From an optimization exercise on the open Yosys and OpenROAD flow, aimed at small area and a short achievable clock period; shortcuts taken in it are not production practice. Where RTL was checked, it was by simulation tests only, not by an equivalence proof against the original. Some runs may be left out. An edit can pass the tests and still lose a function that they never use. Function not checked in runs 3 to 7: the RTL went through the layout flow alone. Power and IR drop assume default switching activity.

Figure 1. Routed clock nets over the placement (run 1).
Scale bar: 50 um.
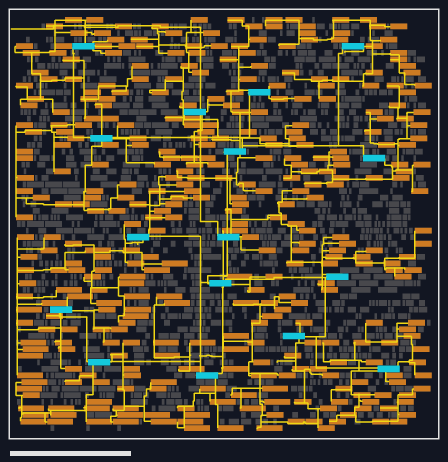
Figure 2. Track usage over the die (run 1).
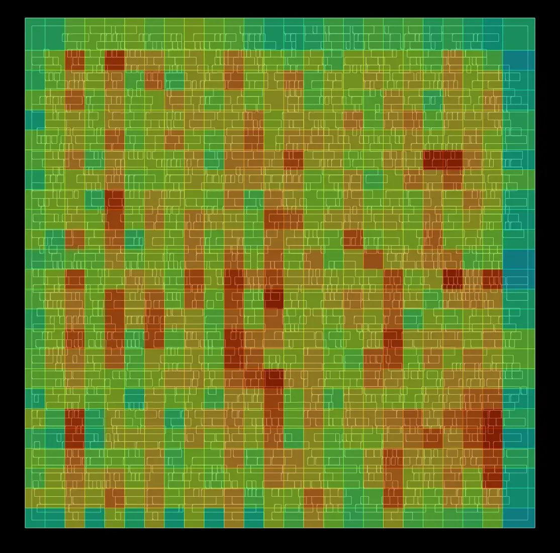
Figure 3. A small window of the routed layout (run 1).
Scale bar: 10 um. Window x 24 to 64, y 113 to 153 um. Cells in gray, sequential cells in the stronger gray; small squares are vias.
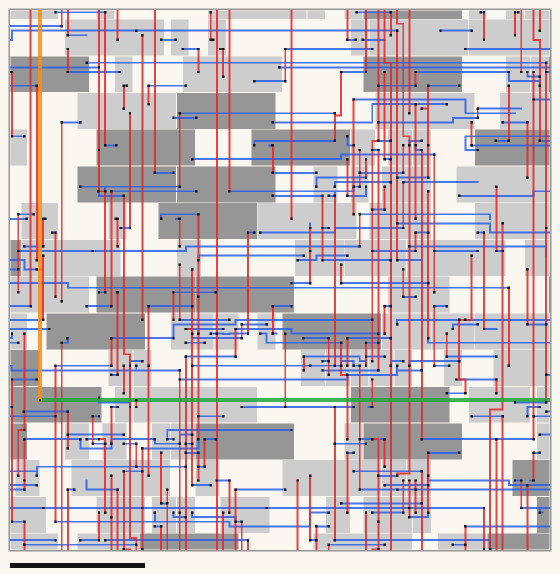
==> flow/design.v <==
`timescale 1ns / 1ps
module rca #(parameter W = 8) (input [W-1:0] a, input [W-1:0] b, input ci, output [W-1:0] s);
    wire [W:0] c;
    assign c[0] = ci;
    genvar i;
    generate for (i = 0; i < W; i = i + 1) begin : bit_
        assign s[i] = a[i] ^ b[i] ^ c[i];
        assign c[i+1] = (a[i] & b[i]) | (c[i] & (a[i] ^ b[i]));
    end endgenerate
endmodule
module rinc #(parameter W = 8) (input [W-1:0] a, input ci, output [W-1:0] s);
    wire [W:0] c;
    assign c[0] = ci;
    genvar i;
    generate for (i = 0; i < W; i = i + 1) begin : bit_
        assign s[i] = a[i] ^ c[i];
        assign c[i+1] = a[i] & c[i];
    end endgenerate
endmodule
module csa #(parameter W = 8) (input [W-1:0] a, input [W-1:0] b, input [W-1:0] c, output [W-1:0] s, output [W-1:0] cy);
    assign s  = a ^ b ^ c;
    assign cy = (a & b) | (c & (a ^ b));
endmodule
module Compressor(CLK_8,RESET,Pixel,OB,SCLK);
input wire RESET,CLK_8;
input wire [7:0] Pixel;
output wire OB,SCLK;
reg [2:0] ph;
reg e0, e7;
wire [2:0] ph_inc;
rinc #(3) i_ph (ph, 1'b1, ph_inc);
always @(posedge CLK_8)
    if (RESET) begin ph <= 3'd0; e0 <= 1'b1; e7 <= 1'b0; end
    else begin ph <= ph_inc; e0 <= (ph == 3'd7); e7 <= (ph == 3'd6); end
reg [7:0] Col;
reg [8:0] rsum, rdif;
reg [1:0] turn;
reg [3:0] Cnt;
wire clip_c = (rsum < 9'd75) | (rsum > 9'd435)
            | (~rdif[8] & (rdif[7:0] > 8'd180))
            | ( rdif[8] & (rdif[7:0] < 8'd76));
wire nf_c = (rsum == 9'd0);
wire fp_c = (rsum == 9'd75) & (rdif == 9'd75);
wire tp_c = (rsum == 9'd77) & (rdif == 9'd77);
wire c0 = (Cnt == 4'd0), c1 = (Cnt == 4'd1), c2 = (Cnt == 4'd2), c3 = (Cnt == 4'd3);
wire c6 = (Cnt == 4'd6), c7 = (Cnt == 4'd7), c8 = (Cnt == 4'd8), c9 = (Cnt == 4'd9);
wire vss_c = (~tp_c | c6) & (c0 | c3 | c6 | c7 | c8 | c9);
wire v1_c = c1 | c2 | c7 | c8;
wire v2_c = c7 | c8;
wire uv_c = ~clip_c & (turn != 2'b00);
wire f_clip = clip_c;
wire f_vc   = vss_c & ~clip_c;
wire f_nf   = nf_c;
wire f_x1   = uv_c;
wire f_d1   = uv_c & v1_c & ~fp_c;
wire f_x2   = uv_c & v1_c;
wire f_d2   = uv_c & v2_c & ~tp_c;
wire [7:0] col_inc, rs_inc2;
wire [8:0] rs_inc, rd_inc;
wire [3:0] cnt_inc;
rinc #(8) i_ci (Col, 1'b1, col_inc);
rinc #(9) i_rsi (rsum, 1'b1, rs_inc);
rinc #(8) i_rs2 (rsum[8:1], 1'b1, rs_inc2);      
rinc #(9) i_rdi (rdif, 1'b1, rd_inc);
rinc #(4) i_ni (Cnt, 1'b1, cnt_inc);
reg rst_q;
always @(posedge CLK_8) rst_q <= RESET;
always @(posedge CLK_8)
    if (rst_q) begin
        if (RESET) begin
            Col <= 8'd254; rsum <= 9'd509; rdif <= 9'h1ff; turn <= 2'b10; Cnt <= 4'd0;
        end else begin
            Col <= 8'd255; rsum <= 9'd510; rdif <= 9'h000; turn <= 2'b00; Cnt <= 4'd0;
        end
    end else if (e0) begin
        if (turn == 2'b10) begin
            turn <= 2'b00;
            Col <= col_inc;
            if (Col == 8'd255) begin
                if (rsum == 9'd510) begin           
                    rsum <= 9'd0; rdif <= 9'd0;
                end else begin                      
                    rsum <= {~rs_inc2[7], rs_inc2[6:0], rsum[0]};    
                    rdif <= {~rdif[8], rdif[7:0]};                    
                end
            end else begin
                rsum <= rs_inc; rdif <= rd_inc;
            end
        end else
            turn <= {turn[0], ~turn[0]};
        if (~f_clip) Cnt <= (Cnt == 4'd11) ? 4'd0 : cnt_inc;
    end
reg [7:0] rR, rG, rB;
always @(posedge CLK_8) begin
    if (e0 && turn == 2'b10) rB <= Pixel;
    if (e7 && turn == 2'b01) rR <= Pixel;
    if (e7 && turn == 2'b10) rG <= Pixel;
end
wire clr = e0 & f_nf;               
wire [7:0] dx = (turn == 2'b00) ? rR : rG;
wire [7:0] dy = (turn == 2'b00) ? rG : rB;
wire [5:0] ddlo;
rca #(6) i_ddlo (.a({1'b0,dx[4:0]}), .b({1'b0,~dy[4:0]}), .ci(1'b1), .s(ddlo));
reg  [3:0] Dlo;                         
always @(posedge CLK_8) Dlo <= {ddlo[5], ddlo[4:2]};
wire [4:0] ddhi;
rca #(5) i_ddhi (.a({2'b00,dx[7:5]}), .b({2'b11,~dy[7:5]}), .ci(Dlo[3]), .s(ddhi));
reg  [3:0] Dhi;                         
always @(posedge CLK_8) Dhi <= ddhi[3:0];
wire [6:0] Q = {Dhi, Dlo[2:0]};         
wire [6:0] uvr;                         
rinc #(7) i_uvr ({Q[6],Q[6:1]}, Q[0], uvr);
wire [5:0] uvq = (uvr == 7'd32) ? 6'd31 : uvr[5:0];
reg  [5:0] P1;                          
always @(posedge CLK_8) if (e0) P1 <= uvq;
wire [8:0] yt;
rca #(9) i_yt (.a({1'b0,rR}), .b({1'b0,rB}), .ci(1'b0), .s(yt));
reg  [8:0] Ya;
always @(posedge CLK_8) Ya <= yt;
wire [8:0] yu;
rca #(9) i_yu (.a({1'b0,rG}), .b({1'b0,Ya[8:1]}), .ci(1'b0), .s(yu));
reg  [5:0] Yb;                          
always @(posedge CLK_8) Yb <= yu[8:3];
wire [5:0] yr;
rinc #(6) i_yr ({1'b0,Yb[5:1]}, Yb[0], yr);
reg  [4:0] P1y;
always @(posedge CLK_8) P1y <= yr[5] ? 5'd31 : yr[4:0];
reg [5:0] cX1, cX2, oX1, oX2;
reg [7:0] cDp, oDp;
reg [6:0] cY1, cY2, oY1, oY2;
reg [8:0] cEp, oEp;
wire swap = e0 & (turn != 2'b00);
wire [6:0] l1a_s, l1a_c, l1d;
csa #(7) i_l1a (.a({cX1[5],cX1}), .b(~{P1[5],P1[5],P1[5:1]}), .c(~{cX2[5],cX2[5],cX2[5:1]}), .s(l1a_s), .cy(l1a_c));
rca #(7) i_l1d (.a(l1a_s), .b({l1a_c[5:0], ~(P1[0] & cX2[0])}), .ci(1'b1), .s(l1d));
reg  [6:0] P2;
always @(posedge CLK_8) P2 <= l1d;
wire l1cl = (P2[1] & cDp[1]) | ((P2[1] ^ cDp[1]) & P2[0] & cDp[0]);
wire l1ov = (P2 == 7'd63) & (cDp == 8'd65);
wire [6:0] l1b_s, l1b_c, l1s;
csa #(7) i_l1b (.a({cX2[5],cX2}), .b({P2[6],P2[6],P2[6:2]}), .c({cDp[7],cDp[7:2]}), .s(l1b_s), .cy(l1b_c));
rca #(7) i_l1s (.a(l1b_s), .b({l1b_c[5:0], 1'b0}), .ci(l1cl), .s(l1s));
reg  [6:0] P3;
always @(posedge CLK_8) P3 <= {l1s[6] ^ l1ov, l1s[5:0]};
wire [7:0] l2a_s, l2a_c, l2d;
csa #(8) i_l2a (.a({cY1[6],cY1}), .b(~{P3[6],P3[6],P3[6:1]}), .c(~{cY2[6],cY2[6],cY2[6:1]}), .s(l2a_s), .cy(l2a_c));
rca #(8) i_l2d (.a(l2a_s), .b({l2a_c[6:0], ~(P3[0] & cY2[0])}), .ci(1'b1), .s(l2d));
reg  [7:0] P4;
always @(posedge CLK_8) P4 <= l2d;
wire l2cl = (P4[1] & cEp[1]) | ((P4[1] ^ cEp[1]) & P4[0] & cEp[0]);
wire [7:0] l2b_s, l2b_c, l2s;
csa #(8) i_l2b (.a({cY2[6],cY2}), .b({P4[7],P4[7],P4[7:2]}), .c({cEp[8],cEp[8:2]}), .s(l2b_s), .cy(l2b_c));
rca #(8) i_l2s (.a(l2b_s), .b({l2b_c[6:0], 1'b0}), .ci(l2cl), .s(l2s));
reg  [7:0] P5;
always @(posedge CLK_8) P5 <= l2s;
wire [7:0] P2p2;
rinc #(7) i_p2p2 ({P2[6],P2[6:1]}, 1'b1, P2p2[7:1]);
assign P2p2[0] = P2[0];
wire [8:0] P4p2;
rinc #(8) i_p4p2 ({P4[7],P4[7:1]}, 1'b1, P4p2[8:1]);
assign P4p2[0] = P4[0];
always @(posedge CLK_8)
    if (clr) begin
        cX1 <= 0; cX2 <= 0; oX1 <= 0; oX2 <= 0; cDp <= 8'd2; oDp <= 8'd2;
        cY1 <= 0; cY2 <= 0; oY1 <= 0; oY2 <= 0; cEp <= 9'd2; oEp <= 9'd2;
    end else if (swap) begin
        cX1 <= oX1; cX2 <= oX2; cDp <= oDp;
        cY1 <= oY1; cY2 <= oY2; cEp <= oEp;
        oX1 <= f_x1 ? P1  : cX1;
        oX2 <= f_x1 ? cX1 : cX2;
        oDp <= f_d1 ? P2p2 : cDp;
        oY1 <= f_x2 ? P3  : cY1;
        oY2 <= f_x2 ? cY1 : cY2;
        oEp <= f_d2 ? P4p2 : cEp;
    end
reg [7:0] pv0, pv1, pv2;
wire [7:0] dpcm_in = (turn == 2'b00) ? {3'b000,P1y} : P5;
wire [5:0] dflo;
rca #(6) i_dflo (.a({1'b0,dpcm_in[4:0]}), .b({1'b0,~pv0[4:0]}), .ci(1'b1), .s(dflo));
reg  [5:0] P6a;                         
always @(posedge CLK_8) P6a <= dflo;
wire [3:0] dfhi;
rca #(4) i_dfhi (.a({dpcm_in[7],dpcm_in[7:5]}), .b(~{pv0[7],pv0[7:5]}), .ci(P6a[5]), .s(dfhi));
wire [8:0] diff = {dfhi, P6a[4:0]};
reg  [8:0] P6;
always @(posedge CLK_8) P6 <= diff[8] ? {~diff[7:0],1'b1} : {diff[7:0],1'b0};
always @(posedge CLK_8)
    if (clr) begin
        pv0 <= 8'd0; pv1 <= 8'd0; pv2 <= 8'd0;
    end else if (e0) begin
        pv0 <= pv1; pv1 <= pv2;
        pv2 <= f_vc ? dpcm_in : pv0;
    end
reg [11:0] ac0, ac1, ac2;
reg [2:0]  NY, NU;
wire [2:0] N_in = (turn == 2'b00) ? NY : NU;
reg [3:0] leadA;
always @(*)
    casez (ac0)
        12'b1???????????: leadA = 4'd11;
        12'b01??????????: leadA = 4'd10;
        12'b001?????????: leadA = 4'd9;
        12'b0001????????: leadA = 4'd8;
        12'b00001???????: leadA = 4'd7;
        12'b000001??????: leadA = 4'd6;
        12'b0000001?????: leadA = 4'd5;
        12'b00000001????: leadA = 4'd4;
        12'b000000001???: leadA = 4'd3;
        12'b0000000001??: leadA = 4'd2;
        12'b00000000001?: leadA = 4'd1;
        default:          leadA = 4'd0;
    endcase
wire [1:0] leadN = N_in[2] ? 2'd3 : N_in[1] ? 2'd2 : N_in[0] ? 2'd1 : 2'd0;
wire [3:0] kdiff;
rca #(4) i_kd (.a(leadA), .b({2'b11,~leadN}), .ci(1'b1), .s(kdiff));
reg [3:0] Ka;
always @(posedge CLK_8) Ka <= kdiff;
wire [5:0] shN = {2'b00,N_in,1'b0} << Ka[1:0];
reg [1:0] Kb;
always @(posedge CLK_8)
    if (Ka[3])                           Kb <= 2'b00;
    else if (Ka[2] | (Ka[1:0] == 2'b11)) Kb <= 2'b11;
    else if (ac0[5:0] > shN)             Kb <= Ka[1:0] + 2'b01;
    else                                 Kb <= Ka[1:0];
wire [8:0]  quo = P6 >> Kb;
reg  [2:0]  rem;
always @(*)
    case (Kb)
        2'd0: rem = 3'b000;
        2'd1: rem = {2'b00,P6[0]};
        2'd2: rem = {1'b0,P6[1:0]};
        default: rem = P6[2:0];
    endcase
wire        esc = (quo[8:3] != 6'd0) | (quo[2:0] == 3'd7);
reg  [15:0] ones;
always @(*)
    case (quo[2:0])
        3'd0: ones = 16'h0000;
        3'd1: ones = 16'h0001;
        3'd2: ones = 16'h0003;
        3'd3: ones = 16'h0007;
        3'd4: ones = 16'h000f;
        3'd5: ones = 16'h001f;
        default: ones = 16'h003f;
    endcase
wire [15:0] cw2 = ({13'b0,rem} << (quo[2:0] + 3'd1)) | ones;
reg  [15:0] P7cw;
reg  [3:0]  P7lm1;
always @(posedge CLK_8) begin
    P7cw  <= ~(e7 & f_vc) ? 16'b0 : esc ? {P6,7'b1111111} : cw2;
    P7lm1 <= esc ? 4'd15 : ({2'b00,Kb} + {1'b0,quo[2:0]});
end
wire [6:0] aclo;
rca #(7) i_aclo (.a({1'b0,ac0[5:0]}), .b({1'b0,P6[5:0]}), .ci(1'b0), .s(aclo));
reg  [6:0] Alo;
always @(posedge CLK_8) Alo <= aclo;
wire [5:0] achi;
rca #(6) i_achi (.a(ac0[11:6]), .b({3'b000,P6[8:6]}), .ci(Alo[6]), .s(achi));
wire [11:0] acsum = {achi, Alo[5:0]};
wire [2:0] ny_inc, nu_inc;
rinc #(3) i_nyi (NY, 1'b1, ny_inc);
rinc #(3) i_nui (NU, 1'b1, nu_inc);
wire n7 = (N_in == 3'b111);
always @(posedge CLK_8)
    if (clr) begin
        ac0 <= 0; ac1 <= 0; ac2 <= 0; NY <= 0; NU <= 0;
    end else if (e0) begin
        ac0 <= ac1; ac1 <= ac2;
        ac2 <= ~f_vc ? ac0 : n7 ? {1'b0,ac0[11:1]} : acsum;
        if (f_vc & (turn == 2'b00)) NY <= n7 ? 3'b011 : ny_inc;
        if (f_vc & (turn == 2'b10)) NU <= n7 ? 3'b011 : nu_inc;
    end
reg [39:0] fifo;
reg [5:0]  sreg;    
reg        nz;      
wire push = e0 & f_vc & ~rst_q;
wire [39:0] shifted = {24'b0,P7cw} << sreg;
wire [5:0] s_add, s_dec;
rca #(6) i_sadd (.a(sreg), .b({2'b00,P7lm1}), .ci(1'b0), .s(s_add));
rca #(6) i_sdec (.a(sreg), .b(6'b111111), .ci(1'b0), .s(s_dec));
always @(posedge CLK_8) begin
    fifo <= {1'b0,fifo[39:1]} | shifted;
    if (RESET | rst_q) nz <= 1'b0;
    else               nz <= push | (sreg != 6'd0);
    if (rst_q)         sreg <= 6'd0;
    else if (push)     sreg <= s_add;
    else               sreg <= (sreg == 6'd0) ? 6'd0 : s_dec;
end
assign OB = fifo[0];
assign SCLK = nz;
endmodule
==> flow/flow/run.sh <==
#!/bin/bash
export BUFFER_PORTS_ARGS="-buffer_cell sky130_fd_sc_hd__buf_2"
bash standard.sh > standard.log 2>&1
==> flow/standard.sh <==
#!/bin/bash
# synth_recipe.tcl (not shown) runs the flow's synth.tcl, then flattens the netlist and writes it again
# the make line also repeats each setting of config.mk as NAME=value (left out here)
make -C /OpenROAD-flow-scripts/flow DESIGN_CONFIG=/design/flow/config.mk WORK_HOME=/design/flow/orfs CLKGATE_MAP_FILE= SYNTH_SCRIPT=/design/flow/synth_recipe.tcl "${@:-finish}"
==> flow/config.mk <==
export PLATFORM = sky130hd
export DESIGN_NAME = Compressor
export DESIGN_NICKNAME = Compressor
export VERILOG_FILES = /design/flow/design.v
export SDC_FILE = /design/flow/constraint.sdc
export NUM_CORES = 4
export LEC_CHECK = 0
export CAP_MARGIN = 20
export CORE_MARGIN = 2
export CORE_UTILIZATION = 60
export CTS_BUF_LIST = sky130_fd_sc_hd__clkbuf_16
export CTS_CLUSTER_DIAMETER = 100
export CTS_CLUSTER_SIZE = 30
export SLEW_MARGIN = 20
==> flow/constraint.sdc <==
create_clock -name core_clock -period 16.0 [get_ports {CLK_8}]
set_input_delay 3.2000 -clock core_clock [delete_from_list [all_inputs] [get_ports {CLK_8}]]
set_output_delay 3.2000 -clock core_clock [all_outputs]
set_load 0.01 [all_outputs]
==> run notes, run 1 <==
- Max Cap Violations: 0
- Mean Syn Cell Area: approximately 10 um2
- Initial core utilization: around 61%
- Syn nets: 1937
- Post-CTS setup buffers: 0
- Core area: roughly 29000 um2
- Largest net degree at the start of global routing: 89
- # IOs: 12
- Unrepaired setup endpoints after global routing: false
- Register area share after synthesis: 44.8%
- Synth warn: 1
- Critical path class: reg2out
- Total Die Area: about 31000 um2
- Status: finished clean
- Post-cts resize count: 0
- Sinks on the clock net: between 300 and 400
- Layout Nets: 1890
- Fin Setup TNS: 0 ns
- DRT iter0 DRCs: approximately 730
- Net switching power: between 1 and 1.5 mW
- First-pass GRT wire length: approximately 57000 um
- Clock latency (worst-skew pair): between 0.5 and 0.6 ns
- Synth unique cells: 75
- #FFs+latches synth: 372
- Ys async rst share: 0%
- Area of the multi-input gates: roughly 9000 um2
- Hold Crit Class: reg2reg
- Root Buffer: clkbuf_16
- Routed vias/inst: between 5 and 6
- TritonCTS clock tree: done
- Chip width: between 150 and 200 um
- Power Density: 176 nW/um2
- CP Buf/Inv Count: 1
- Register share of total power: a little under half
- Total wire length: between 30000 and 40000 um
- Die Y: around 180 um
- Peak per-stage delay on the critical path: about 0.40 ns
- Switching share of power: 36.6%
- CP Capture Type: output pin
- Cts bufs inserted: 16
- Crit path max-delay family: flip-flops
- Clock Path Buffers: 3
- Critical path arrival: roughly 1.1 ns
- Internal Power: between 2 and 2.5 mW
- Hold Fails Final Rpt: 0
- Dpl ws: approximately 12 ns
- Filler cell count: around 2500
- Inst Count DP: slightly above 2000
- Final Max Slew Viols: 0
- Clock-pin slew on the worst setup and hold paths: between 0.1 and 0.15 ns
- Startpoint Class: register
- Post-CTS Hold Fix Bufs: 0
- Final period utilization: a little over a quarter
- Slew HR: 27.6%
- Total number of vias: approximately 12000
- DRT antenna net count: 0
- Placed inst area: between 15000 and 20000 um2
- Number of port buffers: 11
- Number of global-route vias before repair: around 11000
- DRC: 0
- Clock Skews: 0.0289 ns
- Antenna Diode Count: 0
- Post-synth EDFFs: 58
- H-tree depth: 1
- Drt pass-1 iters: 6
- Finished Cell Area: approximately 19000 um2
- Layout Cells excl Fill: ~2100
- Final Core Density: between 60 and 70%
- LEAKAGE: between 8 and 9 nW
- Logic pwr share: 38.4%
- Register area: roughly 8000 um2
- Area Growth Syn to Fin: 4.07%
- Crit-path max FO: 1
- DP HPWL: 23900 um
- Tightest Pin Transition: between 1 and 1.5 ns
Back to the opening pictures, Figure 1:
[clock-net drivers] cyan | count: 16
[flip-flops] orange | count: 372
[clock wires] yellow | length: 3900 um
flops lie: spread over the die
routed clock nets: 17

Back to the opening pictures, Figure 2:
met1 Usage GRT: 29.9%
Total Routing Usage GR: 22.5%
post-detailed-route wirelength per cell: 16.5 um

Back to the opening pictures, Figure 3:
[M1] blue
[M3] green
[M4] orange
[M2] red
cells with their middle in the window: 90
most frequent: dfxtp_1 (17), fa_1 (17)
netlist names of flops here include: P4 (4), cEp (3), oDp (3)
sequential cells in the window: 17

-- run 1: power groups by stage --
stage | Sequential, mW | Combinational, mW | Clock [mW]
3_3_place_gp | 1.56 | 1.24 | 0
4_1_cts | 1.55 | 1.28 | 0.499
3_5_place_dp | 1.57 | 1.28 | 0
5_1_grt | 1.59 | 1.47 | 0.529
6_report | 1.54 | 1.26 | 0.482
2_1_floorplan | 1.47 | 1.02 | 0
-- run 1: flip-flops by register name, indices dropped and copies added (netlist names), 9 cells and up --
register / cells
ac2: 12
rsum: 9
cEp: 9
P7cw: 16
ac1: 12
P6: 9
ac0: 12
rdif: 9
fifo: 40
oEp: 9
-- run 1: metal layers --
metal,part of all wire (%),GRT usage [%],vias up
met4,1.5,4.27,0
met3,2.4,2.13,36
met2,49,40.2,128
met1,47,29.9,5698
li1,-,-,5875
met5,0,0,-
-- run 1: Yosys cell counts (all sizes together) (10+ instances only) --
| master | number | share of area (%) |
|---|---|---|
| a221o | 17 | 0.95 |
| mux4 | 10 | 1.3 |
| o21ai | 86 | 2.4 |
| inv | 141 | 3.0 |
| and2 | 14 | 0.50 |
| dfxtp | 314 | 35 |
| nor3 | 15 | 0.45 |
| nand4 | 10 | 0.35 |
| ha | 99 | 6.9 |
| nand2b | 16 | 0.56 |
| o22ai | 16 | 0.59 |
| edfxtp | 58 | 9.7 |
| nor2 | 106 | 2.2 |
| nand2 | 182 | 3.8 |
| nor4 | 11 | 0.55 |
| clkbuf | 62 | 1.3 |
| buf | 23 | 0.71 |
| and3 | 10 | 0.35 |
| xnor2 | 14 | 0.68 |
| fa | 85 | 9.5 |
| a21oi | 155 | 4.3 |
| or2 | 19 | 0.66 |
| mux2i | 119 | 6.6 |
| nand3 | 22 | 0.67 |
| mux2 | 22 | 1.4 |
| a21o | 18 | 0.75 |
-- run 1: kinds of logic after synthesis --
group / synth area share (%)
adder cells (fa/ha/maj): 16.4
flip-flops: 44.8
AO/OA/AOI/OAI: 11.7
buffers and inverters: 4.96
AND/OR/NAND/NOR: 11.8
XOR/XNOR: 1.03
multiplexers: 9.31
-- run 1: cell type report --
cell class | instances | area share (%)
clock buffers | 17 | 2.28
repair buffers | 20 | 0.658
well taps | 390 | 2.62
inverters | 141 | 2.84
multi-input cells | 1145 | 48.3
clock inverters | 6 | 0.201
flip-flops and latches | 372 | 43.1
-- run 1: layout by cell type (no fill, tap or decap), drive strengths merged, types with 4 or more instances in the layout --
| cell | count |
|---|---|
| nand4b | 4 |
| inv | 144 |
| nor3 | 15 |
| a21o | 18 |
| a211oi | 4 |
| nand2 | 182 |
| mux2 | 22 |
| xor2 | 7 |
| or4bb | 5 |
| clkbuf | 17 |
| buf | 20 |
| a22oi | 5 |
| o22ai | 16 |
| nor2b | 7 |
| o21ai | 86 |
| nand4 | 10 |
| and3 | 10 |
| fa | 85 |
| mux4 | 10 |
| nor2 | 106 |
| a221o | 17 |
| o21bai | 8 |
| nand2b | 16 |
| edfxtp | 58 |
| nand3b | 5 |
| o32ai | 5 |
| nor4 | 11 |
| or2 | 19 |
| mux2i | 119 |
| a31oi | 7 |
| ha | 99 |
| a21oi | 155 |
| xnor2 | 14 |
| a31o | 4 |
| and2 | 14 |
| dfxtp | 314 |
| nand3 | 22 |
-- run 1: final timing paths --
check,endpoint,cells past startpoint,slack [ns],from
min reg2reg,fifo[10]$_DFF_P_,1,0.41,fifo[11]$_DFF_P_
max,SCLK,1,11.72,nz$_SDFF_PP0_
min,fifo[10]$_DFF_P_,1,0.41,fifo[11]$_DFF_P_
max reg2reg,P4[7]$_DFF_P_,12,12.08,cY1[0]$_SDFFE_PP0P_
## Run 2: what changed since run 1
--- a/flow/config.mk
+++ b/flow/config.mk
@@ -8,7 +8,7 @@
 export CAP_MARGIN = 20
 export CORE_MARGIN = 2
 export CORE_UTILIZATION = 60
-export CTS_BUF_LIST = sky130_fd_sc_hd__clkbuf_16
-export CTS_CLUSTER_DIAMETER = 100
-export CTS_CLUSTER_SIZE = 30
+export CTS_BUF_LIST = sky130_fd_sc_hd__clkbuf_8
+export CTS_CLUSTER_DIAMETER = 80
+export CTS_CLUSTER_SIZE = 18
 export SLEW_MARGIN = 20
Figure 4. Routed metal, one color a layer (run 2).
Scale bar: 50 um. Only two layers are drawn.
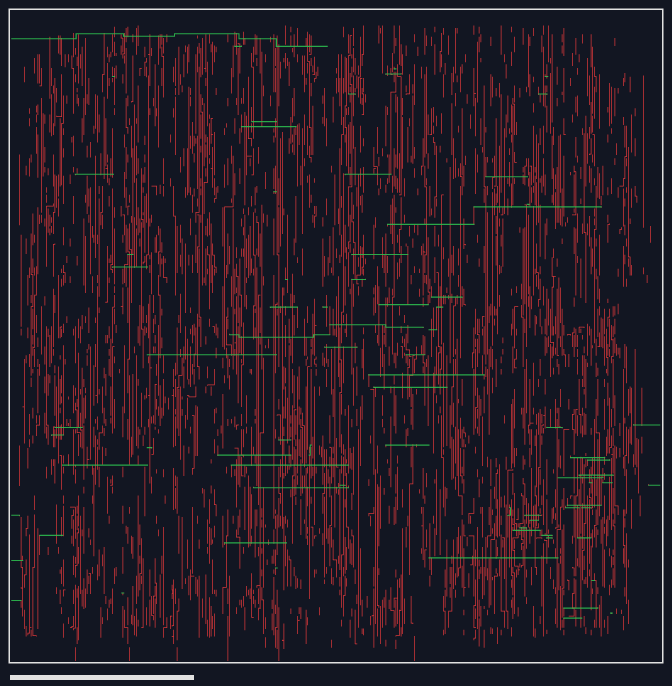
[M2] red | wire length: 16900 um
[M3] green | wire length: 744 um
total number of vias: 11800
post-detailed-route wirelength per cell: 16.5 um
Total Routing Usage GR: 22.5%

Figure 5. Track usage over the die (run 2).
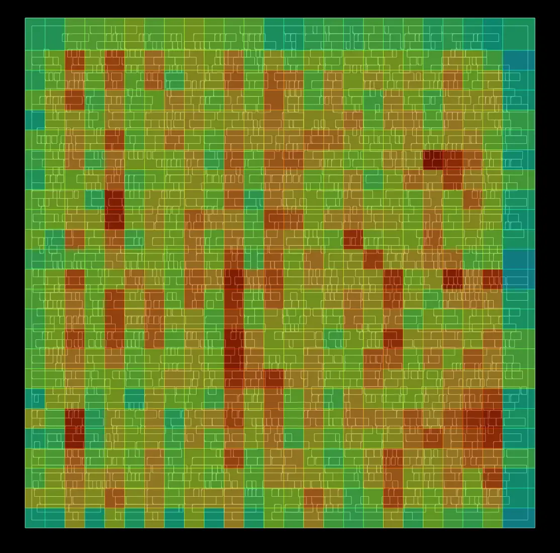
grt met3 use: 2.08%
met1 Usage GRT: 30.0%
busiest grt layer: met2

==> run 2 against run 1 <==
Still clean on timing, DRC and antenna. Fmax fell by 1.1%. Worst hold slack got worse by 0.00067 ns. Synthesized cell count did not move. Largest power group unchanged.
==> run notes, run 2 <==
- Maximum clock rate: 231 MHz (was 234 MHz)
- Most frequent cells in the layout: 313 x dfxtp_1, 182 x nand2_1, 155 x a21oi_1, 146 x inv_1, 119 x mux2i_1 (was 313 x dfxtp_1, 182 x nand2_1, 155 x a21oi_1, 142 x inv_1, 119 x mux2i_1)
- Clock Path Buffers: 3 (unchanged)
- Post-CTS Hold Fix Bufs: 0 (unchanged)
- Final period utilization: 27.0% (was 26.7%)
- Final Core Density: 63.0% (was 63.2%)
- Dpl ws: 11.87 ns (unchanged)
- Startpoint Class: register (unchanged)
- Sinks on the clock net: 372 (unchanged)
- CP Cell Sequence: buf_2 (unchanged)
- Status: finished clean (unchanged)
- Final Max Slew Viols: 0 (unchanged)
- Mean Syn Cell Area: 10.3 um2 (unchanged)
- Unrepaired setup endpoints after global routing: false (unchanged)
- H-tree depth: 1 (unchanged)
- TritonCTS clock tree: done (unchanged)
- R2r setup slk: 12.06 ns (was 12.08 ns)
- First-pass GRT wire length: 57400 um (was 57300 um)
- Peak VDD IR: 146 uV (about the same)
- Critical Path RT: 12.80 ns (about the same)
- Setup crit start: nz$_SDFF_PP0_ (unchanged)
- Synth area leaders: dfxtp_1 35%, edfxtp_1 9.7%, fa_1 9.5% (unchanged)
- Cell row count: 63 (unchanged)
- Top-count cell post-synth: dfxtp_1 (unchanged)
- Core area: 29500 um2 (unchanged)
- DRT iter0 DRCs: 641 (was 726)
- Antenna Diode Count: 0 (unchanged)
- Post-CTS setup buffers: 0 (unchanged)
- DP HPWL: 23900 um (unchanged)
- DRT antenna net count: 0 (unchanged)
- Total grt overflow: 0 (unchanged)
- Mapped Area: 17900 um2 (unchanged)
- Chip width: 177 um (unchanged)
- Critical path class: reg2out (unchanged)
- Filler cell count: 2487 (was 2454)
- Worst path slowest cell: dfxtp_1 (unchanged)
- Ys async rst share: 0% (unchanged)
- Worst hold stages: 1 (unchanged)
- Post-synth top flop: dfxtp_1 (unchanged)
- Final setup viols: 0 (unchanged)
- Fraction of layout cells with a size suffix above 1: 7.13% (was 6.82%)
- Final Wtd Congestion: 0.837 (unchanged)
- Drt pass-1 iters: 7 (was 6)
- Power Density: 174 nW/um2 (was 176 nW/um2)
- Most common cell after layout, fill and taps aside: dfxtp_1 (unchanged)
- CP Buf/Inv Count: 1 (unchanged)
- Routed vias/inst: 5.60 (was 5.61)
- Max reg flops: 40 (unchanged)
- CP Capture Type: output pin (unchanged)
- Post-cts resize count: 0 (unchanged)
- Switching share of power: 37.2% (was 36.6%)
- Number of port buffers: 11 (unchanged)
- Die Y: 177 um (unchanged)
- Commonest cells in the netlist: 314 x dfxtp_1, 182 x nand2_1, 155 x a21oi_1 (unchanged)
- Initial antenna violation count: 0 (unchanged)
- Reg-to-Reg Start: cY1[0]$_SDFFE_PP0P_ (unchanged)
- Register area share after synthesis: 44.8% (unchanged)
- Crit path max-delay family: flip-flops (unchanged)
- Post-synth EDFFs: 58 (unchanged)
- Area of the multi-input gates: 9010 um2 (unchanged)
- Synth warn: 1 (unchanged)
- Tightest Pin Transition: 1.07 ns (was 1.09 ns)
- Critical path arrival: 1.12 ns (was 1.08 ns)
- Syn nets: 1937 (unchanged)
- Post-synth top area cell: dfxtp_1 (unchanged)
- Initial core utilization: 60.8% (unchanged)
- #FFs+latches synth: 372 (unchanged)
- Reg-to-Reg End: P4[7]$_DFF_P_ (unchanged)
- Register share of total power: 47.7% (was 46.9%)
- DRC: 0 (unchanged)
- Slew HR: 28.8% (was 27.6%)
- Cells after synthesis: 1743 (unchanged)
- Final worst slack: 11.68 ns (was 11.72 ns)
- Total Die Area: 31300 um2 (unchanged)
- Fin Setup TNS: 0 ns (unchanged)
- Clock latency (worst-skew pair): 0.60 ns (was 0.53 ns)
- Layout Nets: 1898 (was 1890)
- Worst hold margin: 0.411 ns (was 0.412 ns)
- # IOs: 12 (unchanged)
- Top Registers: fifo (40), P7cw (16) (unchanged)
- Internal Power: 2.03 mW (was 2.09 mW)
- Net switching power: 1.20 mW (about the same)
- Hold Crit Class: reg2reg (unchanged)
- Register area: 8030 um2 (unchanged)
- Area Growth Syn to Fin: 3.60% (was 4.07%)
- Cts bufs inserted: 24 (was 16)
- Crit-path max FO: 1 (unchanged)
- Synth unique cells: 75 (unchanged)
- Register-to-Register Path Depth: 12 (unchanged)
- Root Buffer: clkbuf_8 (was clkbuf_16)
- Final min period: 4.32 ns (was 4.28 ns)
- Peak per-stage delay on the critical path: 0.39 ns (was 0.40 ns)
- Hold endpoint: fifo[10]$_DFF_P_ (unchanged)
- Hold Crit Start: fifo[11]$_DFF_P_ (unchanged)
- Clock group share of total power: 13.3% (was 14.7%)
- Clock Skews: 0.0385 ns (was 0.0289 ns)
- LEAKAGE: 8.17 nW (was 8.19 nW)
- Logic pwr share: 39.0% (was 38.4%)
- Most flop-heavy register: fifo (unchanged)
- Hold Fails Final Rpt: 0 (unchanged)
- Max Cap Violations: 0 (unchanged)
- Number of global-route vias before repair: 11400 (about the same)
- Total wire length: 34700 um (was 34400 um)
- Clock-pin slew on the worst setup and hold paths: 0.12 ns (about the same)
- Total power: 3.24 mW (was 3.29 mW)
- Yosys top cell area share: 35.1% (unchanged)
- Largest net degree at the start of global routing: 89 (unchanged)
run 2: per-stage QoR:
step	instances	area (um2)
finish	2101	18600
global route	2101	18600
CTS	2101	18600
detailed placement	2068	18200
global placement	2068	18200
floorplan	1743	17900
run 2: final cells by class:
class,count,area share (%)
multi-input combinational,1145,48.5
sequential,372,43.3
inverter,141,2.85
tap,390,2.63
clock buffer,25,1.85
timing repair buffer,20,0.661
clock inverter,8,0.189
run 2: routing by layer:
layer	wire, um	track usage [%]
met5	0	0
met4	705	4.72
met3	743	2.08
met2	16900	40.1
met1	16300	30.0
run 2: power groups by stage:
| stage | Clock, mW | Combinational, mW | Sequential, mW |
|---|---|---|---|
| final | 0.429 | 1.26 | 1.54 |
| after global routing | 0.473 | 1.47 | 1.59 |
| after CTS | 0.446 | 1.28 | 1.55 |
| after detailed placement | 0 | 1.28 | 1.57 |
| after global placement | 0 | 1.24 | 1.56 |
| after floorplan | 0 | 1.02 | 1.47 |
run 2: cell families after synthesis:
family | share of synthesized area [%]
and+or+nand+nor | 11.8
DFF | 44.8
muxes | 9.31
adders and majority gates | 16.4
xor gates and xnor gates | 1.03
buffers and inverters | 4.96
AOI/OAI and AO/OA | 11.7
run 2: how the worst max path moves through the flow:
stage / endpoint / slack, ns / cells after the start
6_report: SCLK / 11.68 / 1
5_1_grt: SCLK / 11.63 / 1
4_1_cts: SCLK / 11.64 / 1
3_5_place_dp: rsum[0]$_DFFE_PP_ / 11.87 / 3
3_3_place_gp: rsum[0]$_DFFE_PP_ / 11.92 / 3
2_1_floorplan: rdif[0]$_DFFE_PP_ / 12.07 / 3
## Run 3: what changed since run 2
--- a/flow/design.v
+++ b/flow/design.v
@@ -17,10 +17,6 @@
         assign c[i+1] = a[i] & c[i];
     end endgenerate
 endmodule
-module csa #(parameter W = 8) (input [W-1:0] a, input [W-1:0] b, input [W-1:0] c, output [W-1:0] s, output [W-1:0] cy);
-    assign s  = a ^ b ^ c;
-    assign cy = (a & b) | (c & (a ^ b));
-endmodule
 module Compressor(CLK_8,RESET,Pixel,OB,SCLK);
 input wire RESET,CLK_8;
 input wire [7:0] Pixel;
@@ -48,13 +44,16 @@
 wire v1_c = c1 | c2 | c7 | c8;
 wire v2_c = c7 | c8;
 wire uv_c = ~clip_c & (turn != 2'b00);
-wire f_clip = clip_c;
-wire f_vc   = vss_c & ~clip_c;
-wire f_nf   = nf_c;
-wire f_x1   = uv_c;
-wire f_d1   = uv_c & v1_c & ~fp_c;
-wire f_x2   = uv_c & v1_c;
-wire f_d2   = uv_c & v2_c & ~tp_c;
+reg f_clip, f_vc, f_nf, f_x1, f_d1, f_x2, f_d2;
+always @(posedge CLK_8) begin
+    if (RESET) begin f_clip <= 1'b1; f_vc <= 1'b0; end
+    else begin f_clip <= clip_c; f_vc <= vss_c & ~clip_c; end
+    f_nf <= nf_c;
+    f_x1 <= uv_c;
+    f_d1 <= uv_c & v1_c & ~fp_c;
+    f_x2 <= uv_c & v1_c;
+    f_d2 <= uv_c & v2_c & ~tp_c;
+end
 wire [7:0] col_inc, rs_inc2;
 wire [8:0] rs_inc, rd_inc;
 wire [3:0] cnt_inc;
@@ -63,15 +62,9 @@
 rinc #(8) i_rs2 (rsum[8:1], 1'b1, rs_inc2);      
 rinc #(9) i_rdi (rdif, 1'b1, rd_inc);
 rinc #(4) i_ni (Cnt, 1'b1, cnt_inc);
-reg rst_q;
-always @(posedge CLK_8) rst_q <= RESET;
-always @(posedge CLK_8)
-    if (rst_q) begin
-        if (RESET) begin
-            Col <= 8'd254; rsum <= 9'd509; rdif <= 9'h1ff; turn <= 2'b10; Cnt <= 4'd0;
-        end else begin
-            Col <= 8'd255; rsum <= 9'd510; rdif <= 9'h000; turn <= 2'b00; Cnt <= 4'd0;
-        end
+always @(posedge CLK_8)
+    if (RESET) begin
+        Col <= 8'd254; rsum <= 9'd509; rdif <= 9'h1ff; turn <= 2'b10; Cnt <= 4'd0;
     end else if (e0) begin
         if (turn == 2'b10) begin
             turn <= 2'b00;
@@ -130,27 +123,28 @@
 reg [6:0] cY1, cY2, oY1, oY2;
 reg [8:0] cEp, oEp;
 wire swap = e0 & (turn != 2'b00);
-wire [6:0] l1a_s, l1a_c, l1d;
-csa #(7) i_l1a (.a({cX1[5],cX1}), .b(~{P1[5],P1[5],P1[5:1]}), .c(~{cX2[5],cX2[5],cX2[5:1]}), .s(l1a_s), .cy(l1a_c));
-rca #(7) i_l1d (.a(l1a_s), .b({l1a_c[5:0], ~(P1[0] & cX2[0])}), .ci(1'b1), .s(l1d));
+wire [6:0] l1dt;
+rca #(7) i_l1dt (.a({P1[5],P1}), .b({cX2[5],cX2}), .ci(1'b0), .s(l1dt));
+wire [6:0] l1d;
+rca #(7) i_l1d (.a({cX1[5],cX1}), .b(~{l1dt[6],l1dt[6:1]}), .ci(1'b1), .s(l1d));
 reg  [6:0] P2;
 always @(posedge CLK_8) P2 <= l1d;
-wire l1cl = (P2[1] & cDp[1]) | ((P2[1] ^ cDp[1]) & P2[0] & cDp[0]);
-wire l1ov = (P2 == 7'd63) & (cDp == 8'd65);
-wire [6:0] l1b_s, l1b_c, l1s;
-csa #(7) i_l1b (.a({cX2[5],cX2}), .b({P2[6],P2[6],P2[6:2]}), .c({cDp[7],cDp[7:2]}), .s(l1b_s), .cy(l1b_c));
-rca #(7) i_l1s (.a(l1b_s), .b({l1b_c[5:0], 1'b0}), .ci(l1cl), .s(l1s));
+wire [7:0] l1st;
+rca #(8) i_l1st (.a({P2[6],P2}), .b(cDp), .ci(1'b0), .s(l1st));
+wire [6:0] l1s;
+rca #(7) i_l1s (.a({cX2[5],cX2}), .b({l1st[7],l1st[7:2]}), .ci(1'b0), .s(l1s));
 reg  [6:0] P3;
-always @(posedge CLK_8) P3 <= {l1s[6] ^ l1ov, l1s[5:0]};
-wire [7:0] l2a_s, l2a_c, l2d;
-csa #(8) i_l2a (.a({cY1[6],cY1}), .b(~{P3[6],P3[6],P3[6:1]}), .c(~{cY2[6],cY2[6],cY2[6:1]}), .s(l2a_s), .cy(l2a_c));
-rca #(8) i_l2d (.a(l2a_s), .b({l2a_c[6:0], ~(P3[0] & cY2[0])}), .ci(1'b1), .s(l2d));
+always @(posedge CLK_8) P3 <= l1s;
+wire [7:0] l2dt;
+rca #(8) i_l2dt (.a({P3[6],P3}), .b({cY2[6],cY2}), .ci(1'b0), .s(l2dt));
+wire [7:0] l2d;
+rca #(8) i_l2d (.a({cY1[6],cY1}), .b(~{l2dt[7],l2dt[7:1]}), .ci(1'b1), .s(l2d));
 reg  [7:0] P4;
 always @(posedge CLK_8) P4 <= l2d;
-wire l2cl = (P4[1] & cEp[1]) | ((P4[1] ^ cEp[1]) & P4[0] & cEp[0]);
-wire [7:0] l2b_s, l2b_c, l2s;
-csa #(8) i_l2b (.a({cY2[6],cY2}), .b({P4[7],P4[7],P4[7:2]}), .c({cEp[8],cEp[8:2]}), .s(l2b_s), .cy(l2b_c));
-rca #(8) i_l2s (.a(l2b_s), .b({l2b_c[6:0], 1'b0}), .ci(l2cl), .s(l2s));
+wire [8:0] l2st;
+rca #(9) i_l2st (.a({P4[7],P4}), .b(cEp), .ci(1'b0), .s(l2st));
+wire [7:0] l2s;
+rca #(8) i_l2s (.a({cY2[6],cY2}), .b({l2st[8],l2st[8:2]}), .ci(1'b0), .s(l2s));
 reg  [7:0] P5;
 always @(posedge CLK_8) P5 <= l2s;
 wire [7:0] P2p2;
@@ -247,7 +241,7 @@
 reg  [15:0] P7cw;
 reg  [3:0]  P7lm1;
 always @(posedge CLK_8) begin
-    P7cw  <= ~(e7 & f_vc) ? 16'b0 : esc ? {P6,7'b1111111} : cw2;
+    P7cw  <= esc ? {P6,7'b1111111} : cw2;
     P7lm1 <= esc ? 4'd15 : ({2'b00,Kb} + {1'b0,quo[2:0]});
 end
 wire [6:0] aclo;
@@ -273,18 +267,22 @@
 reg [39:0] fifo;
 reg [5:0]  sreg;    
 reg        nz;      
-wire push = e0 & f_vc & ~rst_q;
+wire push = e0 & f_vc;
 wire [39:0] shifted = {24'b0,P7cw} << sreg;
 wire [5:0] s_add, s_dec;
 rca #(6) i_sadd (.a(sreg), .b({2'b00,P7lm1}), .ci(1'b0), .s(s_add));
 rca #(6) i_sdec (.a(sreg), .b(6'b111111), .ci(1'b0), .s(s_dec));
 always @(posedge CLK_8) begin
-    fifo <= {1'b0,fifo[39:1]} | shifted;
-    if (RESET | rst_q) nz <= 1'b0;
-    else               nz <= push | (sreg != 6'd0);
-    if (rst_q)         sreg <= 6'd0;
-    else if (push)     sreg <= s_add;
-    else               sreg <= (sreg == 6'd0) ? 6'd0 : s_dec;
+    fifo <= {1'b0,fifo[39:1]} | (push ? shifted : 40'b0);
+    if (RESET) begin
+        sreg <= 6'd0; nz <= 1'b0;
+    end else if (push) begin
+        sreg <= s_add;
+        nz   <= 1'b1;
+    end else begin
+        sreg <= (sreg == 6'd0) ? 6'd0 : s_dec;
+        nz   <= (sreg != 6'd0);
+    end
 end
 assign OB = fifo[0];
 assign SCLK = nz;
==> flow/run.sh (new file) <==
#!/bin/bash
# synth_recipe.tcl (not shown) runs the flow's synth.tcl, then flattens the netlist and writes it again
# the make line also repeats each setting of config.mk as NAME=value (left out here)
make -C /OpenROAD-flow-scripts/flow DESIGN_CONFIG=/design/flow/config.mk WORK_HOME=/design/flow/orfs CLKGATE_MAP_FILE= SYNTH_SCRIPT=/design/flow/synth_recipe.tcl finish
--- a/flow/config.mk
+++ b/flow/config.mk
@@ -7,8 +7,5 @@
 export LEC_CHECK = 0
 export CAP_MARGIN = 20
 export CORE_MARGIN = 2
-export CORE_UTILIZATION = 60
-export CTS_BUF_LIST = sky130_fd_sc_hd__clkbuf_8
-export CTS_CLUSTER_DIAMETER = 80
-export CTS_CLUSTER_SIZE = 18
+export CORE_UTILIZATION = 40
 export SLEW_MARGIN = 20
removed: flow/flow/run.sh
removed: flow/standard.sh
Figure 6. A small window of the routed layout (run 3).
Scale bar: 10 um. Window x 34 to 74, y 143 to 183 um. Cells in gray, sequential cells in the stronger gray; small squares are vias.
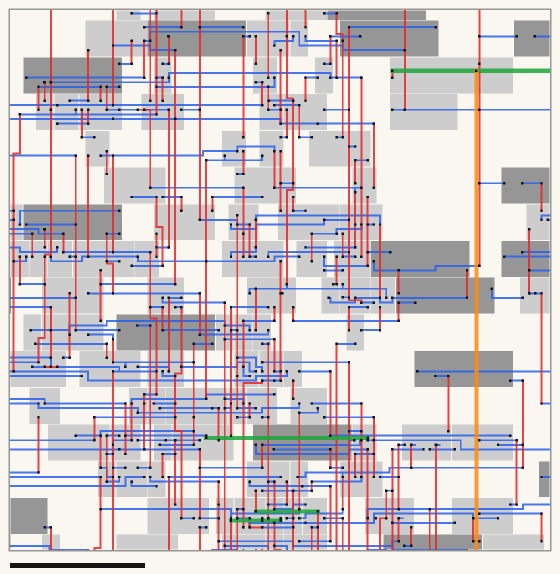
[M1] blue
[M4] orange
[M3] green
[M2] red
sequential cells in the window: 9
cells with their middle in the window: 90
most frequent: ha_1 (17), nand2_1 (13), dfxtp_1 (9)
netlist names of flops here include: rsum (6), rdif (2)

Figure 7. Routed metal, one color a layer (run 3).
Scale bar: 50 um. Only two layers are drawn.
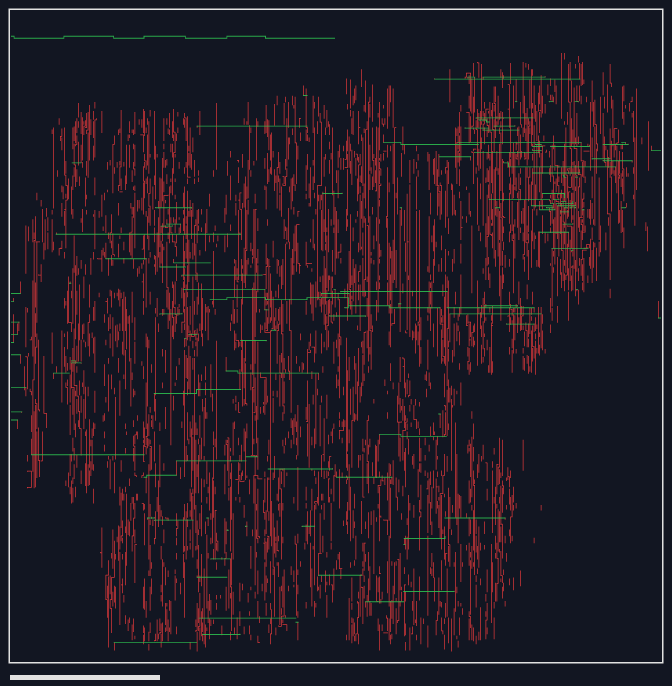
[M3] green | wire length: 1420 um
[M2] red | wire length: 17100 um

==> run 3 against run 2 <==
Synthesized area increased by 1.5%. Worst hold slack got worse by 0.035 ns. Global-route usage decreased by 6.6 points. Clock power increased by 120%. Flip-flop and latch count increased by 6. Non-clock buffer count increased by 6. Clock skew decreased by 0.0036 ns. Sequential power decreased by 8%. Routed wire length increased by 6.1%. Core utilization decreased by 19 points. Setup slack got worse by 0.35 ns. Combinational power increased by 8%. Highest routed layer unchanged.
==> run notes, run 3 <==
- Number of port buffers: 11 (unchanged)
- Die Y: 217 um (was 177 um)
- Cells after synthesis: 1866 (was 1743)
- TritonCTS clock tree: done (unchanged)
- Most flop-heavy register: fifo (unchanged)
- Fin Setup TNS: 0 ns (unchanged)
- Antenna Diode Count: 0 (unchanged)
- Layout Nets: 2023 (was 1898)
- Critical path class: reg2out (unchanged)
- Most common cell after layout, fill and taps aside: dfxtp_1 (unchanged)
- Worst hold margin: 0.376 ns (was 0.411 ns)
- Post-CTS setup buffers: 0 (unchanged)
- Initial core utilization: 40.3% (was 60.8%)
- Root Buffer: clkbuf_16 (was clkbuf_8)
- Core area: 45100 um2 (was 29500 um2)
- Initial antenna violation count: 0 (unchanged)
- Max Cap Violations: 0 (unchanged)
- Commonest cells in the netlist: 348 x dfxtp_1, 242 x nand2_1, 205 x inv_1 (was 314 x dfxtp_1, 182 x nand2_1, 155 x a21oi_1)
- Most frequent cells in the layout: 347 x dfxtp_1, 242 x nand2_1, 204 x inv_1, 108 x mux2i_1, 99 x ha_1 (was 313 x dfxtp_1, 182 x nand2_1, 155 x a21oi_1, 146 x inv_1, 119 x mux2i_1)
- Drt pass-1 iters: 5 (was 7)
- CP Cell Sequence: clkdlybuf4s50_1 (was buf_2)
- Yosys top cell area share: 38.3% (was 35.1%)
- Startpoint Class: register (unchanged)
- Clock latency (worst-skew pair): 0.57 ns (was 0.60 ns)
- DRT antenna net count: 0 (unchanged)
- Cts bufs inserted: 41 (was 24)
- Clock-pin slew on the worst setup and hold paths: 0.06 ns (was 0.12 ns)
- Slew HR: 32.9% (was 28.8%)
- Worst path slowest cell: clkdlybuf4s50_1 (was dfxtp_1)
- Total grt overflow: 0 (unchanged)
- Critical Path RT: 12.80 ns (about the same)
- Routed vias/inst: 5.09 (was 5.60)
- Final period utilization: 29.2% (was 27.0%)
- Chip width: 217 um (was 177 um)
- CP Buf/Inv Count: 1 (unchanged)
- Reg-to-Reg Start: P4[1]$_DFF_P_ (was cY1[0]$_SDFFE_PP0P_)
- Hold Crit Class: reg2reg (unchanged)
- Final Wtd Congestion: 0.810 (was 0.837)
- Post-CTS Hold Fix Bufs: 0 (unchanged)
- Clock Skews: 0.0349 ns (was 0.0385 ns)
- DRC: 0 (unchanged)
- Critical path arrival: 1.48 ns (was 1.12 ns)
- Top Registers: fifo (40), P7cw (16) (unchanged)
- R2r setup slk: 11.76 ns (was 12.06 ns)
- # IOs: 12 (unchanged)
- Status: finished clean (unchanged)
- Maximum clock rate: 214 MHz (was 231 MHz)
- Mapped Area: 18200 um2 (was 17900 um2)
- DP HPWL: 25400 um (was 23900 um)
- Total wire length: 36800 um (was 34700 um)
- #FFs+latches synth: 378 (was 372)
- Unrepaired setup endpoints after global routing: false (unchanged)
- Crit-path max FO: 1 (unchanged)
- Synth unique cells: 81 (was 75)
- Total Routing Usage GR: 15.9% (was 22.5%)
- Crit path max-delay family: buffers and inverters (was flip-flops)
- Final min period: 4.68 ns (was 4.32 ns)
- Tightest Pin Transition: 1.00 ns (was 1.07 ns)
- Hold Fails Final Rpt: 0 (unchanged)
- Synth area leaders: dfxtp_1 38%, fa_1 9.4%, ha_1 6.8% (was dfxtp_1 35%, edfxtp_1 9.7%, fa_1 9.5%)
- Post-synth top flop: dfxtp_1 (unchanged)
- Max reg flops: 40 (unchanged)
- Fraction of layout cells with a size suffix above 1: 6.89% (was 7.13%)
- First-pass GRT wire length: 61700 um (was 57400 um)
- Sinks on the clock net: 378 (was 372)
- Hold endpoint: P7cw[13]$_SDFF_PN0_ (was fifo[10]$_DFF_P_)
- Mean Syn Cell Area: 9.74 um2 (was 10.3 um2)
- Ys async rst share: 0% (unchanged)
- Syn nets: 2060 (was 1937)
- Power Density: 185 nW/um2 (was 174 nW/um2)
- Top-count cell post-synth: dfxtp_1 (unchanged)
- Total Die Area: 47200 um2 (was 31300 um2)
- Cell row count: 78 (was 63)
- Post-cts resize count: 0 (unchanged)
- Number of global-route vias before repair: 12300 (was 11400)
- DRT iter0 DRCs: 779 (was 641)
- Worst hold stages: 0 (was 1)
- Post-detailed-route wirelength per cell: 15.0 um (was 16.5 um)
- Area Growth Syn to Fin: 10.1% (was 3.60%)
- H-tree depth: 2 (was 1)
- Post-synth top area cell: dfxtp_1 (unchanged)
- Peak VDD IR: 86.0 uV (was 146 uV)
- Clock Path Buffers: 3 (unchanged)
- CP Capture Type: output pin (unchanged)
- Peak per-stage delay on the critical path: 0.56 ns (was 0.39 ns)
- Register-to-Register Path Depth: 11 (was 12)
- Final Max Slew Viols: 0 (unchanged)
- Hold Crit Start: P6[6]$_DFF_P_ (was fifo[11]$_DFF_P_)
- Total number of vias: 12500 (was 11800)
- Register area share after synthesis: 43.3% (was 44.8%)
- Reg-to-Reg End: P5[6]$_DFF_P_ (was P4[7]$_DFF_P_)
- Synth warn: 1 (unchanged)
- Post-synth EDFFs: 30 (was 58)
- Final setup viols: 0 (unchanged)
- Largest net degree at the start of global routing: 126 (was 89)
- LEAKAGE: 8.26 nW (was 8.17 nW)
[run 3: cell types whose count changed after synthesis, moves of 10 or more]
cell / previous run / this run
a211oi_1: 3 / 52
edfxtp_1: 58 / 30
dfxtp_1: 314 / 348
a211o_1: 1 / 11
o21ai_0: 83 / 43
a21oi_1: 155 / 96
o22ai_1: 15 / 53
inv_1: 139 / 205
buf_2: 8 / 28
mux2i_1: 119 / 108
nand2_1: 182 / 242
nor2_1: 106 / 93
[run 3: stage by stage]
stage	power [mW]	cells	worst slack, ns	area (um2)	util [%]
floorplan	2.42	1866	11.92	18200	-
CTS	3.76	2457	11.28	20000	44.4
finish	3.70	2457	11.32	20000	44.4
global placement	2.76	2386	11.03	18700	41.4
detailed placement	2.81	2386	10.99	18700	41.4
global route	4.02	2457	11.28	20000	44.4
[run 3: where the power goes]
part           internal (mW)  total [mW]  leakage (nW)  switching (mW)
clock                  0.548       0.933         0.649           0.385
combinational          0.588        1.36          4.44           0.769
sequential              1.22        1.42          3.17           0.196
total                   2.35        3.70          8.26            1.35
[run 3: cell type report]
class,count,area (um2)
inverter,207,777
sequential,378,7870
multi-input combinational,1175,9070
clock buffer,60,1230
tap,600,751
fill,4336,25100
timing repair buffer,26,226
clock inverter,11,98.8
[run 3: worst max path at each step]
stage | start | endpoint | slack (ns) | depth (start not counted)
finish | nz$_SDFF_PP0_ | SCLK | 11.32 | 1
global route | nz$_SDFF_PP0_ | SCLK | 11.28 | 1
CTS | nz$_SDFF_PP0_ | SCLK | 11.28 | 1
detailed placement | RESET | e7$_SDFF_PP0_ | 10.99 | 4
global placement | RESET | e7$_SDFF_PP0_ | 11.03 | 4
floorplan | cEp[1]$_SDFFE_PP1P_ | P5[6]$_DFF_P_ | 11.92 | 11
[run 3: routing by layer]
| metal | wire length (um) | share of wire, % | GRT usage [%] |
|---|---|---|---|
| met4 | 984 | 2.7 | 5.89 |
| met5 | 0 | 0 | 0 |
| met3 | 1420 | 3.9 | 2.53 |
| met1 | 17300 | 47 | 20.8 |
| met2 | 17100 | 46 | 26.5 |
[run 3: cell families after synthesis]
group,synth area share [%]
XOR/XNOR,0.867
buffers and inverters,6.90
AO/OA/AOI/OAI,13.3
AND/OR/NAND/NOR,11.9
adder cells (fa/ha/maj),16.2
flip-flops,43.3
multiplexers,7.56
[run 3: worst reg2reg max path: cells and delay by family, from the launching register on]
kind,cells,cell delay [ns]
AOI/OAI and AO/OA,1,0.10
buffers and inverters,1,0.04
DFF,1,0.33
adders and majority gates,9,3.67
## Run 4: what changed since run 3
==> flow/flow/run.sh (new file) <==
#!/bin/bash
export BUFFER_PORTS_ARGS="-buffer_cell sky130_fd_sc_hd__buf_2"
bash standard.sh > standard.log 2>&1
==> flow/standard.sh (new file) <==
#!/bin/bash
# synth_recipe.tcl (not shown) runs the flow's synth.tcl, then flattens the netlist and writes it again
# the make line also repeats each setting of config.mk as NAME=value (left out here)
make -C /OpenROAD-flow-scripts/flow DESIGN_CONFIG=/design/flow/config.mk WORK_HOME=/design/flow/orfs CLKGATE_MAP_FILE= SYNTH_SCRIPT=/design/flow/synth_recipe.tcl "${@:-finish}"
removed: flow/run.sh
Figure 8. A small window of the routed layout (run 4).
Scale bar: 10 um. Window x 34 to 74, y 143 to 183 um. Cells in gray, sequential cells in the stronger gray; small squares are vias.
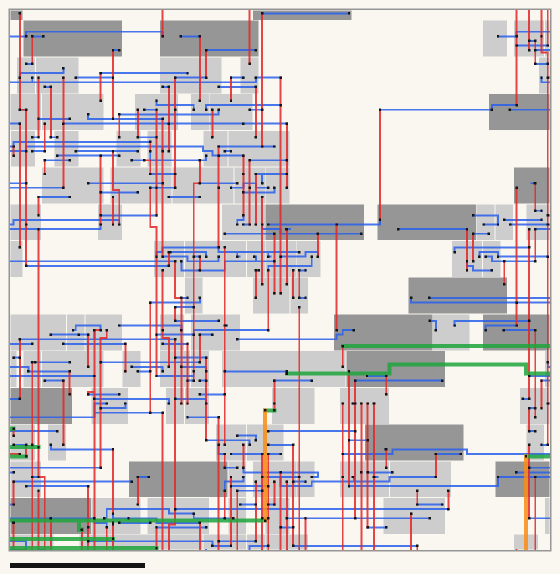
[M2] red
[M1] blue
[M3] green
[M4] orange
most frequent: dfxtp_1 (14), ha_1 (13), nand2_1 (12)
cells with their middle in the window: 87
sequential cells in the window: 14
netlist names of flops here include: rdif (4), rsum (4), ac2 (3)

Figure 9. Wires at chosen ports, followed through buffers (run 4).
Scale bar: 50 um.
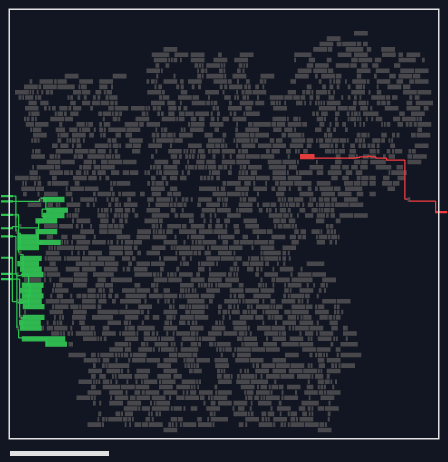
[Pixel] green | direction: input | edge: left | end cells: 24 | buffers: 8 | wire: 299 um
[SCLK] red | direction: output | edge: right | end cells: 1 | buffers: 1 | wire: 89.8 um
# IOs: 12
number of port buffers: 11

==> run 4 against run 3 <==
Still clean on timing, DRC and antenna. Clock skew fell by 0.00059 ns. Critical path depth unchanged. Synthesized area unchanged. Sequential power about the same. Critical path type unchanged.
==> run notes, run 4 <==
- Status: finished clean (unchanged)
- Layout Nets: 2026 (was 2023)
- Routed vias/inst: 5.10 (was 5.09)
- Synth unique cells: 81 (unchanged)
- Final Max Slew Viols: 0 (unchanged)
- Area of the multi-input gates: 9060 um2 (was 9070 um2)
- Register area: 7870 um2 (unchanged)
- Initial core utilization: 40.3% (unchanged)
- Drt pass-1 iters: 5 (unchanged)
- Register area share after synthesis: 43.3% (unchanged)
- Reg-to-Reg End: P5[6]$_DFF_P_ (unchanged)
- Antenna Diode Count: 0 (unchanged)
- Clock group share of total power: 26.1% (was 25.2%)
- Register-to-Register Path Depth: 11 (unchanged)
- Yosys top cell area share: 38.3% (unchanged)
- Unrepaired setup endpoints after global routing: false (unchanged)
- Post-detailed-route wirelength per cell: 14.9 um (was 15.0 um)
- Sinks on the clock net: 378 (unchanged)
- Logic pwr share: 36.1% (was 36.6%)
- First-pass GRT wire length: 62300 um (was 61700 um)
- Register share of total power: 37.8% (was 38.2%)
- Hold endpoint: fifo[2]$_DFF_P_ (was P7cw[13]$_SDFF_PN0_)
- Total Die Area: 47200 um2 (unchanged)
- Core area: 45100 um2 (unchanged)
- Post-CTS setup buffers: 0 (unchanged)
- Die Y: 217 um (unchanged)
- Total Routing Usage GR: 16.0% (was 15.9%)
- Hold Fails Final Rpt: 0 (unchanged)
- Cts bufs inserted: 43 (was 41)
- Clock-pin slew on the worst setup and hold paths: 0.06 ns (about the same)
- #FFs+latches synth: 378 (unchanged)
- Tightest Pin Transition: 1.04 ns (was 1.00 ns)
- Mapped Area: 18200 um2 (unchanged)
- R2r setup slk: 11.81 ns (was 11.76 ns)
- Mean Syn Cell Area: 9.74 um2 (unchanged)
- CP Buf/Inv Count: 1 (unchanged)
- Crit path max-delay family: flip-flops (was buffers and inverters)
- Layout Cells excl Fill: 2462 (was 2457)
- Net switching power: 1.36 mW (was 1.35 mW)
- Crit-path max FO: 1 (unchanged)
- Hold Crit Start: fifo[3]$_DFF_P_ (was P6[6]$_DFF_P_)
- Post-cts resize count: 0 (unchanged)
- Area Growth Syn to Fin: 10.4% (was 10.1%)
- Worst hold stages: 1 (was 0)
- DRT iter0 DRCs: 649 (was 779)
- Hold Crit Class: reg2reg (unchanged)
- Internal Power: 2.39 mW (was 2.35 mW)
- Power Density: 187 nW/um2 (was 185 nW/um2)
- Number of global-route vias before repair: 12700 (was 12300)
- Max Cap Violations: 0 (unchanged)
- Peak VDD IR: 90.9 uV (was 86.0 uV)
- Critical path arrival: 1.10 ns (was 1.48 ns)
- Post-CTS Hold Fix Bufs: 0 (unchanged)
- H-tree depth: 2 (unchanged)
- Most frequent cells in the layout: 347 x dfxtp_1, 242 x nand2_1, 205 x inv_1, 108 x mux2i_1, 99 x ha_1 (was 347 x dfxtp_1, 242 x nand2_1, 204 x inv_1, 108 x mux2i_1, 99 x ha_1)
- Synth area leaders: dfxtp_1 38%, fa_1 9.4%, ha_1 6.8% (unchanged)
- Peak per-stage delay on the critical path: 0.37 ns (was 0.56 ns)
- Inst Count DP: 2386 (unchanged)
- Total number of vias: 12500 (about the same)
- Ys async rst share: 0% (unchanged)
- Synth warn: 1 (unchanged)
- CP Capture Type: output pin (unchanged)
- Post-synth top area cell: dfxtp_1 (unchanged)
- DP HPWL: 25600 um (was 25400 um)
- Final min period: 4.30 ns (was 4.68 ns)
- Chip width: 217 um (unchanged)
- TritonCTS clock tree: done (unchanged)
- Cell row count: 78 (unchanged)
- Clock Path Buffers: 3 (unchanged)
- Max reg flops: 40 (unchanged)
- Critical path class: reg2out (unchanged)
- Syn nets: 2060 (unchanged)
- DRT antenna net count: 0 (unchanged)
- DRC: 0 (unchanged)
- Filler cell count: 4304 (was 4336)
- Worst path slowest cell: dfxtp_1 (was clkdlybuf4s50_1)
- LEAKAGE: 8.31 nW (was 8.26 nW)
- Reg-to-Reg Start: cEp[1]$_SDFFE_PP1P_ (was P4[1]$_DFF_P_)
- Post-synth top flop: dfxtp_1 (unchanged)
- CP Cell Sequence: buf_2 (was clkdlybuf4s50_1)
- Top Registers: fifo (40), P7cw (16) (unchanged)
- Most flop-heavy register: fifo (unchanged)
- Slew HR: 30.7% (was 32.9%)
- Total grt overflow: 0 (unchanged)
- Cells after synthesis: 1866 (unchanged)
- Initial antenna violation count: 0 (unchanged)
- Final Wtd Congestion: 0.834 (was 0.810)
- Startpoint Class: register (unchanged)
- Final setup viols: 0 (unchanged)
- Largest net degree at the start of global routing: 126 (unchanged)
- Critical Path RT: 12.80 ns (about the same)
- Switching share of power: 36.3% (was 36.5%)
- Commonest cells in the netlist: 348 x dfxtp_1, 242 x nand2_1, 205 x inv_1 (unchanged)
- Most common cell after layout, fill and taps aside: dfxtp_1 (unchanged)
- Total power: 3.75 mW (was 3.70 mW)
- Fraction of layout cells with a size suffix above 1: 7.52% (was 6.89%)
- Total wire length: 36700 um (was 36800 um)
- Clock latency (worst-skew pair): 0.58 ns (was 0.57 ns)
- Post-synth EDFFs: 30 (unchanged)
- Final period utilization: 26.8% (was 29.2%)
- Clock Skews: 0.0343 ns (was 0.0349 ns)
- Top-count cell post-synth: dfxtp_1 (unchanged)
- Maximum clock rate: 233 MHz (was 214 MHz)
- Root Buffer: clkbuf_16 (unchanged)
- Fin Setup TNS: 0 ns (unchanged)
run 4: metrics by stage:
step	cell area, um2	worst slack [ns]	hold WS (ns)	util (%)
final	20100	11.70	0.402	44.5
after CTS	20000	11.66	0.404	44.4
after global placement	18600	11.29	0.387	41.3
after floorplan	18200	11.92	0.382	-
after detailed placement	18600	11.23	0.390	41.3
after global routing	20100	11.51	0.413	44.5
run 4: worst max path at each step:
| stage | startpoint | to | slack [ns] | cells past startpoint |
|---|---|---|---|---|
| 3_5_place_dp | RESET | e7$_SDFF_PP0_ | 11.23 | 3 |
| 2_1_floorplan | cEp[1]$_SDFFE_PP1P_ | P5[6]$_DFF_P_ | 11.92 | 11 |
| 5_1_grt | cEp[1]$_SDFFE_PP1P_ | P5[6]$_DFF_P_ | 11.51 | 13 |
| 3_3_place_gp | RESET | e7$_SDFF_PP0_ | 11.29 | 3 |
| 4_1_cts | nz$_SDFF_PP0_ | SCLK | 11.66 | 1 |
| 6_report | nz$_SDFF_PP0_ | SCLK | 11.70 | 1 |
run 4: layer usage:
metal / GRT usage (%) / vias to the layer above / routed length (um)
met2: 26.7 / 227 / 17200
met5: 0 / - / 0
met4: 4.95 / 0 / 901
li1: - / 6267 / -
met1: 21.1 / 5988 / 17100
met3: 2.98 / 67 / 1490
run 4: kinds of logic (layout without fill, tap and decap cells):
logic type | count (synthesis) | after routing | share of synthesized area, %
fa+ha+maj | 184 | 184 | 16.2
xor+xnor | 18 | 18 | 0.867
buf+inv | 313 | 309 | 6.90
mux | 129 | 129 | 7.56
compound gates | 364 | 364 | 13.3
simple gates | 480 | 480 | 11.9
flops | 378 | 378 | 43.3
run 4: final cells by class:
class | count | share of cell area (%)
repair buffers | 27 | 0.936
well taps | 600 | 3.74
clock buffers | 61 | 6.10
inverters | 207 | 3.87
clock inverters | 14 | 0.948
multi-input cells | 1175 | 45.2
flip-flops and latches | 378 | 39.2
run 4: power by group through the flow:
stage               Sequential [mW]  Clock, mW  Combinational [mW]
floorplan                      1.35          0                1.06
global placement               1.43          0                1.32
detailed placement             1.44          0                1.37
CTS                            1.42       1.00                1.38
global route                   1.45       1.04                1.57
finish                         1.42      0.977                1.35
## Run 5: files that changed since run 4, shown whole
removed: flow/flow/run.sh
removed: flow/standard.sh
==> flow/design.v <==
`timescale 1ns / 1ps
module rca #(parameter W = 8) (input [W-1:0] a, input [W-1:0] b, input ci, output [W-1:0] s);
    wire [W:0] c;
    assign c[0] = ci;
    genvar i;
    generate for (i = 0; i < W; i = i + 1) begin : bit_
        assign s[i] = a[i] ^ b[i] ^ c[i];
        assign c[i+1] = (a[i] & b[i]) | (c[i] & (a[i] ^ b[i]));
    end endgenerate
endmodule
module rinc #(parameter W = 8) (input [W-1:0] a, input ci, output [W-1:0] s);
    wire [W:0] c;
    assign c[0] = ci;
    genvar i;
    generate for (i = 0; i < W; i = i + 1) begin : bit_
        assign s[i] = a[i] ^ c[i];
        assign c[i+1] = a[i] & c[i];
    end endgenerate
endmodule
module Compressor(CLK_8,RESET,Pixel,OB,SCLK);
input wire RESET,CLK_8;
input wire [7:0] Pixel;
output wire OB,SCLK;
reg [2:0] ph;
reg e0, e7;
wire [2:0] ph_inc;
rinc #(3) i_ph (ph, 1'b1, ph_inc);
always @(posedge CLK_8)
    if (RESET) begin ph <= 3'd0; e0 <= 1'b1; e7 <= 1'b0; end
    else begin ph <= ph_inc; e0 <= (ph == 3'd7); e7 <= (ph == 3'd6); end
reg [7:0] Row, Col;
reg [1:0] turn;
reg [3:0] Cnt;
wire [8:0] rc_add, rc_sub;
rca #(9) i_rca (.a({1'b0,Row}), .b({1'b0,Col}), .ci(1'b0), .s(rc_add));
rca #(9) i_rcs (.a({1'b0,Col}), .b({1'b1,~Row}), .ci(1'b1), .s(rc_sub));
wire clip_c = (rc_add < 9'd75) | (rc_add > 9'd435)
            | (~rc_sub[8] & (rc_sub[7:0] > 8'd180))
            | ( rc_sub[8] & (rc_sub[7:0] < 8'd76));
wire first_row = (Row == 8'd0);
wire nf_c = first_row & (Col == 8'd0);
wire fp_c = first_row & (Col == 8'd75);
wire tp_c = first_row & (Col == 8'd77);
wire c0 = (Cnt == 4'd0), c1 = (Cnt == 4'd1), c2 = (Cnt == 4'd2), c3 = (Cnt == 4'd3);
wire c6 = (Cnt == 4'd6), c7 = (Cnt == 4'd7), c8 = (Cnt == 4'd8), c9 = (Cnt == 4'd9);
wire vss_c = (~tp_c | c6) & (c0 | c3 | c6 | c7 | c8 | c9);
wire v1_c = c1 | c2 | c7 | c8;
wire v2_c = c7 | c8;
wire uv_c = ~clip_c & (turn != 2'b00);
reg f_clip, f_vc, f_nf, f_x1, f_d1, f_x2, f_d2;
always @(posedge CLK_8) begin
    if (RESET) begin f_clip <= 1'b1; f_vc <= 1'b0; end
    else begin f_clip <= clip_c; f_vc <= vss_c & ~clip_c; end
    f_nf <= nf_c;
    f_x1 <= uv_c;
    f_d1 <= uv_c & v1_c & ~fp_c;
    f_x2 <= uv_c & v1_c;
    f_d2 <= uv_c & v2_c & ~tp_c;
end
wire [7:0] col_inc, row_inc;
wire [3:0] cnt_inc;
rinc #(8) i_ci (Col, 1'b1, col_inc);
rinc #(8) i_ri (Row, 1'b1, row_inc);
rinc #(4) i_ni (Cnt, 1'b1, cnt_inc);
always @(posedge CLK_8)
    if (RESET) begin
        Row <= 8'd255; Col <= 8'd254; turn <= 2'b10; Cnt <= 4'd0;
    end else if (e0) begin
        if (turn == 2'b10) begin
            turn <= 2'b00;
            Col <= col_inc;
            if (Col == 8'd255) Row <= row_inc;
        end else
            turn <= {turn[0], ~turn[0]};
        if (~f_clip) Cnt <= (Cnt == 4'd11) ? 4'd0 : cnt_inc;
    end
reg [7:0] rR, rG, rB;
always @(posedge CLK_8) begin
    if (e0 && turn == 2'b10) rB <= Pixel;
    if (e7 && turn == 2'b01) rR <= Pixel;
    if (e7 && turn == 2'b10) rG <= Pixel;
end
reg [5:0] u1x1, u1x2, v1x1, v1x2;
reg [6:0] u1d, v1d;
reg [6:0] u2x1, u2x2, v2x1, v2x2;
reg [7:0] u2d, v2d;
reg [4:0] y_prev;
reg [7:0] u_prev, v_prev;
reg [11:0] ACY, ACU, ACV;
reg [2:0] NY, NU;
wire isU = (turn == 2'b01);
wire [7:0] dx = (turn == 2'b00) ? rR : rG;
wire [7:0] dy = (turn == 2'b00) ? rG : rB;
wire [9:0] dd;
rca #(10) i_dd (.a({2'b00,dx}), .b({2'b11,~dy}), .ci(1'b1), .s(dd));
reg  [6:0] Da;                          
always @(posedge CLK_8) Da <= dd[8:2];
wire [6:0] uvr;                         
rinc #(7) i_uvr ({Da[6],Da[6:1]}, Da[0], uvr);
wire [5:0] uvq = (uvr == 7'd32) ? 6'd31 : uvr[5:0];
reg  [5:0] P1;                          
always @(posedge CLK_8) if (e0) P1 <= uvq;
wire [8:0] yt;
rca #(9) i_yt (.a({1'b0,rR}), .b({1'b0,rB}), .ci(1'b0), .s(yt));
reg  [8:0] Ya;
always @(posedge CLK_8) Ya <= yt;
wire [8:0] yu;
rca #(9) i_yu (.a({1'b0,rG}), .b({1'b0,Ya[8:1]}), .ci(1'b0), .s(yu));
reg  [5:0] Yb;                          
always @(posedge CLK_8) Yb <= yu[8:3];
wire [5:0] yr;
rinc #(6) i_yr ({1'b0,Yb[5:1]}, Yb[0], yr);
reg  [4:0] P1y;
always @(posedge CLK_8) P1y <= yr[5] ? 5'd31 : yr[4:0];
wire [5:0] l1x1 = isU ? u1x1 : v1x1;
wire [5:0] l1x2 = isU ? u1x2 : v1x2;
wire [6:0] l1dp = isU ? u1d  : v1d;
wire [6:0] l1dt;
rca #(7) i_l1dt (.a({P1[5],P1}), .b({l1x2[5],l1x2}), .ci(1'b0), .s(l1dt));
wire [6:0] l1d;
rca #(7) i_l1d (.a({l1x1[5],l1x1}), .b(~{l1dt[6],l1dt[6:1]}), .ci(1'b1), .s(l1d));
reg  [6:0] P2;
always @(posedge CLK_8) P2 <= l1d;
wire [7:0] l1dp2;                       
rinc #(7) i_l1dp2 ({l1dp[6],l1dp[6:1]}, 1'b1, l1dp2[7:1]);
assign l1dp2[0] = l1dp[0];
wire [7:0] l1st;
rca #(8) i_l1st (.a({P2[6],P2}), .b(l1dp2), .ci(1'b0), .s(l1st));
wire [6:0] l1s;
rca #(7) i_l1s (.a({l1x2[5],l1x2}), .b({l1st[7],l1st[7:2]}), .ci(1'b0), .s(l1s));
reg  [6:0] P3;
always @(posedge CLK_8) P3 <= l1s;
wire [6:0] l2x1 = isU ? u2x1 : v2x1;
wire [6:0] l2x2 = isU ? u2x2 : v2x2;
wire [7:0] l2dp = isU ? u2d  : v2d;
wire [7:0] l2dt;
rca #(8) i_l2dt (.a({P3[6],P3}), .b({l2x2[6],l2x2}), .ci(1'b0), .s(l2dt));
wire [7:0] l2d;
rca #(8) i_l2d (.a({l2x1[6],l2x1}), .b(~{l2dt[7],l2dt[7:1]}), .ci(1'b1), .s(l2d));
reg  [7:0] P4;
always @(posedge CLK_8) P4 <= l2d;
wire [8:0] l2dp2;
rinc #(8) i_l2dp2 ({l2dp[7],l2dp[7:1]}, 1'b1, l2dp2[8:1]);
assign l2dp2[0] = l2dp[0];
wire [8:0] l2st;
rca #(9) i_l2st (.a({P4[7],P4}), .b(l2dp2), .ci(1'b0), .s(l2st));
wire [7:0] l2s;
rca #(8) i_l2s (.a({l2x2[6],l2x2}), .b({l2st[8],l2st[8:2]}), .ci(1'b0), .s(l2s));
reg  [7:0] P5;
always @(posedge CLK_8) P5 <= l2s;
wire [7:0] dpcm_in = (turn == 2'b00) ? {3'b000,P1y} : P5;
reg  [7:0] prev;
always @(*)
    case (turn)
        2'b00:   prev = {3'b000,y_prev};
        2'b01:   prev = u_prev;
        default: prev = v_prev;
    endcase
wire [8:0] diff;
rca #(9) i_diff (.a({dpcm_in[7],dpcm_in}), .b(~{prev[7],prev}), .ci(1'b1), .s(diff));
reg  [8:0] P6;
always @(posedge CLK_8) P6 <= diff[8] ? {~diff[7:0],1'b1} : {diff[7:0],1'b0};
reg [11:0] A_in;
reg [2:0]  N_in;
always @(*)
    case (turn)
        2'b01:   begin A_in = ACU; N_in = NU; end
        2'b10:   begin A_in = ACV; N_in = NU; end
        default: begin A_in = ACY; N_in = NY; end
    endcase
reg [3:0] leadA;
always @(*)
    casez (A_in)
        12'b1???????????: leadA = 4'd11;
        12'b01??????????: leadA = 4'd10;
        12'b001?????????: leadA = 4'd9;
        12'b0001????????: leadA = 4'd8;
        12'b00001???????: leadA = 4'd7;
        12'b000001??????: leadA = 4'd6;
        12'b0000001?????: leadA = 4'd5;
        12'b00000001????: leadA = 4'd4;
        12'b000000001???: leadA = 4'd3;
        12'b0000000001??: leadA = 4'd2;
        12'b00000000001?: leadA = 4'd1;
        default:          leadA = 4'd0;
    endcase
wire [1:0] leadN = N_in[2] ? 2'd3 : N_in[1] ? 2'd2 : N_in[0] ? 2'd1 : 2'd0;
wire [3:0] kdiff;
rca #(4) i_kd (.a(leadA), .b({2'b11,~leadN}), .ci(1'b1), .s(kdiff));
reg [3:0] Ka;
always @(posedge CLK_8) Ka <= kdiff;
wire [5:0] shN = {2'b00,N_in,1'b0} << Ka[1:0];
reg [1:0] Kb;
always @(posedge CLK_8)
    if (Ka[3])                   Kb <= 2'b00;
    else if (Ka[2] | (Ka[1:0] == 2'b11)) Kb <= 2'b11;
    else if (A_in[5:0] > shN)    Kb <= Ka[1:0] + 2'b01;
    else                         Kb <= Ka[1:0];
wire [8:0]  quo = P6 >> Kb;
reg  [2:0]  rem;
always @(*)
    case (Kb)
        2'd0: rem = 3'b000;
        2'd1: rem = {2'b00,P6[0]};
        2'd2: rem = {1'b0,P6[1:0]};
        default: rem = P6[2:0];
    endcase
wire        esc = (quo[8:3] != 6'd0) | (quo[2:0] == 3'd7);
reg  [15:0] ones;
always @(*)
    case (quo[2:0])
        3'd0: ones = 16'h0000;
        3'd1: ones = 16'h0001;
        3'd2: ones = 16'h0003;
        3'd3: ones = 16'h0007;
        3'd4: ones = 16'h000f;
        3'd5: ones = 16'h001f;
        default: ones = 16'h003f;
    endcase
wire [15:0] cw2 = ({13'b0,rem} << (quo[2:0] + 3'd1)) | ones;
reg  [15:0] P7cw;
reg  [3:0]  P7lm1;
always @(posedge CLK_8) begin
    P7cw  <= esc ? {P6,7'b1111111} : cw2;
    P7lm1 <= esc ? 4'd15 : ({2'b00,Kb} + {1'b0,quo[2:0]});
end
wire [6:0] aclo;
rca #(7) i_aclo (.a({1'b0,A_in[5:0]}), .b({1'b0,P6[5:0]}), .ci(1'b0), .s(aclo));
reg  [6:0] Alo;
always @(posedge CLK_8) Alo <= aclo;
wire [5:0] achi;
rca #(6) i_achi (.a(A_in[11:6]), .b({3'b000,P6[8:6]}), .ci(Alo[6]), .s(achi));
wire [11:0] acsum = {achi, Alo[5:0]};
wire [2:0] ny_inc, nu_inc;
rinc #(3) i_nyi (NY, 1'b1, ny_inc);
rinc #(3) i_nui (NU, 1'b1, nu_inc);
always @(posedge CLK_8)
    if (e0 & f_nf) begin
        u1x1 <= 0; u1x2 <= 0; v1x1 <= 0; v1x2 <= 0; u1d <= 0; v1d <= 0;
        u2x1 <= 0; u2x2 <= 0; v2x1 <= 0; v2x2 <= 0; u2d <= 0; v2d <= 0;
        y_prev <= 0; u_prev <= 0; v_prev <= 0;
        ACY <= 0; ACU <= 0; ACV <= 0; NY <= 0; NU <= 0;
    end else if (e0) begin
        if (f_x1) begin
            if (isU) begin u1x2 <= u1x1; u1x1 <= P1; end
            else     begin v1x2 <= v1x1; v1x1 <= P1; end
        end
        if (f_d1) begin
            if (isU) u1d <= P2; else v1d <= P2;
        end
        if (f_x2) begin
            if (isU) begin u2x2 <= u2x1; u2x1 <= P3; end
            else     begin v2x2 <= v2x1; v2x1 <= P3; end
        end
        if (f_d2) begin
            if (isU) u2d <= P4; else v2d <= P4;
        end
        if (f_vc) begin
            case (turn)
                2'b00: begin
                    y_prev <= P1y;
                    if (NY == 3'b111) begin NY <= 3'b011; ACY <= {1'b0,ACY[11:1]}; end
                    else begin ACY <= acsum; NY <= ny_inc; end
                end
                2'b01: begin
                    u_prev <= P5;
                    if (NU == 3'b111) ACU <= {1'b0,ACU[11:1]};
                    else ACU <= acsum;
                end
                2'b10: begin
                    v_prev <= P5;
                    if (NU == 3'b111) begin NU <= 3'b011; ACV <= {1'b0,ACV[11:1]}; end
                    else begin ACV <= acsum; NU <= nu_inc; end
                end
                default: ;
            endcase
        end
    end
reg [39:0] fifo;
reg [5:0]  sreg;    
reg        nz;      
wire push = e0 & f_vc;
wire [39:0] shifted = {24'b0,P7cw} << sreg;
wire [5:0] s_add, s_dec;
rca #(6) i_sadd (.a(sreg), .b({2'b00,P7lm1}), .ci(1'b0), .s(s_add));
rca #(6) i_sdec (.a(sreg), .b(6'b111111), .ci(1'b0), .s(s_dec));
always @(posedge CLK_8) begin
    fifo <= {1'b0,fifo[39:1]} | (push ? shifted : 40'b0);
    if (RESET) begin
        sreg <= 6'd0; nz <= 1'b0;
    end else if (push) begin
        sreg <= s_add;
        nz   <= 1'b1;
    end else begin
        sreg <= (sreg == 6'd0) ? 6'd0 : s_dec;
        nz   <= (sreg != 6'd0);
    end
end
assign OB = fifo[0];
assign SCLK = nz;
endmodule
==> flow/run.sh <==
#!/bin/bash
# synth_recipe.tcl (not shown) runs the flow's synth.tcl, then flattens the netlist and writes it again
# the make line also repeats each setting of config.mk as NAME=value (left out here)
make -C /OpenROAD-flow-scripts/flow DESIGN_CONFIG=/design/flow/config.mk WORK_HOME=/design/flow/orfs CLKGATE_MAP_FILE= SYNTH_SCRIPT=/design/flow/synth_recipe.tcl finish
Figure 10. Routed metal, one color a layer (run 5).
Scale bar: 50 um. Only two layers are drawn.
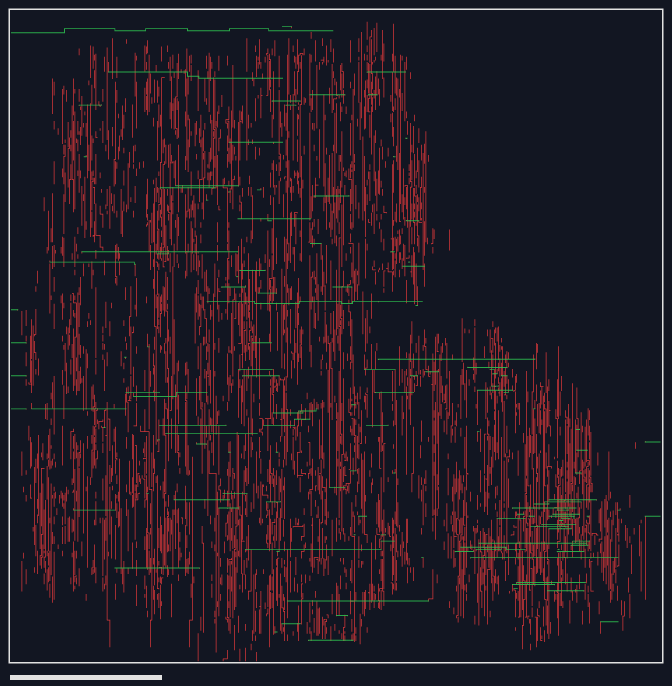
[M2] red | wire length: 18200 um
[M3] green | wire length: 1390 um
Total Routing Usage GR: 16.7%
total wire length: 38100 um
total number of vias: 12400

Figure 11. Wires at chosen ports, followed through buffers (run 5).
Scale bar: 50 um.
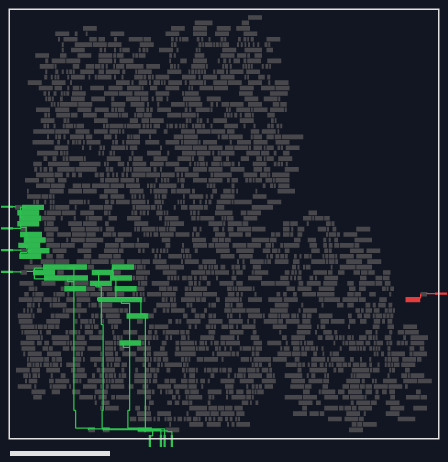
[SCLK] red | direction: output | edge: right | end cells: 1 | buffers: 1 | wire: 7.50 um
[Pixel] green | direction: input | edge: 4 bottom, 4 left | end cells: 24 | buffers: 8 | wire: 570 um

==> run 5 against run 4 <==
Cell area down 1.6%. Largest cell class unchanged. Critical path type is now reg2reg. Power shrank 5.6%. Final cell count decreased by 2.0%. Core utilization up 0.36 points. Worst hold slack about the same. Sequential share of layout area decreased by 1.8 points. Clock power fell by 1%. Flip-flop and latch count shrank 24. First-iteration DRC count fell by 4.5%. Register-to-register slack worse by 1.7 ns.
==> run notes, run 5 <==
- Post-synth top area cell: dfxtp_1 (unchanged)
- # IOs: 12 (unchanged)
- Routed vias/inst: 5.13 (was 5.10)
- Antenna Diode Count: 0 (unchanged)
- Final Wtd Congestion: 0.847 (was 0.834)
- Post-CTS Hold Fix Bufs: 0 (unchanged)
- Layout Nets: 1989 (was 2026)
- Sinks on the clock net: 354 (was 378)
- Critical path class: reg2reg (was reg2out)
- Post-detailed-route wirelength per cell: 15.8 um (was 14.9 um)
- Initial core utilization: 40.3% (about the same)
- LEAKAGE: 8.35 nW (was 8.31 nW)
- DRT antenna net count: 0 (unchanged)
- Finished Cell Area: 19700 um2 (was 20100 um2)
- Cts bufs inserted: 41 (was 43)
- Cells after synthesis: 1820 (was 1866)
- Startpoint Class: register (unchanged)
- Final setup viols: 0 (unchanged)
- Post-synth EDFFs: 30 (unchanged)
- Number of port buffers: 11 (unchanged)
- Mean Syn Cell Area: 9.74 um2 (about the same)
- Fin Setup TNS: 0 ns (unchanged)
- DRC: 0 (unchanged)
- Layout Cells excl Fill: 2413 (was 2462)
- Placed inst area: 18300 um2 (was 18600 um2)
- Critical path arrival: 6.37 ns (was 1.10 ns)
- Inst Count DP: 2339 (was 2386)
- CP Capture Type: register (was output pin)
- Register area share after synthesis: 41.7% (was 43.3%)
- Final period utilization: 37.0% (was 26.8%)
- Hold Crit Class: reg2reg (unchanged)
- Chip width: 215 um (was 217 um)
- Status: finished clean (unchanged)
- Top Registers: fifo (40), P7cw (16) (unchanged)
- Final min period: 5.92 ns (was 4.30 ns)
- Total grt overflow: 0 (unchanged)
- Top-count cell post-synth: dfxtp_1 (unchanged)
- First-pass GRT wire length: 63600 um (was 62300 um)
- TritonCTS clock tree: done (unchanged)
- Hold Fails Final Rpt: 0 (unchanged)
- Core area: 44000 um2 (was 45100 um2)
- Clock-pin slew on the worst setup and hold paths: 0.06 ns (about the same)
- Most flop-heavy register: fifo (unchanged)
- H-tree depth: 2 (unchanged)
- Peak VDD IR: 97.8 uV (was 90.9 uV)
- Hold Crit Start: fifo[13]$_DFF_P_ (was fifo[3]$_DFF_P_)
- Tightest Pin Transition: 1.10 ns (was 1.04 ns)
- Drt pass-1 iters: 5 (unchanged)
- Maximum clock rate: 169 MHz (was 233 MHz)
- Clock Skews: 0.0235 ns (was 0.0343 ns)
- Dpl ws: 10.04 ns (was 11.23 ns)
- Final worst slack: 10.08 ns (was 11.70 ns)
- #FFs+latches synth: 354 (was 378)
- Syn nets: 2019 (was 2060)
- Clock latency (worst-skew pair): 0.55 ns (was 0.58 ns)
- Worst hold stages: 1 (unchanged)
- Register area: 7390 um2 (was 7870 um2)
- Largest net degree at the start of global routing: 112 (was 126)
- Synth area leaders: dfxtp_1 37%, fa_1 11%, ha_1 6.3% (was dfxtp_1 38%, fa_1 9.4%, ha_1 6.8%)
- Ys async rst share: 0% (unchanged)
- Final Max Slew Viols: 0 (unchanged)
- Initial antenna violation count: 0 (unchanged)
- Clock Path Buffers: 3 (unchanged)
- Commonest cells in the netlist: 324 x dfxtp_1, 263 x nand2_1, 151 x inv_1 (was 348 x dfxtp_1, 242 x nand2_1, 205 x inv_1)
- Most common cell after layout, fill and taps aside: dfxtp_1 (unchanged)
[run 5: cell count changes after synthesis, sizes merged, moves of 23 or more]
cell | before | now
mux2 | 17 | 40
o21ai | 51 | 28
a21oi | 97 | 130
inv | 205 | 155
o22ai | 53 | 1
dfxtp | 348 | 324
[run 5: final cells by class]
| class | instances | share of cell area [%] |
|---|---|---|
| well taps | 592 | 3.75 |
| multi-input cells | 1215 | 47.7 |
| flip-flops and latches | 354 | 37.4 |
| clock inverters | 21 | 1.13 |
| inverters | 155 | 2.95 |
| repair buffers | 23 | 1.03 |
| clock buffers | 53 | 6.04 |
[run 5: cells by family after synthesis]
family,after synthesis,share of synthesized area [%]
AO/OA/AOI/OAI,312,11.4
flip-flops,354,41.7
adder cells (fa/ha/maj),189,17.5
XOR/XNOR,20,0.988
buffers and inverters,251,5.39
multiplexers,150,9.38
AND/OR/NAND/NOR,544,13.7
[run 5: worst max-delay path, cell delays in order, from the launching register on]
cell	delay [ns]
dfxtp_1	0.31
inv_1	0.13
ha_4	0.39
buf_4	0.65
mux2i_1	0.31
ha_1	0.26
a31o_2	0.24
fa_1	0.37
fa_1	0.39
fa_1	0.39
fa_1	0.50
inv_1	0.06
fa_1	0.42
fa_1	0.40
fa_1	0.43
fa_1	0.50
inv_1	0.04
[run 5: metal layers]
metal / share of wire [%] / vias up / GRT usage [%]
met2: 48 / 220 / 28.3
met3: 3.6 / 73 / 2.65
met5: 0 / - / 0
met1: 46 / 5981 / 21.5
met4: 2.9 / 0 / 6.25
li1: - / 6101 / -
[run 5: path summary, 6_finish.rpt]
path                           end  slack [ns]
setup / recovery     P5[6]$_DFF_P_       10.08
hold / removal    fifo[12]$_DFF_P_        0.40
setup reg to reg     P5[6]$_DFF_P_       10.08
hold reg to reg   fifo[12]$_DFF_P_        0.40
[run 5: per-stage QoR]
| stage | hold slack (ns) | power (mW) |
|---|---|---|
| 5_1_grt | 0.426 | 3.81 |
| 3_5_place_dp | 0.391 | 2.59 |
| 4_1_cts | 0.406 | 3.57 |
| 3_3_place_gp | 0.388 | 2.55 |
| 2_1_floorplan | 0.382 | 2.24 |
| 6_report | 0.402 | 3.54 |
[run 5: report_power, final]
group          switching (mW)  internal [mW]
logic                   0.686          0.547
clock network           0.374          0.591
registers               0.205           1.13
total                    1.26           2.27
## Run 6: files that changed since run 5, shown whole
removed: flow/run.sh
==> flow/design.v <==
`timescale 1ns / 1ps
module Compressor(CLK_8,RESET,Pixel,OB,SCLK);
input wire RESET,CLK_8;
input wire [7:0] Pixel;
output wire OB,SCLK;
function [15:0] f_add(input [15:0] a, input [15:0] b, input ci);
    integer i;
    reg c;
    begin
        c = ci;
        for (i = 0; i < 16; i = i + 1) begin
            f_add[i] = a[i] ^ b[i] ^ c;
            c = (a[i] & b[i]) | (c & (a[i] ^ b[i]));
        end
    end
endfunction
function [15:0] f_inc(input [15:0] a, input ci);
    integer i;
    reg c;
    begin
        c = ci;
        for (i = 0; i < 16; i = i + 1) begin
            f_inc[i] = a[i] ^ c;
            c = a[i] & c;
        end
    end
endfunction
reg [2:0] ph;
reg e0, e7;
wire [2:0] ph_inc;
assign ph_inc = f_inc(ph, 1'b1);
always @(posedge CLK_8)
    if (RESET) begin ph <= 3'd0; e0 <= 1'b1; e7 <= 1'b0; end
    else begin ph <= ph_inc; e0 <= (ph == 3'd7); e7 <= (ph == 3'd6); end
reg [8:0] rsum, rdif;
reg [1:0] turn;
reg [3:0] Cnt;
wire clip_c = (rsum < 9'd75) | (rsum > 9'd435)
            | (~rdif[8] & (rdif[7:0] > 8'd180))
            | ( rdif[8] & (rdif[7:0] < 8'd76));
wire nf_c = (rsum == 9'd0);
wire fp_c = (rsum == 9'd75) & (rdif == 9'd75);
wire tp_c = (rsum == 9'd77) & (rdif == 9'd77);
wire c0 = (Cnt == 4'd0), c1 = (Cnt == 4'd1), c2 = (Cnt == 4'd2), c3 = (Cnt == 4'd3);
wire c6 = (Cnt == 4'd6), c7 = (Cnt == 4'd7), c8 = (Cnt == 4'd8), c9 = (Cnt == 4'd9);
wire vss_c = (~tp_c | c6) & (c0 | c3 | c6 | c7 | c8 | c9);
wire v1_c = c1 | c2 | c7 | c8;
wire v2_c = c7 | c8;
wire uv_c = ~clip_c & (turn != 2'b00);
wire f_clip = clip_c;
wire f_vc   = vss_c & ~clip_c;
wire f_nf   = nf_c;
wire f_x1   = uv_c;
wire f_d1   = uv_c & v1_c & ~fp_c;
wire f_x2   = uv_c & v1_c;
wire f_d2   = uv_c & v2_c & ~tp_c;
wire [7:0] rs_inc2;
wire [8:0] rs_inc, rd_inc;
wire [3:0] cnt_inc;
assign rs_inc = f_inc(rsum, 1'b1);
assign rs_inc2 = f_inc(rsum[8:1], 1'b1);      
assign rd_inc = f_inc(rdif, 1'b1);
assign cnt_inc = f_inc(Cnt, 1'b1);
reg rst_q;
always @(posedge CLK_8) rst_q <= RESET;
always @(posedge CLK_8)
    if (rst_q) begin
        if (RESET) begin
            rsum <= 9'd509; rdif <= 9'h1ff; turn <= 2'b10; Cnt <= 4'd0;
        end else begin
            rsum <= 9'd510; rdif <= 9'h000; turn <= 2'b00; Cnt <= 4'd0;
        end
    end else if (e0) begin
        if (turn == 2'b10) begin
            turn <= 2'b00;
            if (rdif == ~rs_inc) begin
                if (rsum == 9'd510) begin           
                    rsum <= 9'd0; rdif <= 9'd0;
                end else begin                      
                    rsum <= {~rs_inc2[7], rs_inc2[6:0], rsum[0]};    
                    rdif <= {~rdif[8], rdif[7:0]};                    
                end
            end else begin
                rsum <= rs_inc; rdif <= rd_inc;
            end
        end else
            turn <= {turn[0], ~turn[0]};
        if (~f_clip) Cnt <= (Cnt == 4'd11) ? 4'd0 : cnt_inc;
    end
reg [7:0] rR, rG, rB;
always @(posedge CLK_8) begin
    if (e0 && turn == 2'b10) rB <= Pixel;
    if (e7 && turn == 2'b01) rR <= Pixel;
    if (e7 && turn == 2'b10) rG <= Pixel;
end
wire clr = e0 & f_nf;               
wire [7:0] dx = (turn == 2'b00) ? rR : rG;
wire [7:0] dy = (turn == 2'b00) ? rG : rB;
wire [5:0] ddlo;
assign ddlo = f_add({1'b0,dx[4:0]}, {1'b0,~dy[4:0]}, 1'b1);
reg  [3:0] Dlo;                         
always @(posedge CLK_8) Dlo <= {ddlo[5], ddlo[4:2]};
wire [4:0] ddhi;
assign ddhi = f_add({2'b00,dx[7:5]}, {2'b11,~dy[7:5]}, Dlo[3]);
reg  [3:0] Dhi;                         
always @(posedge CLK_8) Dhi <= ddhi[3:0];
wire [6:0] Q = {Dhi, Dlo[2:0]};         
wire [6:0] uvr;                         
assign uvr = f_inc({Q[6],Q[6:1]}, Q[0]);
wire [5:0] uvq = (uvr == 7'd32) ? 6'd31 : uvr[5:0];
reg  [5:0] P1;                          
always @(posedge CLK_8) if (e0) P1 <= uvq;
wire [8:0] yt;
assign yt = f_add({1'b0,rR}, {1'b0,rB}, 1'b0);
reg  [8:0] Ya;
always @(posedge CLK_8) Ya <= yt;
wire [8:0] yu;
assign yu = f_add({1'b0,rG}, {1'b0,Ya[8:1]}, 1'b0);
reg  [5:0] Yb;                          
always @(posedge CLK_8) Yb <= yu[8:3];
wire [5:0] yr;
assign yr = f_inc({1'b0,Yb[5:1]}, Yb[0]);
reg  [4:0] P1y;
always @(posedge CLK_8) P1y <= yr[5] ? 5'd31 : yr[4:0];
reg [5:0] cX1, cX2, oX1, oX2;
reg [6:0] cDp, oDp;
reg [6:0] cY1, cY2, oY1, oY2;
reg [7:0] cEp, oEp;
wire swap = e0 & (turn != 2'b00);
wire [6:0] l1a_s, l1a_c, l1d;
assign l1a_s = ({cX1[5],cX1}) ^ (~{P1[5],P1[5],P1[5:1]}) ^ (~{cX2[5],cX2[5],cX2[5:1]});
assign l1a_c = (({cX1[5],cX1}) & (~{P1[5],P1[5],P1[5:1]})) | ((~{cX2[5],cX2[5],cX2[5:1]}) & (({cX1[5],cX1}) ^ (~{P1[5],P1[5],P1[5:1]})));
assign l1d = f_add(l1a_s, {l1a_c[5:0], ~(P1[0] & cX2[0])}, 1'b1);
reg  [6:0] P2;
always @(posedge CLK_8) P2 <= l1d;
wire [2:0] l1lo = {1'b0,P2[1:0]} + {1'b0,cDp[1:0]};
wire l1ov = (P2 == 7'd63) & (cDp == 7'd63);
wire [6:0] l1b_s, l1b_c, l1s;
assign l1b_s = ({cX2[5],cX2}) ^ ({P2[6],P2[6],P2[6:2]}) ^ ({cDp[6],cDp[6],cDp[6:2]});
assign l1b_c = (({cX2[5],cX2}) & ({P2[6],P2[6],P2[6:2]})) | (({cDp[6],cDp[6],cDp[6:2]}) & (({cX2[5],cX2}) ^ ({P2[6],P2[6],P2[6:2]})));
assign l1s = f_add(l1b_s, {l1b_c[5:0], l1lo == 3'd6}, l1lo >= 3'd2);
reg  [6:0] P3;
always @(posedge CLK_8) P3 <= {l1s[6] ^ l1ov, l1s[5:0]};
wire [7:0] l2a_s, l2a_c, l2d;
assign l2a_s = ({cY1[6],cY1}) ^ (~{P3[6],P3[6],P3[6:1]}) ^ (~{cY2[6],cY2[6],cY2[6:1]});
assign l2a_c = (({cY1[6],cY1}) & (~{P3[6],P3[6],P3[6:1]})) | ((~{cY2[6],cY2[6],cY2[6:1]}) & (({cY1[6],cY1}) ^ (~{P3[6],P3[6],P3[6:1]})));
assign l2d = f_add(l2a_s, {l2a_c[6:0], ~(P3[0] & cY2[0])}, 1'b1);
reg  [7:0] P4;
always @(posedge CLK_8) P4 <= l2d;
wire [2:0] l2lo = {1'b0,P4[1:0]} + {1'b0,cEp[1:0]};
wire [7:0] l2b_s, l2b_c, l2s;
assign l2b_s = ({cY2[6],cY2}) ^ ({P4[7],P4[7],P4[7:2]}) ^ ({cEp[7],cEp[7],cEp[7:2]});
assign l2b_c = (({cY2[6],cY2}) & ({P4[7],P4[7],P4[7:2]})) | (({cEp[7],cEp[7],cEp[7:2]}) & (({cY2[6],cY2}) ^ ({P4[7],P4[7],P4[7:2]})));
assign l2s = f_add(l2b_s, {l2b_c[6:0], l2lo == 3'd6}, l2lo >= 3'd2);
reg  [7:0] P5;
always @(posedge CLK_8) P5 <= l2s;
always @(posedge CLK_8)
    if (clr) begin
        cX1 <= 0; cX2 <= 0; oX1 <= 0; oX2 <= 0; cDp <= 0; oDp <= 0;
        cY1 <= 0; cY2 <= 0; oY1 <= 0; oY2 <= 0; cEp <= 0; oEp <= 0;
    end else if (swap) begin
        cX1 <= oX1; cX2 <= oX2; cDp <= oDp;
        cY1 <= oY1; cY2 <= oY2; cEp <= oEp;
        oX1 <= f_x1 ? P1  : cX1;
        oX2 <= f_x1 ? cX1 : cX2;
        oDp <= f_d1 ? P2 : cDp;
        oY1 <= f_x2 ? P3  : cY1;
        oY2 <= f_x2 ? cY1 : cY2;
        oEp <= f_d2 ? P4 : cEp;
    end
reg [7:0] pv0, pv1, pv2;
wire [7:0] dpcm_in = (turn == 2'b00) ? {3'b000,P1y} : P5;
wire [5:0] dflo;
assign dflo = f_add({1'b0,dpcm_in[4:0]}, {1'b0,~pv0[4:0]}, 1'b1);
reg  [5:0] P6a;                         
always @(posedge CLK_8) P6a <= dflo;
wire [3:0] dfhi;
assign dfhi = f_add({dpcm_in[7],dpcm_in[7:5]}, ~{pv0[7],pv0[7:5]}, P6a[5]);
wire [8:0] diff = {dfhi, P6a[4:0]};
reg  [8:0] P6;
always @(posedge CLK_8) P6 <= diff[8] ? {~diff[7:0],1'b1} : {diff[7:0],1'b0};
always @(posedge CLK_8)
    if (clr) begin
        pv0 <= 8'd0; pv1 <= 8'd0; pv2 <= 8'd0;
    end else if (e0) begin
        pv0 <= pv1; pv1 <= pv2;
        pv2 <= f_vc ? dpcm_in : pv0;
    end
reg [11:0] ac0, ac1, ac2;
reg [2:0]  NY, NU;
wire [2:0] N_in = (turn == 2'b00) ? NY : NU;
reg [3:0] leadA;
always @(*)
    casez (ac0)
        12'b1???????????: leadA = 4'd11;
        12'b01??????????: leadA = 4'd10;
        12'b001?????????: leadA = 4'd9;
        12'b0001????????: leadA = 4'd8;
        12'b00001???????: leadA = 4'd7;
        12'b000001??????: leadA = 4'd6;
        12'b0000001?????: leadA = 4'd5;
        12'b00000001????: leadA = 4'd4;
        12'b000000001???: leadA = 4'd3;
        12'b0000000001??: leadA = 4'd2;
        12'b00000000001?: leadA = 4'd1;
        default:          leadA = 4'd0;
    endcase
wire [1:0] leadN = N_in[2] ? 2'd3 : N_in[1] ? 2'd2 : N_in[0] ? 2'd1 : 2'd0;
wire [3:0] kdiff;
assign kdiff = f_add(leadA, {2'b11,~leadN}, 1'b1);
reg [3:0] Ka;
always @(posedge CLK_8) Ka <= kdiff;
wire [5:0] shN = {2'b00,N_in,1'b0} << Ka[1:0];
reg [1:0] Kb;
always @(posedge CLK_8)
    if (Ka[3])                           Kb <= 2'b00;
    else if (Ka[2] | (Ka[1:0] == 2'b11)) Kb <= 2'b11;
    else if (ac0[5:0] > shN)             Kb <= Ka[1:0] + 2'b01;
    else                                 Kb <= Ka[1:0];
wire [8:0]  quo = P6 >> Kb;
reg  [2:0]  rem;
always @(*)
    case (Kb)
        2'd0: rem = 3'b000;
        2'd1: rem = {2'b00,P6[0]};
        2'd2: rem = {1'b0,P6[1:0]};
        default: rem = P6[2:0];
    endcase
wire        esc = (quo[8:3] != 6'd0) | (quo[2:0] == 3'd7);
reg  [15:0] ones;
always @(*)
    case (quo[2:0])
        3'd0: ones = 16'h0000;
        3'd1: ones = 16'h0001;
        3'd2: ones = 16'h0003;
        3'd3: ones = 16'h0007;
        3'd4: ones = 16'h000f;
        3'd5: ones = 16'h001f;
        default: ones = 16'h003f;
    endcase
wire [15:0] cw2 = ({13'b0,rem} << (quo[2:0] + 3'd1)) | ones;
reg  [15:0] P7cw;
reg  [3:0]  P7lm1;
always @(posedge CLK_8) begin
    P7cw  <= ~(e7 & f_vc) ? 16'b0 : esc ? {P6,7'b1111111} : cw2;
    P7lm1 <= esc ? 4'd15 : ({2'b00,Kb} + {1'b0,quo[2:0]});
end
wire [6:0] aclo;
assign aclo = f_add({1'b0,ac0[5:0]}, {1'b0,P6[5:0]}, 1'b0);
reg  [6:0] Alo;
always @(posedge CLK_8) Alo <= aclo;
wire [5:0] achi;
assign achi = f_add(ac0[11:6], {3'b000,P6[8:6]}, Alo[6]);
wire [11:0] acsum = {achi, Alo[5:0]};
wire [2:0] ny_inc, nu_inc;
assign ny_inc = f_inc(NY, 1'b1);
assign nu_inc = f_inc(NU, 1'b1);
wire n7 = (N_in == 3'b111);
always @(posedge CLK_8)
    if (clr) begin
        ac0 <= 0; ac1 <= 0; ac2 <= 0; NY <= 0; NU <= 0;
    end else if (e0) begin
        ac0 <= ac1; ac1 <= ac2;
        ac2 <= ~f_vc ? ac0 : n7 ? {1'b0,ac0[11:1]} : acsum;
        if (f_vc & (turn == 2'b00)) NY <= n7 ? 3'b011 : ny_inc;
        if (f_vc & (turn == 2'b10)) NU <= n7 ? 3'b011 : nu_inc;
    end
reg [39:0] fifo;
reg [5:0]  sreg;    
reg        nz;      
wire push = e0 & f_vc & ~rst_q;
wire [39:0] shifted = {24'b0,P7cw} << sreg;
wire [5:0] s_add, s_dec;
assign s_add = f_add(sreg, {2'b00,P7lm1}, 1'b0);
assign s_dec = f_add(sreg, 6'b111111, 1'b0);
always @(posedge CLK_8) begin
    fifo <= {1'b0,fifo[39:1]} | shifted;
    if (RESET | rst_q) nz <= 1'b0;
    else               nz <= push | (sreg != 6'd0);
    if (rst_q)         sreg <= 6'd0;
    else if (push)     sreg <= s_add;
    else               sreg <= (sreg == 6'd0) ? 6'd0 : s_dec;
end
assign OB = fifo[0];
assign SCLK = nz;
endmodule
==> flow/flow/run.sh <==
#!/bin/bash
export BUFFER_PORTS_ARGS="-buffer_cell sky130_fd_sc_hd__buf_2"
bash standard.sh > standard.log 2>&1
==> flow/standard.sh <==
#!/bin/bash
# synth_recipe.tcl (not shown) runs the flow's synth.tcl, then flattens the netlist and writes it again
# the make line also repeats each setting of config.mk as NAME=value (left out here)
make -C /OpenROAD-flow-scripts/flow DESIGN_CONFIG=/design/flow/config.mk WORK_HOME=/design/flow/orfs CLKGATE_MAP_FILE= SYNTH_SCRIPT=/design/flow/synth_recipe.tcl "${@:-finish}"
==> flow/config.mk <==
export PLATFORM = sky130hd
export DESIGN_NAME = Compressor
export DESIGN_NICKNAME = Compressor
export VERILOG_FILES = /design/flow/design.v
export SDC_FILE = /design/flow/constraint.sdc
export NUM_CORES = 4
export LEC_CHECK = 0
export CAP_MARGIN = 20
export CORE_MARGIN = 2
export CORE_UTILIZATION = 60
export CTS_BUF_LIST = sky130_fd_sc_hd__clkbuf_16
export CTS_CLUSTER_DIAMETER = 100
export CTS_CLUSTER_SIZE = 30
export SLEW_MARGIN = 20
Figure 12. Wires at chosen ports, followed through buffers (run 6).
Scale bar: 50 um.
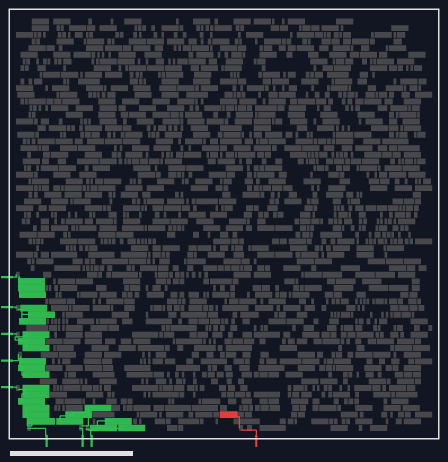
[SCLK] red | direction: output | edge: bottom | end cells: 1 | buffers: 1 | wire: 14.5 um
[Pixel] green | direction: input | edge: 5 left, 3 bottom | end cells: 24 | buffers: 8 | wire: 162 um

Figure 13. A small window of the routed layout (run 6).
Scale bar: 10 um. Window x 24 to 64, y 111 to 151 um. Cells in gray, sequential cells in the stronger gray; small squares are vias.
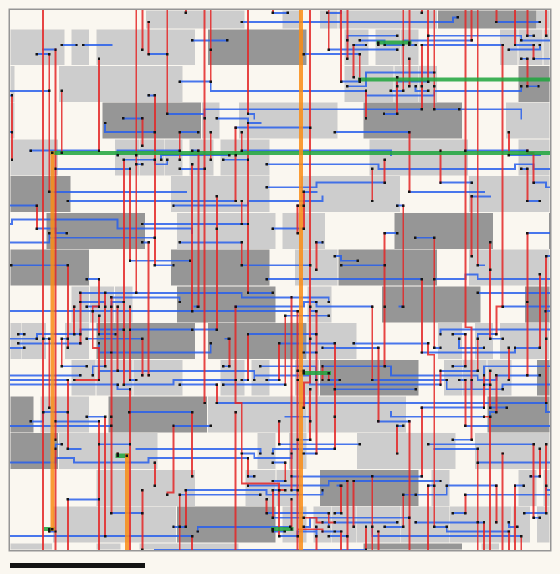
[M1] blue
[M3] green
[M4] orange
[M2] red
cells with their middle in the window: 90
netlist names of flops here include: P4 (5), cEp (3), oEp (3)
most frequent: dfxtp_1 (19), fa_1 (17)
sequential cells in the window: 19

==> run 6 against run 5 <==
Cell area is 7.5% lower. Power is 5.3% lower. Synthesized cell count is 7.3% lower. Global-route usage is 5.5 points higher. Largest cell class unchanged. Largest power group unchanged. Highest routed layer unchanged.
==> run notes, run 6 <==
- Layout Cells excl Fill: 2031 (was 2413)
- Die Y: 175 um (was 215 um)
- # IOs: 12 (unchanged)
- Total grt overflow: 0 (unchanged)
- Post-synth top flop: dfxtp_1 (unchanged)
- Peak VDD IR: 134 uV (was 97.8 uV)
- Crit-path max FO: 3 (was 46)
- Most frequent cells in the layout: 308 x dfxtp_1, 168 x nand2_1, 142 x mux2i_1, 137 x inv_1, 130 x a21oi_1 (was 324 x dfxtp_1, 263 x nand2_1, 151 x inv_1, 129 x a21oi_1, 105 x nor2_1)
- Fin Setup TNS: 0 ns (unchanged)
- Initial core utilization: 60.9% (was 40.3%)
- Yosys top cell area share: 35.5% (was 36.6%)
- CP most frequent cell: fa_1 (unchanged)
- DRC: 0 (unchanged)
- Post-CTS Hold Fix Bufs: 0 (unchanged)
- Max reg flops: 40 (unchanged)
- Worst path slowest cell: fa_1 (was buf_4)
- Max Cap Violations: 0 (unchanged)
- Top-count cell post-synth: dfxtp_1 (unchanged)
- Top Registers: fifo (40), P7cw (16) (unchanged)
- Largest net degree at the start of global routing: 124 (was 112)
- Final worst slack: 11.76 ns (was 10.08 ns)
- Initial antenna violation count: 0 (unchanged)
- Total number of vias: 11400 (was 12400)
- Synth area leaders: dfxtp_1 36%, fa_1 10%, edfxtp_1 8.6% (was dfxtp_1 37%, fa_1 11%, ha_1 6.3%)
- Commonest cells in the netlist: 310 x dfxtp_1, 168 x nand2_1, 142 x mux2i_1 (was 324 x dfxtp_1, 263 x nand2_1, 151 x inv_1)
- Sinks on the clock net: 360 (was 354)
- Synth unique cells: 72 (was 63)
- Maximum clock rate: 236 MHz (was 169 MHz)
- Power Density: 183 nW/um2 (was 179 nW/um2)
- Final min period: 4.24 ns (was 5.92 ns)
- Status: finished clean (unchanged)
- Antenna Diode Count: 0 (unchanged)
- Post-synth top area cell: dfxtp_1 (unchanged)
- Hold Crit Class: reg2reg (unchanged)
- Post-synth EDFFs: 50 (was 30)
- Critical path class: reg2reg (unchanged)
- Crit path max-delay family: adder cells (unchanged)
- Clock Skews: 0.0201 ns (was 0.0235 ns)
- Number of port buffers: 11 (unchanged)
- Post-CTS setup buffers: 0 (unchanged)
- Final Wtd Congestion: 0.820 (was 0.847)
- Mean Syn Cell Area: 10.4 um2 (was 9.74 um2)
- Most common cell after layout, fill and taps aside: dfxtp_1 (unchanged)
- Cells after synthesis: 1687 (was 1820)
- Dpl ws: 11.74 ns (was 10.04 ns)
- Root Buffer: clkbuf_16 (unchanged)
- Final Max Slew Viols: 0 (unchanged)
- Syn nets: 1866 (was 2019)
- Layout Nets: 1819 (was 1989)
- Drt pass-1 iters: 5 (unchanged)
- Cell row count: 62 (was 77)
- Hold Fails Final Rpt: 0 (unchanged)
- Core area: 28700 um2 (was 44000 um2)
- Slew HR: 30.6% (was 26.8%)
- Total wire length: 33300 um (was 38100 um)
- Number of global-route vias before repair: 11100 (was 12600)
- Chip width: 175 um (was 215 um)
- Clock-pin slew on the worst setup and hold paths: 0.11 ns (was 0.06 ns)
- TritonCTS clock tree: done (unchanged)
- H-tree depth: 1 (was 2)
- Final setup viols: 0 (unchanged)
## run 6: changes by cell type in the layout (fill, tap and decap cells not counted), moves of 25 or more
| cell | delta |
|---|---|
| o21ai_0 | +51 |
| a211oi_1 | -34 |
| clkbuf_16 | -25 |
| mux2i_1 | +41 |
| nand2_1 | -95 |
## run 6: cell families (layout without fill, tap and decap cells)
group / Yosys count / in the layout / synth area share (%)
compound gates: 326 / 326 / 11.6
xor+xnor: 30 / 30 / 1.50
fa+ha+maj: 169 / 169 / 15.9
buf+inv: 223 / 183 / 5.06
flops: 360 / 360 / 44.1
mux: 174 / 174 / 10.8
simple gates: 405 / 405 / 11.1
## run 6: worst paths after layout
path	slack, ns	startpoint	to	depth (start not counted)
max	11.76	cEp[0]$_SDFFE_PP0P_	P5[7]$_DFF_P_	13
min	0.41	fifo[2]$_DFF_P_	fifo[1]$_DFF_P_	1
max reg2reg	11.76	cEp[0]$_SDFFE_PP0P_	P5[7]$_DFF_P_	13
min reg2reg	0.41	fifo[2]$_DFF_P_	fifo[1]$_DFF_P_	1
## run 6: through the flow
stage,util (%),area [um2]
after floorplan,-,17500
after global placement,61.7,17700
after detailed placement,61.8,17700
after CTS,63.6,18200
after global routing,63.7,18300
final,63.7,18300
## run 6: where the power goes
group          switching, mW  total, mW  leakage (nW)  internal (mW)
sequential             0.268       1.52          3.05           1.25
combinational          0.691       1.32          4.43          0.633
clock                  0.282      0.506         0.263          0.224
## run 6: cell type report
type,count,area [um2]
Fill cell,2353,10400
Multi-Input combinational cell,1104,8900
Sequential cell,360,7710
Inverter,137,514
Tap cell,384,480
Clock buffer,18,450
Timing Repair Buffer,21,140
Clock inverter,7,71.3
## run 6: metal layers
layer  routed length, um  vias up  share of wire [%]  track usage [%]
li1                    -     5664                  -                -
met1               15800     5533                 48             30.8
met2               16100      158                 48             38.0
met3                 901       33                2.7             2.33
met4                 456        0                1.4             4.41
met5                   0        -                  0                0
## Run 7: what changed since run 6
==> flow/flow/run.sh (replaced) <==
#!/bin/bash
export BUFFER_PORTS_ARGS="-buffer_cell sky130_fd_sc_hd__buf_2"
export SETUP_SLACK_MARGIN=11.9
bash standard.sh > standard.log 2>&1
Figure 14. Wires at chosen ports, followed through buffers (run 7).
Scale bar: 50 um.
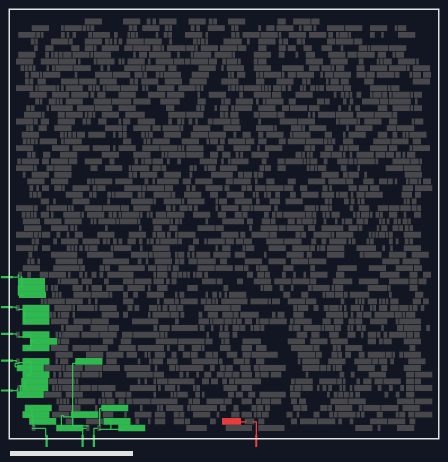
[Pixel] green | direction: input | edge: 5 left, 3 bottom | end cells: 24 | buffers: 8 | wire: 185 um
[SCLK] red | direction: output | edge: bottom | end cells: 1 | buffers: 1 | wire: 11.1 um

Figure 15. A small window of the routed layout (run 7).
Scale bar: 10 um. Window x 24 to 64, y 111 to 151 um. Cells in gray, sequential cells in the stronger gray; small squares are vias.
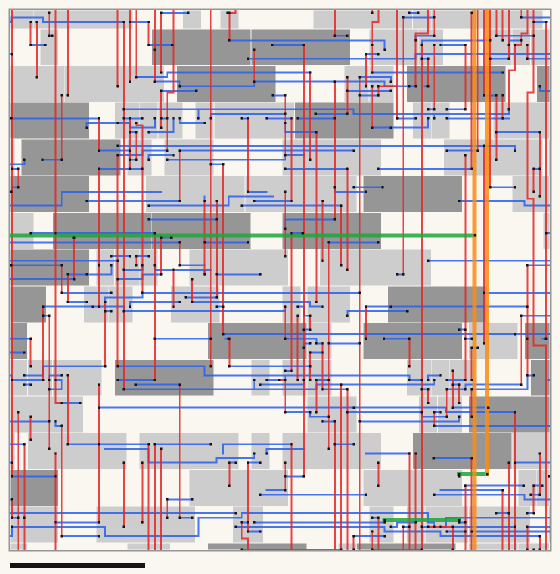
[M3] green
[M1] blue
[M4] orange
[M2] red
sequential cells in the window: 19
most frequent: dfxtp_1 (19), fa_1 (16)
cells with their middle in the window: 88
netlist names of flops here include: P4 (4), cEp (3), oEp (3)

==> run 7 against run 6 <==
Critical path depth fell by 12. Largest cell class unchanged. Worst hold slack improved by 0.0040 ns. Routed wire length barely moved. Still clean on timing, DRC and antenna. Core utilization fell by 0.28 points. Clock power fell by 12%. Register-to-register slack improved by 0.14 ns. Power fell by 1.3%. Global-route usage rose by 0.20 points. Fmax rose by 1.8%. Synthesized cell count did not move. Count of clock-buffer cells in the layout fell by 3.
==> run notes, run 7 <==
- Status: finished clean (unchanged)
- Total number of vias: 11300 (was 11400)
- Mapped Area: 17500 um2 (unchanged)
- Sinks on the clock net: 360 (unchanged)
- Ys async rst share: 0% (unchanged)
- Clock latency (worst-skew pair): 0.52 ns (about the same)
- Most common cell after layout, fill and taps aside: dfxtp_1 (unchanged)
- Critical path class: reg2out (was reg2reg)
- Crit-path max FO: 1 (was 3)
- # IOs: 12 (unchanged)
- Fin Setup TNS: 0 ns (unchanged)
- Clock-pin slew on the worst setup and hold paths: 0.12 ns (was 0.11 ns)
- Core area: 28700 um2 (unchanged)
- Register area: 7710 um2 (about the same)
- CP Buf/Inv Count: 1 (unchanged)
- Top-count cell post-synth: dfxtp_1 (unchanged)
- Critical path arrival: 0.97 ns (was 4.69 ns)
- Layout Nets: 1818 (was 1819)
- Unrepaired setup endpoints after global routing: true (was false)
- Final min period: 4.17 ns (was 4.24 ns)
- Slew HR: 30.1% (was 30.6%)
- Most flop-heavy register: fifo (unchanged)
- Clock group share of total power: 13.4% (was 15.1%)
- Power Density: 182 nW/um2 (was 183 nW/um2)
- Hold Crit Class: reg2reg (unchanged)
- Finished Cell Area: 18200 um2 (was 18300 um2)
- Commonest cells in the netlist: 310 x dfxtp_1, 168 x nand2_1, 142 x mux2i_1 (unchanged)
- DRT antenna net count: 0 (unchanged)
- Post-CTS setup buffers: 0 (unchanged)
- DRC: 0 (unchanged)
- Initial core utilization: 60.9% (unchanged)
- Mean Syn Cell Area: 10.4 um2 (unchanged)
- Final Max Slew Viols: 0 (unchanged)
- Number of port buffers: 11 (unchanged)
- Post-synth top area cell: dfxtp_1 (unchanged)
- Cells after synthesis: 1687 (unchanged)
- Register share of total power: 45.9% (was 45.3%)
- Top Registers: fifo (40), P7cw (16) (unchanged)
- Synth area leaders: dfxtp_1 36%, fa_1 10%, edfxtp_1 8.6% (unchanged)
- Synth warn: 1 (unchanged)
- Final Wtd Congestion: 0.822 (was 0.820)
- Synth unique cells: 72 (unchanged)
- Peak VDD IR: 127 uV (was 134 uV)
- Final period utilization: 26.0% (was 26.5%)
- Busiest grt layer: met2 (unchanged)
- Grt met2 use: 39.1% (was 38.0%)
- Peak per-stage delay on the critical path: 0.33 ns (was 0.50 ns)
- R2r setup slk: 11.90 ns (was 11.76 ns)
- Total power: 3.31 mW (was 3.35 mW)
- DRT iter0 DRCs: 641 (was 656)
- CP Cell Sequence: buf_6 (was ha_1 > inv_1 > fa_1 > nor3_1 > fa_1 > fa_1 > fa_1 > fa_1 > fa_1 > fa_1 > fa_1 > xnor2_1 > xnor2_1)
- Final Core Density: 63.4% (was 63.7%)
- Total Die Area: 30500 um2 (unchanged)
- Grt met3 use: 2.07% (was 2.33%)
- Die Y: 175 um (unchanged)
- Net switching power: 1.24 mW (about the same)
- DP HPWL: 23000 um (about the same)
- Clock Path Buffers: 3 (unchanged)
- TritonCTS clock tree: done (unchanged)
- Syn nets: 1866 (unchanged)
- Initial antenna violation count: 0 (unchanged)
- Max Cap Violations: 0 (unchanged)
- Tightest Pin Transition: 1.05 ns (was 1.04 ns)
- Final setup viols: 0 (unchanged)
- H-tree depth: 1 (unchanged)
- Post-detailed-route wirelength per cell: 16.4 um (about the same)
- Area of the multi-input gates: 8930 um2 (was 8900 um2)
- CP Capture Type: output pin (was register)
- Switching share of power: 37.4% (was 37.1%)
- Clock Skews: 0.0237 ns (was 0.0201 ns)
- First-pass GRT wire length: 56400 um (was 56200 um)
- Root Buffer: clkbuf_16 (unchanged)
- Post-synth top flop: dfxtp_1 (unchanged)
- Number of global-route vias before repair: 11200 (was 11100)
- Fraction of layout cells with a size suffix above 1: 6.82% (was 6.68%)
- Cell row count: 62 (unchanged)
- Met1 Usage GRT: 30.8% (about the same)
- Crit path max-delay family: flip-flops (was adder cells)
- Logic pwr share: 40.7% (was 39.5%)
- LEAKAGE: 7.71 nW (was 7.75 nW)
- Chip width: 175 um (unchanged)
- Hold Fails Final Rpt: 0 (unchanged)
- Most frequent cells in the layout: 306 x dfxtp_1, 168 x nand2_1, 142 x mux2i_1, 139 x inv_1, 130 x a21oi_1 (was 308 x dfxtp_1, 168 x nand2_1, 142 x mux2i_1, 137 x inv_1, 130 x a21oi_1)
- Routed vias/inst: 5.60 (was 5.61)
- Placed inst area: 17700 um2 (about the same)
- Register area share after synthesis: 44.1% (unchanged)
- Post-CTS Hold Fix Bufs: 0 (unchanged)
- Drt pass-1 iters: 5 (unchanged)
- Largest net degree at the start of global routing: 124 (unchanged)
- Critical Path RT: 12.80 ns (was 16.45 ns)
- Maximum clock rate: 240 MHz (was 236 MHz)
- #FFs+latches synth: 360 (unchanged)
- Yosys top cell area share: 35.5% (unchanged)
- Filler cell count: 2384 (was 2353)
- Total Routing Usage GR: 22.4% (was 22.2%)
- Worst hold margin: 0.417 ns (was 0.413 ns)
- Antenna Diode Count: 0 (unchanged)
- Worst path slowest cell: dfxtp_2 (was fa_1)
- Internal Power: 2.07 mW (was 2.11 mW)
- Max reg flops: 40 (unchanged)
- Post-synth EDFFs: 50 (unchanged)
- Total wire length: 33300 um (about the same)
- Total grt overflow: 0 (unchanged)
- Cts bufs inserted: 15 (was 16)
- Area Growth Syn to Fin: 4.05% (was 4.52%)
==> run 7: kinds of logic after synthesis <==
logic type | count (synthesis) | synth area share [%]
muxes | 174 | 10.8
DFF | 360 | 44.1
buffers and inverters | 223 | 5.06
adders and majority gates | 169 | 15.9
AOI/OAI and AO/OA | 326 | 11.6
and+or+nand+nor | 405 | 11.1
xor gates and xnor gates | 30 | 1.50
==> run 7: timing repair <==
action | 4_1_cts | 5_1_grt
hold endpoints to repair | 0 | 0
gates cloned | 0 | 0
setup endpoints to repair | 3 | 5
gates resized for setup | 5 | 5
==> run 7: layout make-up <==
cell class | instances | share of cell area (%)
Clock buffer | 15 | 2.06
Clock inverter | 5 | 0.131
Inverter | 137 | 2.83
Multi-Input combinational cell | 1104 | 49.1
Sequential cell | 360 | 42.4
Tap cell | 384 | 2.64
Timing Repair Buffer | 21 | 0.819
==> run 7: stage by stage <==
stage	setup slack, ns	cells
global route	11.79	2026
floorplan	11.90	1687
global placement	11.80	2005
CTS	11.81	2025
finish	11.83	2026
detailed placement	11.66	2005
==> run 7: power by group through the flow <==
stage / combinational, mW / clock, mW / sequential, mW
global placement: 1.30 / 0 / 1.53
CTS: 1.37 / 0.462 / 1.52
global route: 1.57 / 0.489 / 1.57
floorplan: 1.07 / 0 / 1.43
detailed placement: 1.35 / 0 / 1.54
finish: 1.34 / 0.443 / 1.52
==> run 7: per-layer routing <==
layer | part of all wire, % | routed length [um] | vias to the layer above
met4 | 1.7 | 550 | 0
met5 | 0 | 0 | -
met1 | 47 | 15800 | 5516
met2 | 49 | 16200 | 127
li1 | - | - | 5669
met3 | 2.2 | 741 | 33
==> run 7: final timing paths <==
| path | cells past startpoint | startpoint | to |
|---|---|---|---|
| max | 1 | nz$_SDFF_PP0_ | SCLK |
| max reg2reg | 13 | cEp[0]$_SDFFE_PP0P_ | P5[7]$_DFF_P_ |
| min | 1 | fifo[14]$_DFF_P_ | fifo[13]$_DFF_P_ |
| min reg2reg | 1 | fifo[14]$_DFF_P_ | fifo[13]$_DFF_P_ |

==> notes/layouts.md <==
Pictures saved along the way, in no particular order.

Routed metal, one color a layer.
Scale bar: 50 um. Only two layers are drawn.
image #1
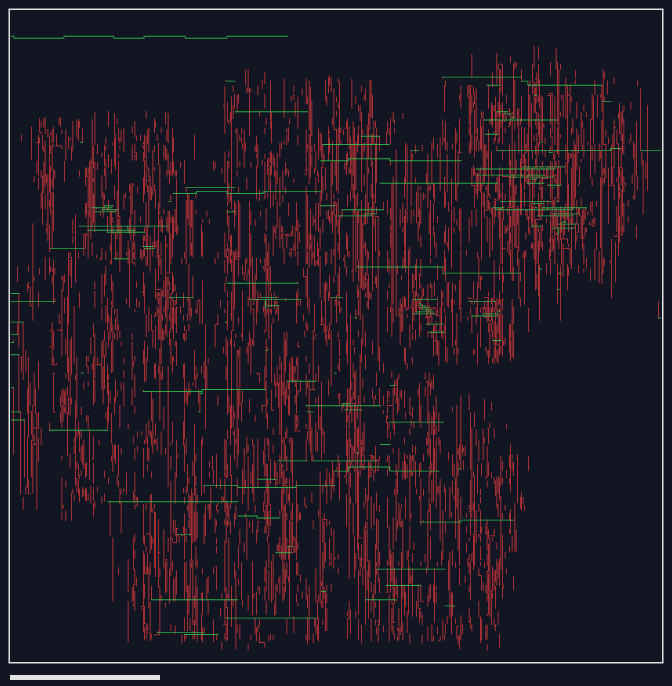
image #2
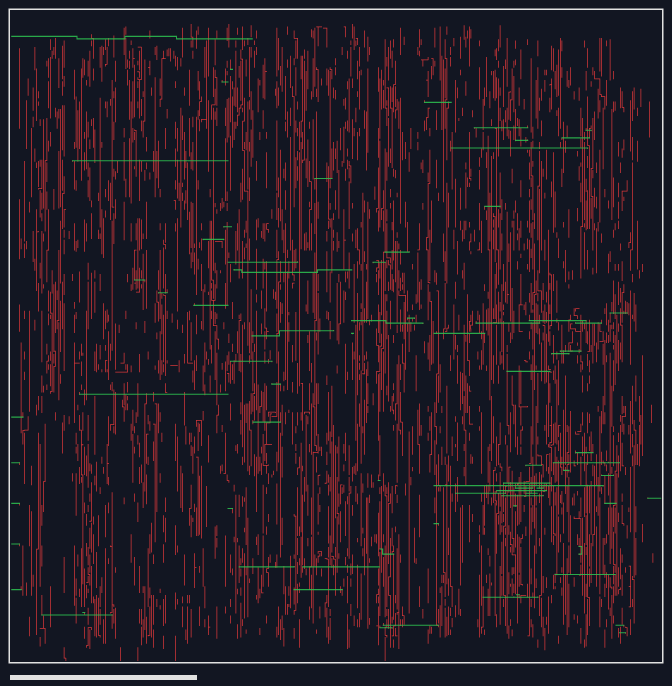
image #2 -> run 7
image #1 -> run 4
Of these, largest die: image #1


==> screenshots <==
Track usage over the die.
(a)
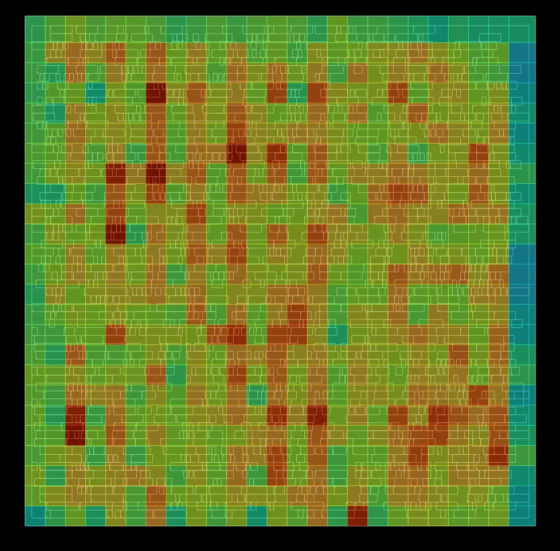
(b)
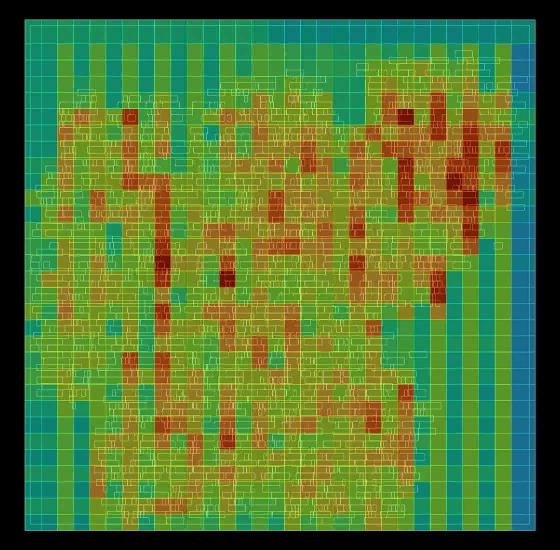
(c)
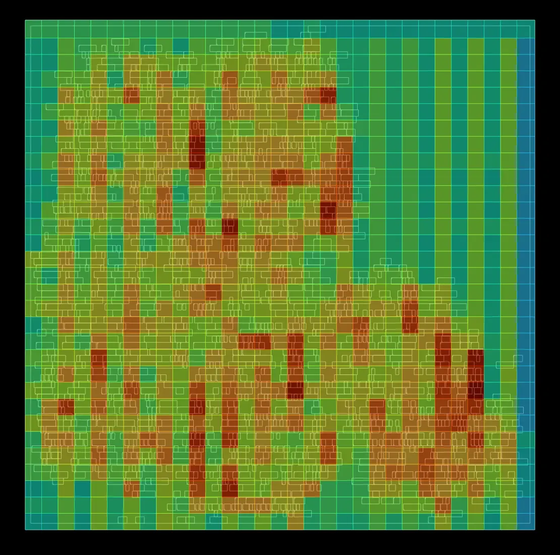
- run 3 = (b)
- run 6 = (a)
- run 5 = (c)
Of these, highest utilization: (a)
Of these, highest track usage: (a)

[afterwards: timing with drivers on the ports]
How much do the figures lean on ideal ports? The routed layouts below were timed once more, with nothing changed but the port constraints. Step 1 assumes that a clkbuf_16 drives the clock port and a buf_2 every other input. Step 2 also shifts input and output timing later by t, the mid clock arrival at the registers, as if the neighbouring blocks saw the same clock. Three values: ideal ports, drivers, drivers and shift; two values: the first two.
| run | t, ns | setup WS [ns] | clock arrival spread, ns | worst slew at a driven data input, ns |
|---|---|---|---|---|
| run 1 | 0.569 | 11.722 / 11.670 / 11.905 | 0.029 / 0.029 | 0.03 |
| run 2 | 0.629 | 11.676 / 11.629 / 11.920 | 0.039 / 0.039 | 0.03 |
| run 3 | 0.603 | 11.323 / 11.272 / 11.039 | 0.035 / 0.035 | 0.03 |
| run 4 | 0.621 | 11.705 / 11.650 / 11.241 | 0.036 / 0.037 | 0.04 |
| run 5 | 0.592 | 10.082 / 10.082 / 10.082 | 0.027 / 0.026 | 0.06 |
| run 6 | 0.562 | 11.758 / 11.758 / 11.758 | 0.022 / 0.022 | 0.03 |
| run 7 | 0.562 | 11.834 / 11.783 / 11.904 | 0.024 / 0.024 | 0.03 |
After both steps setup and hold are still met in every run listed. For run 4, which loses most, drivers alone change the setup slack by -0.055 ns; drivers and shift together by -0.464 ns.
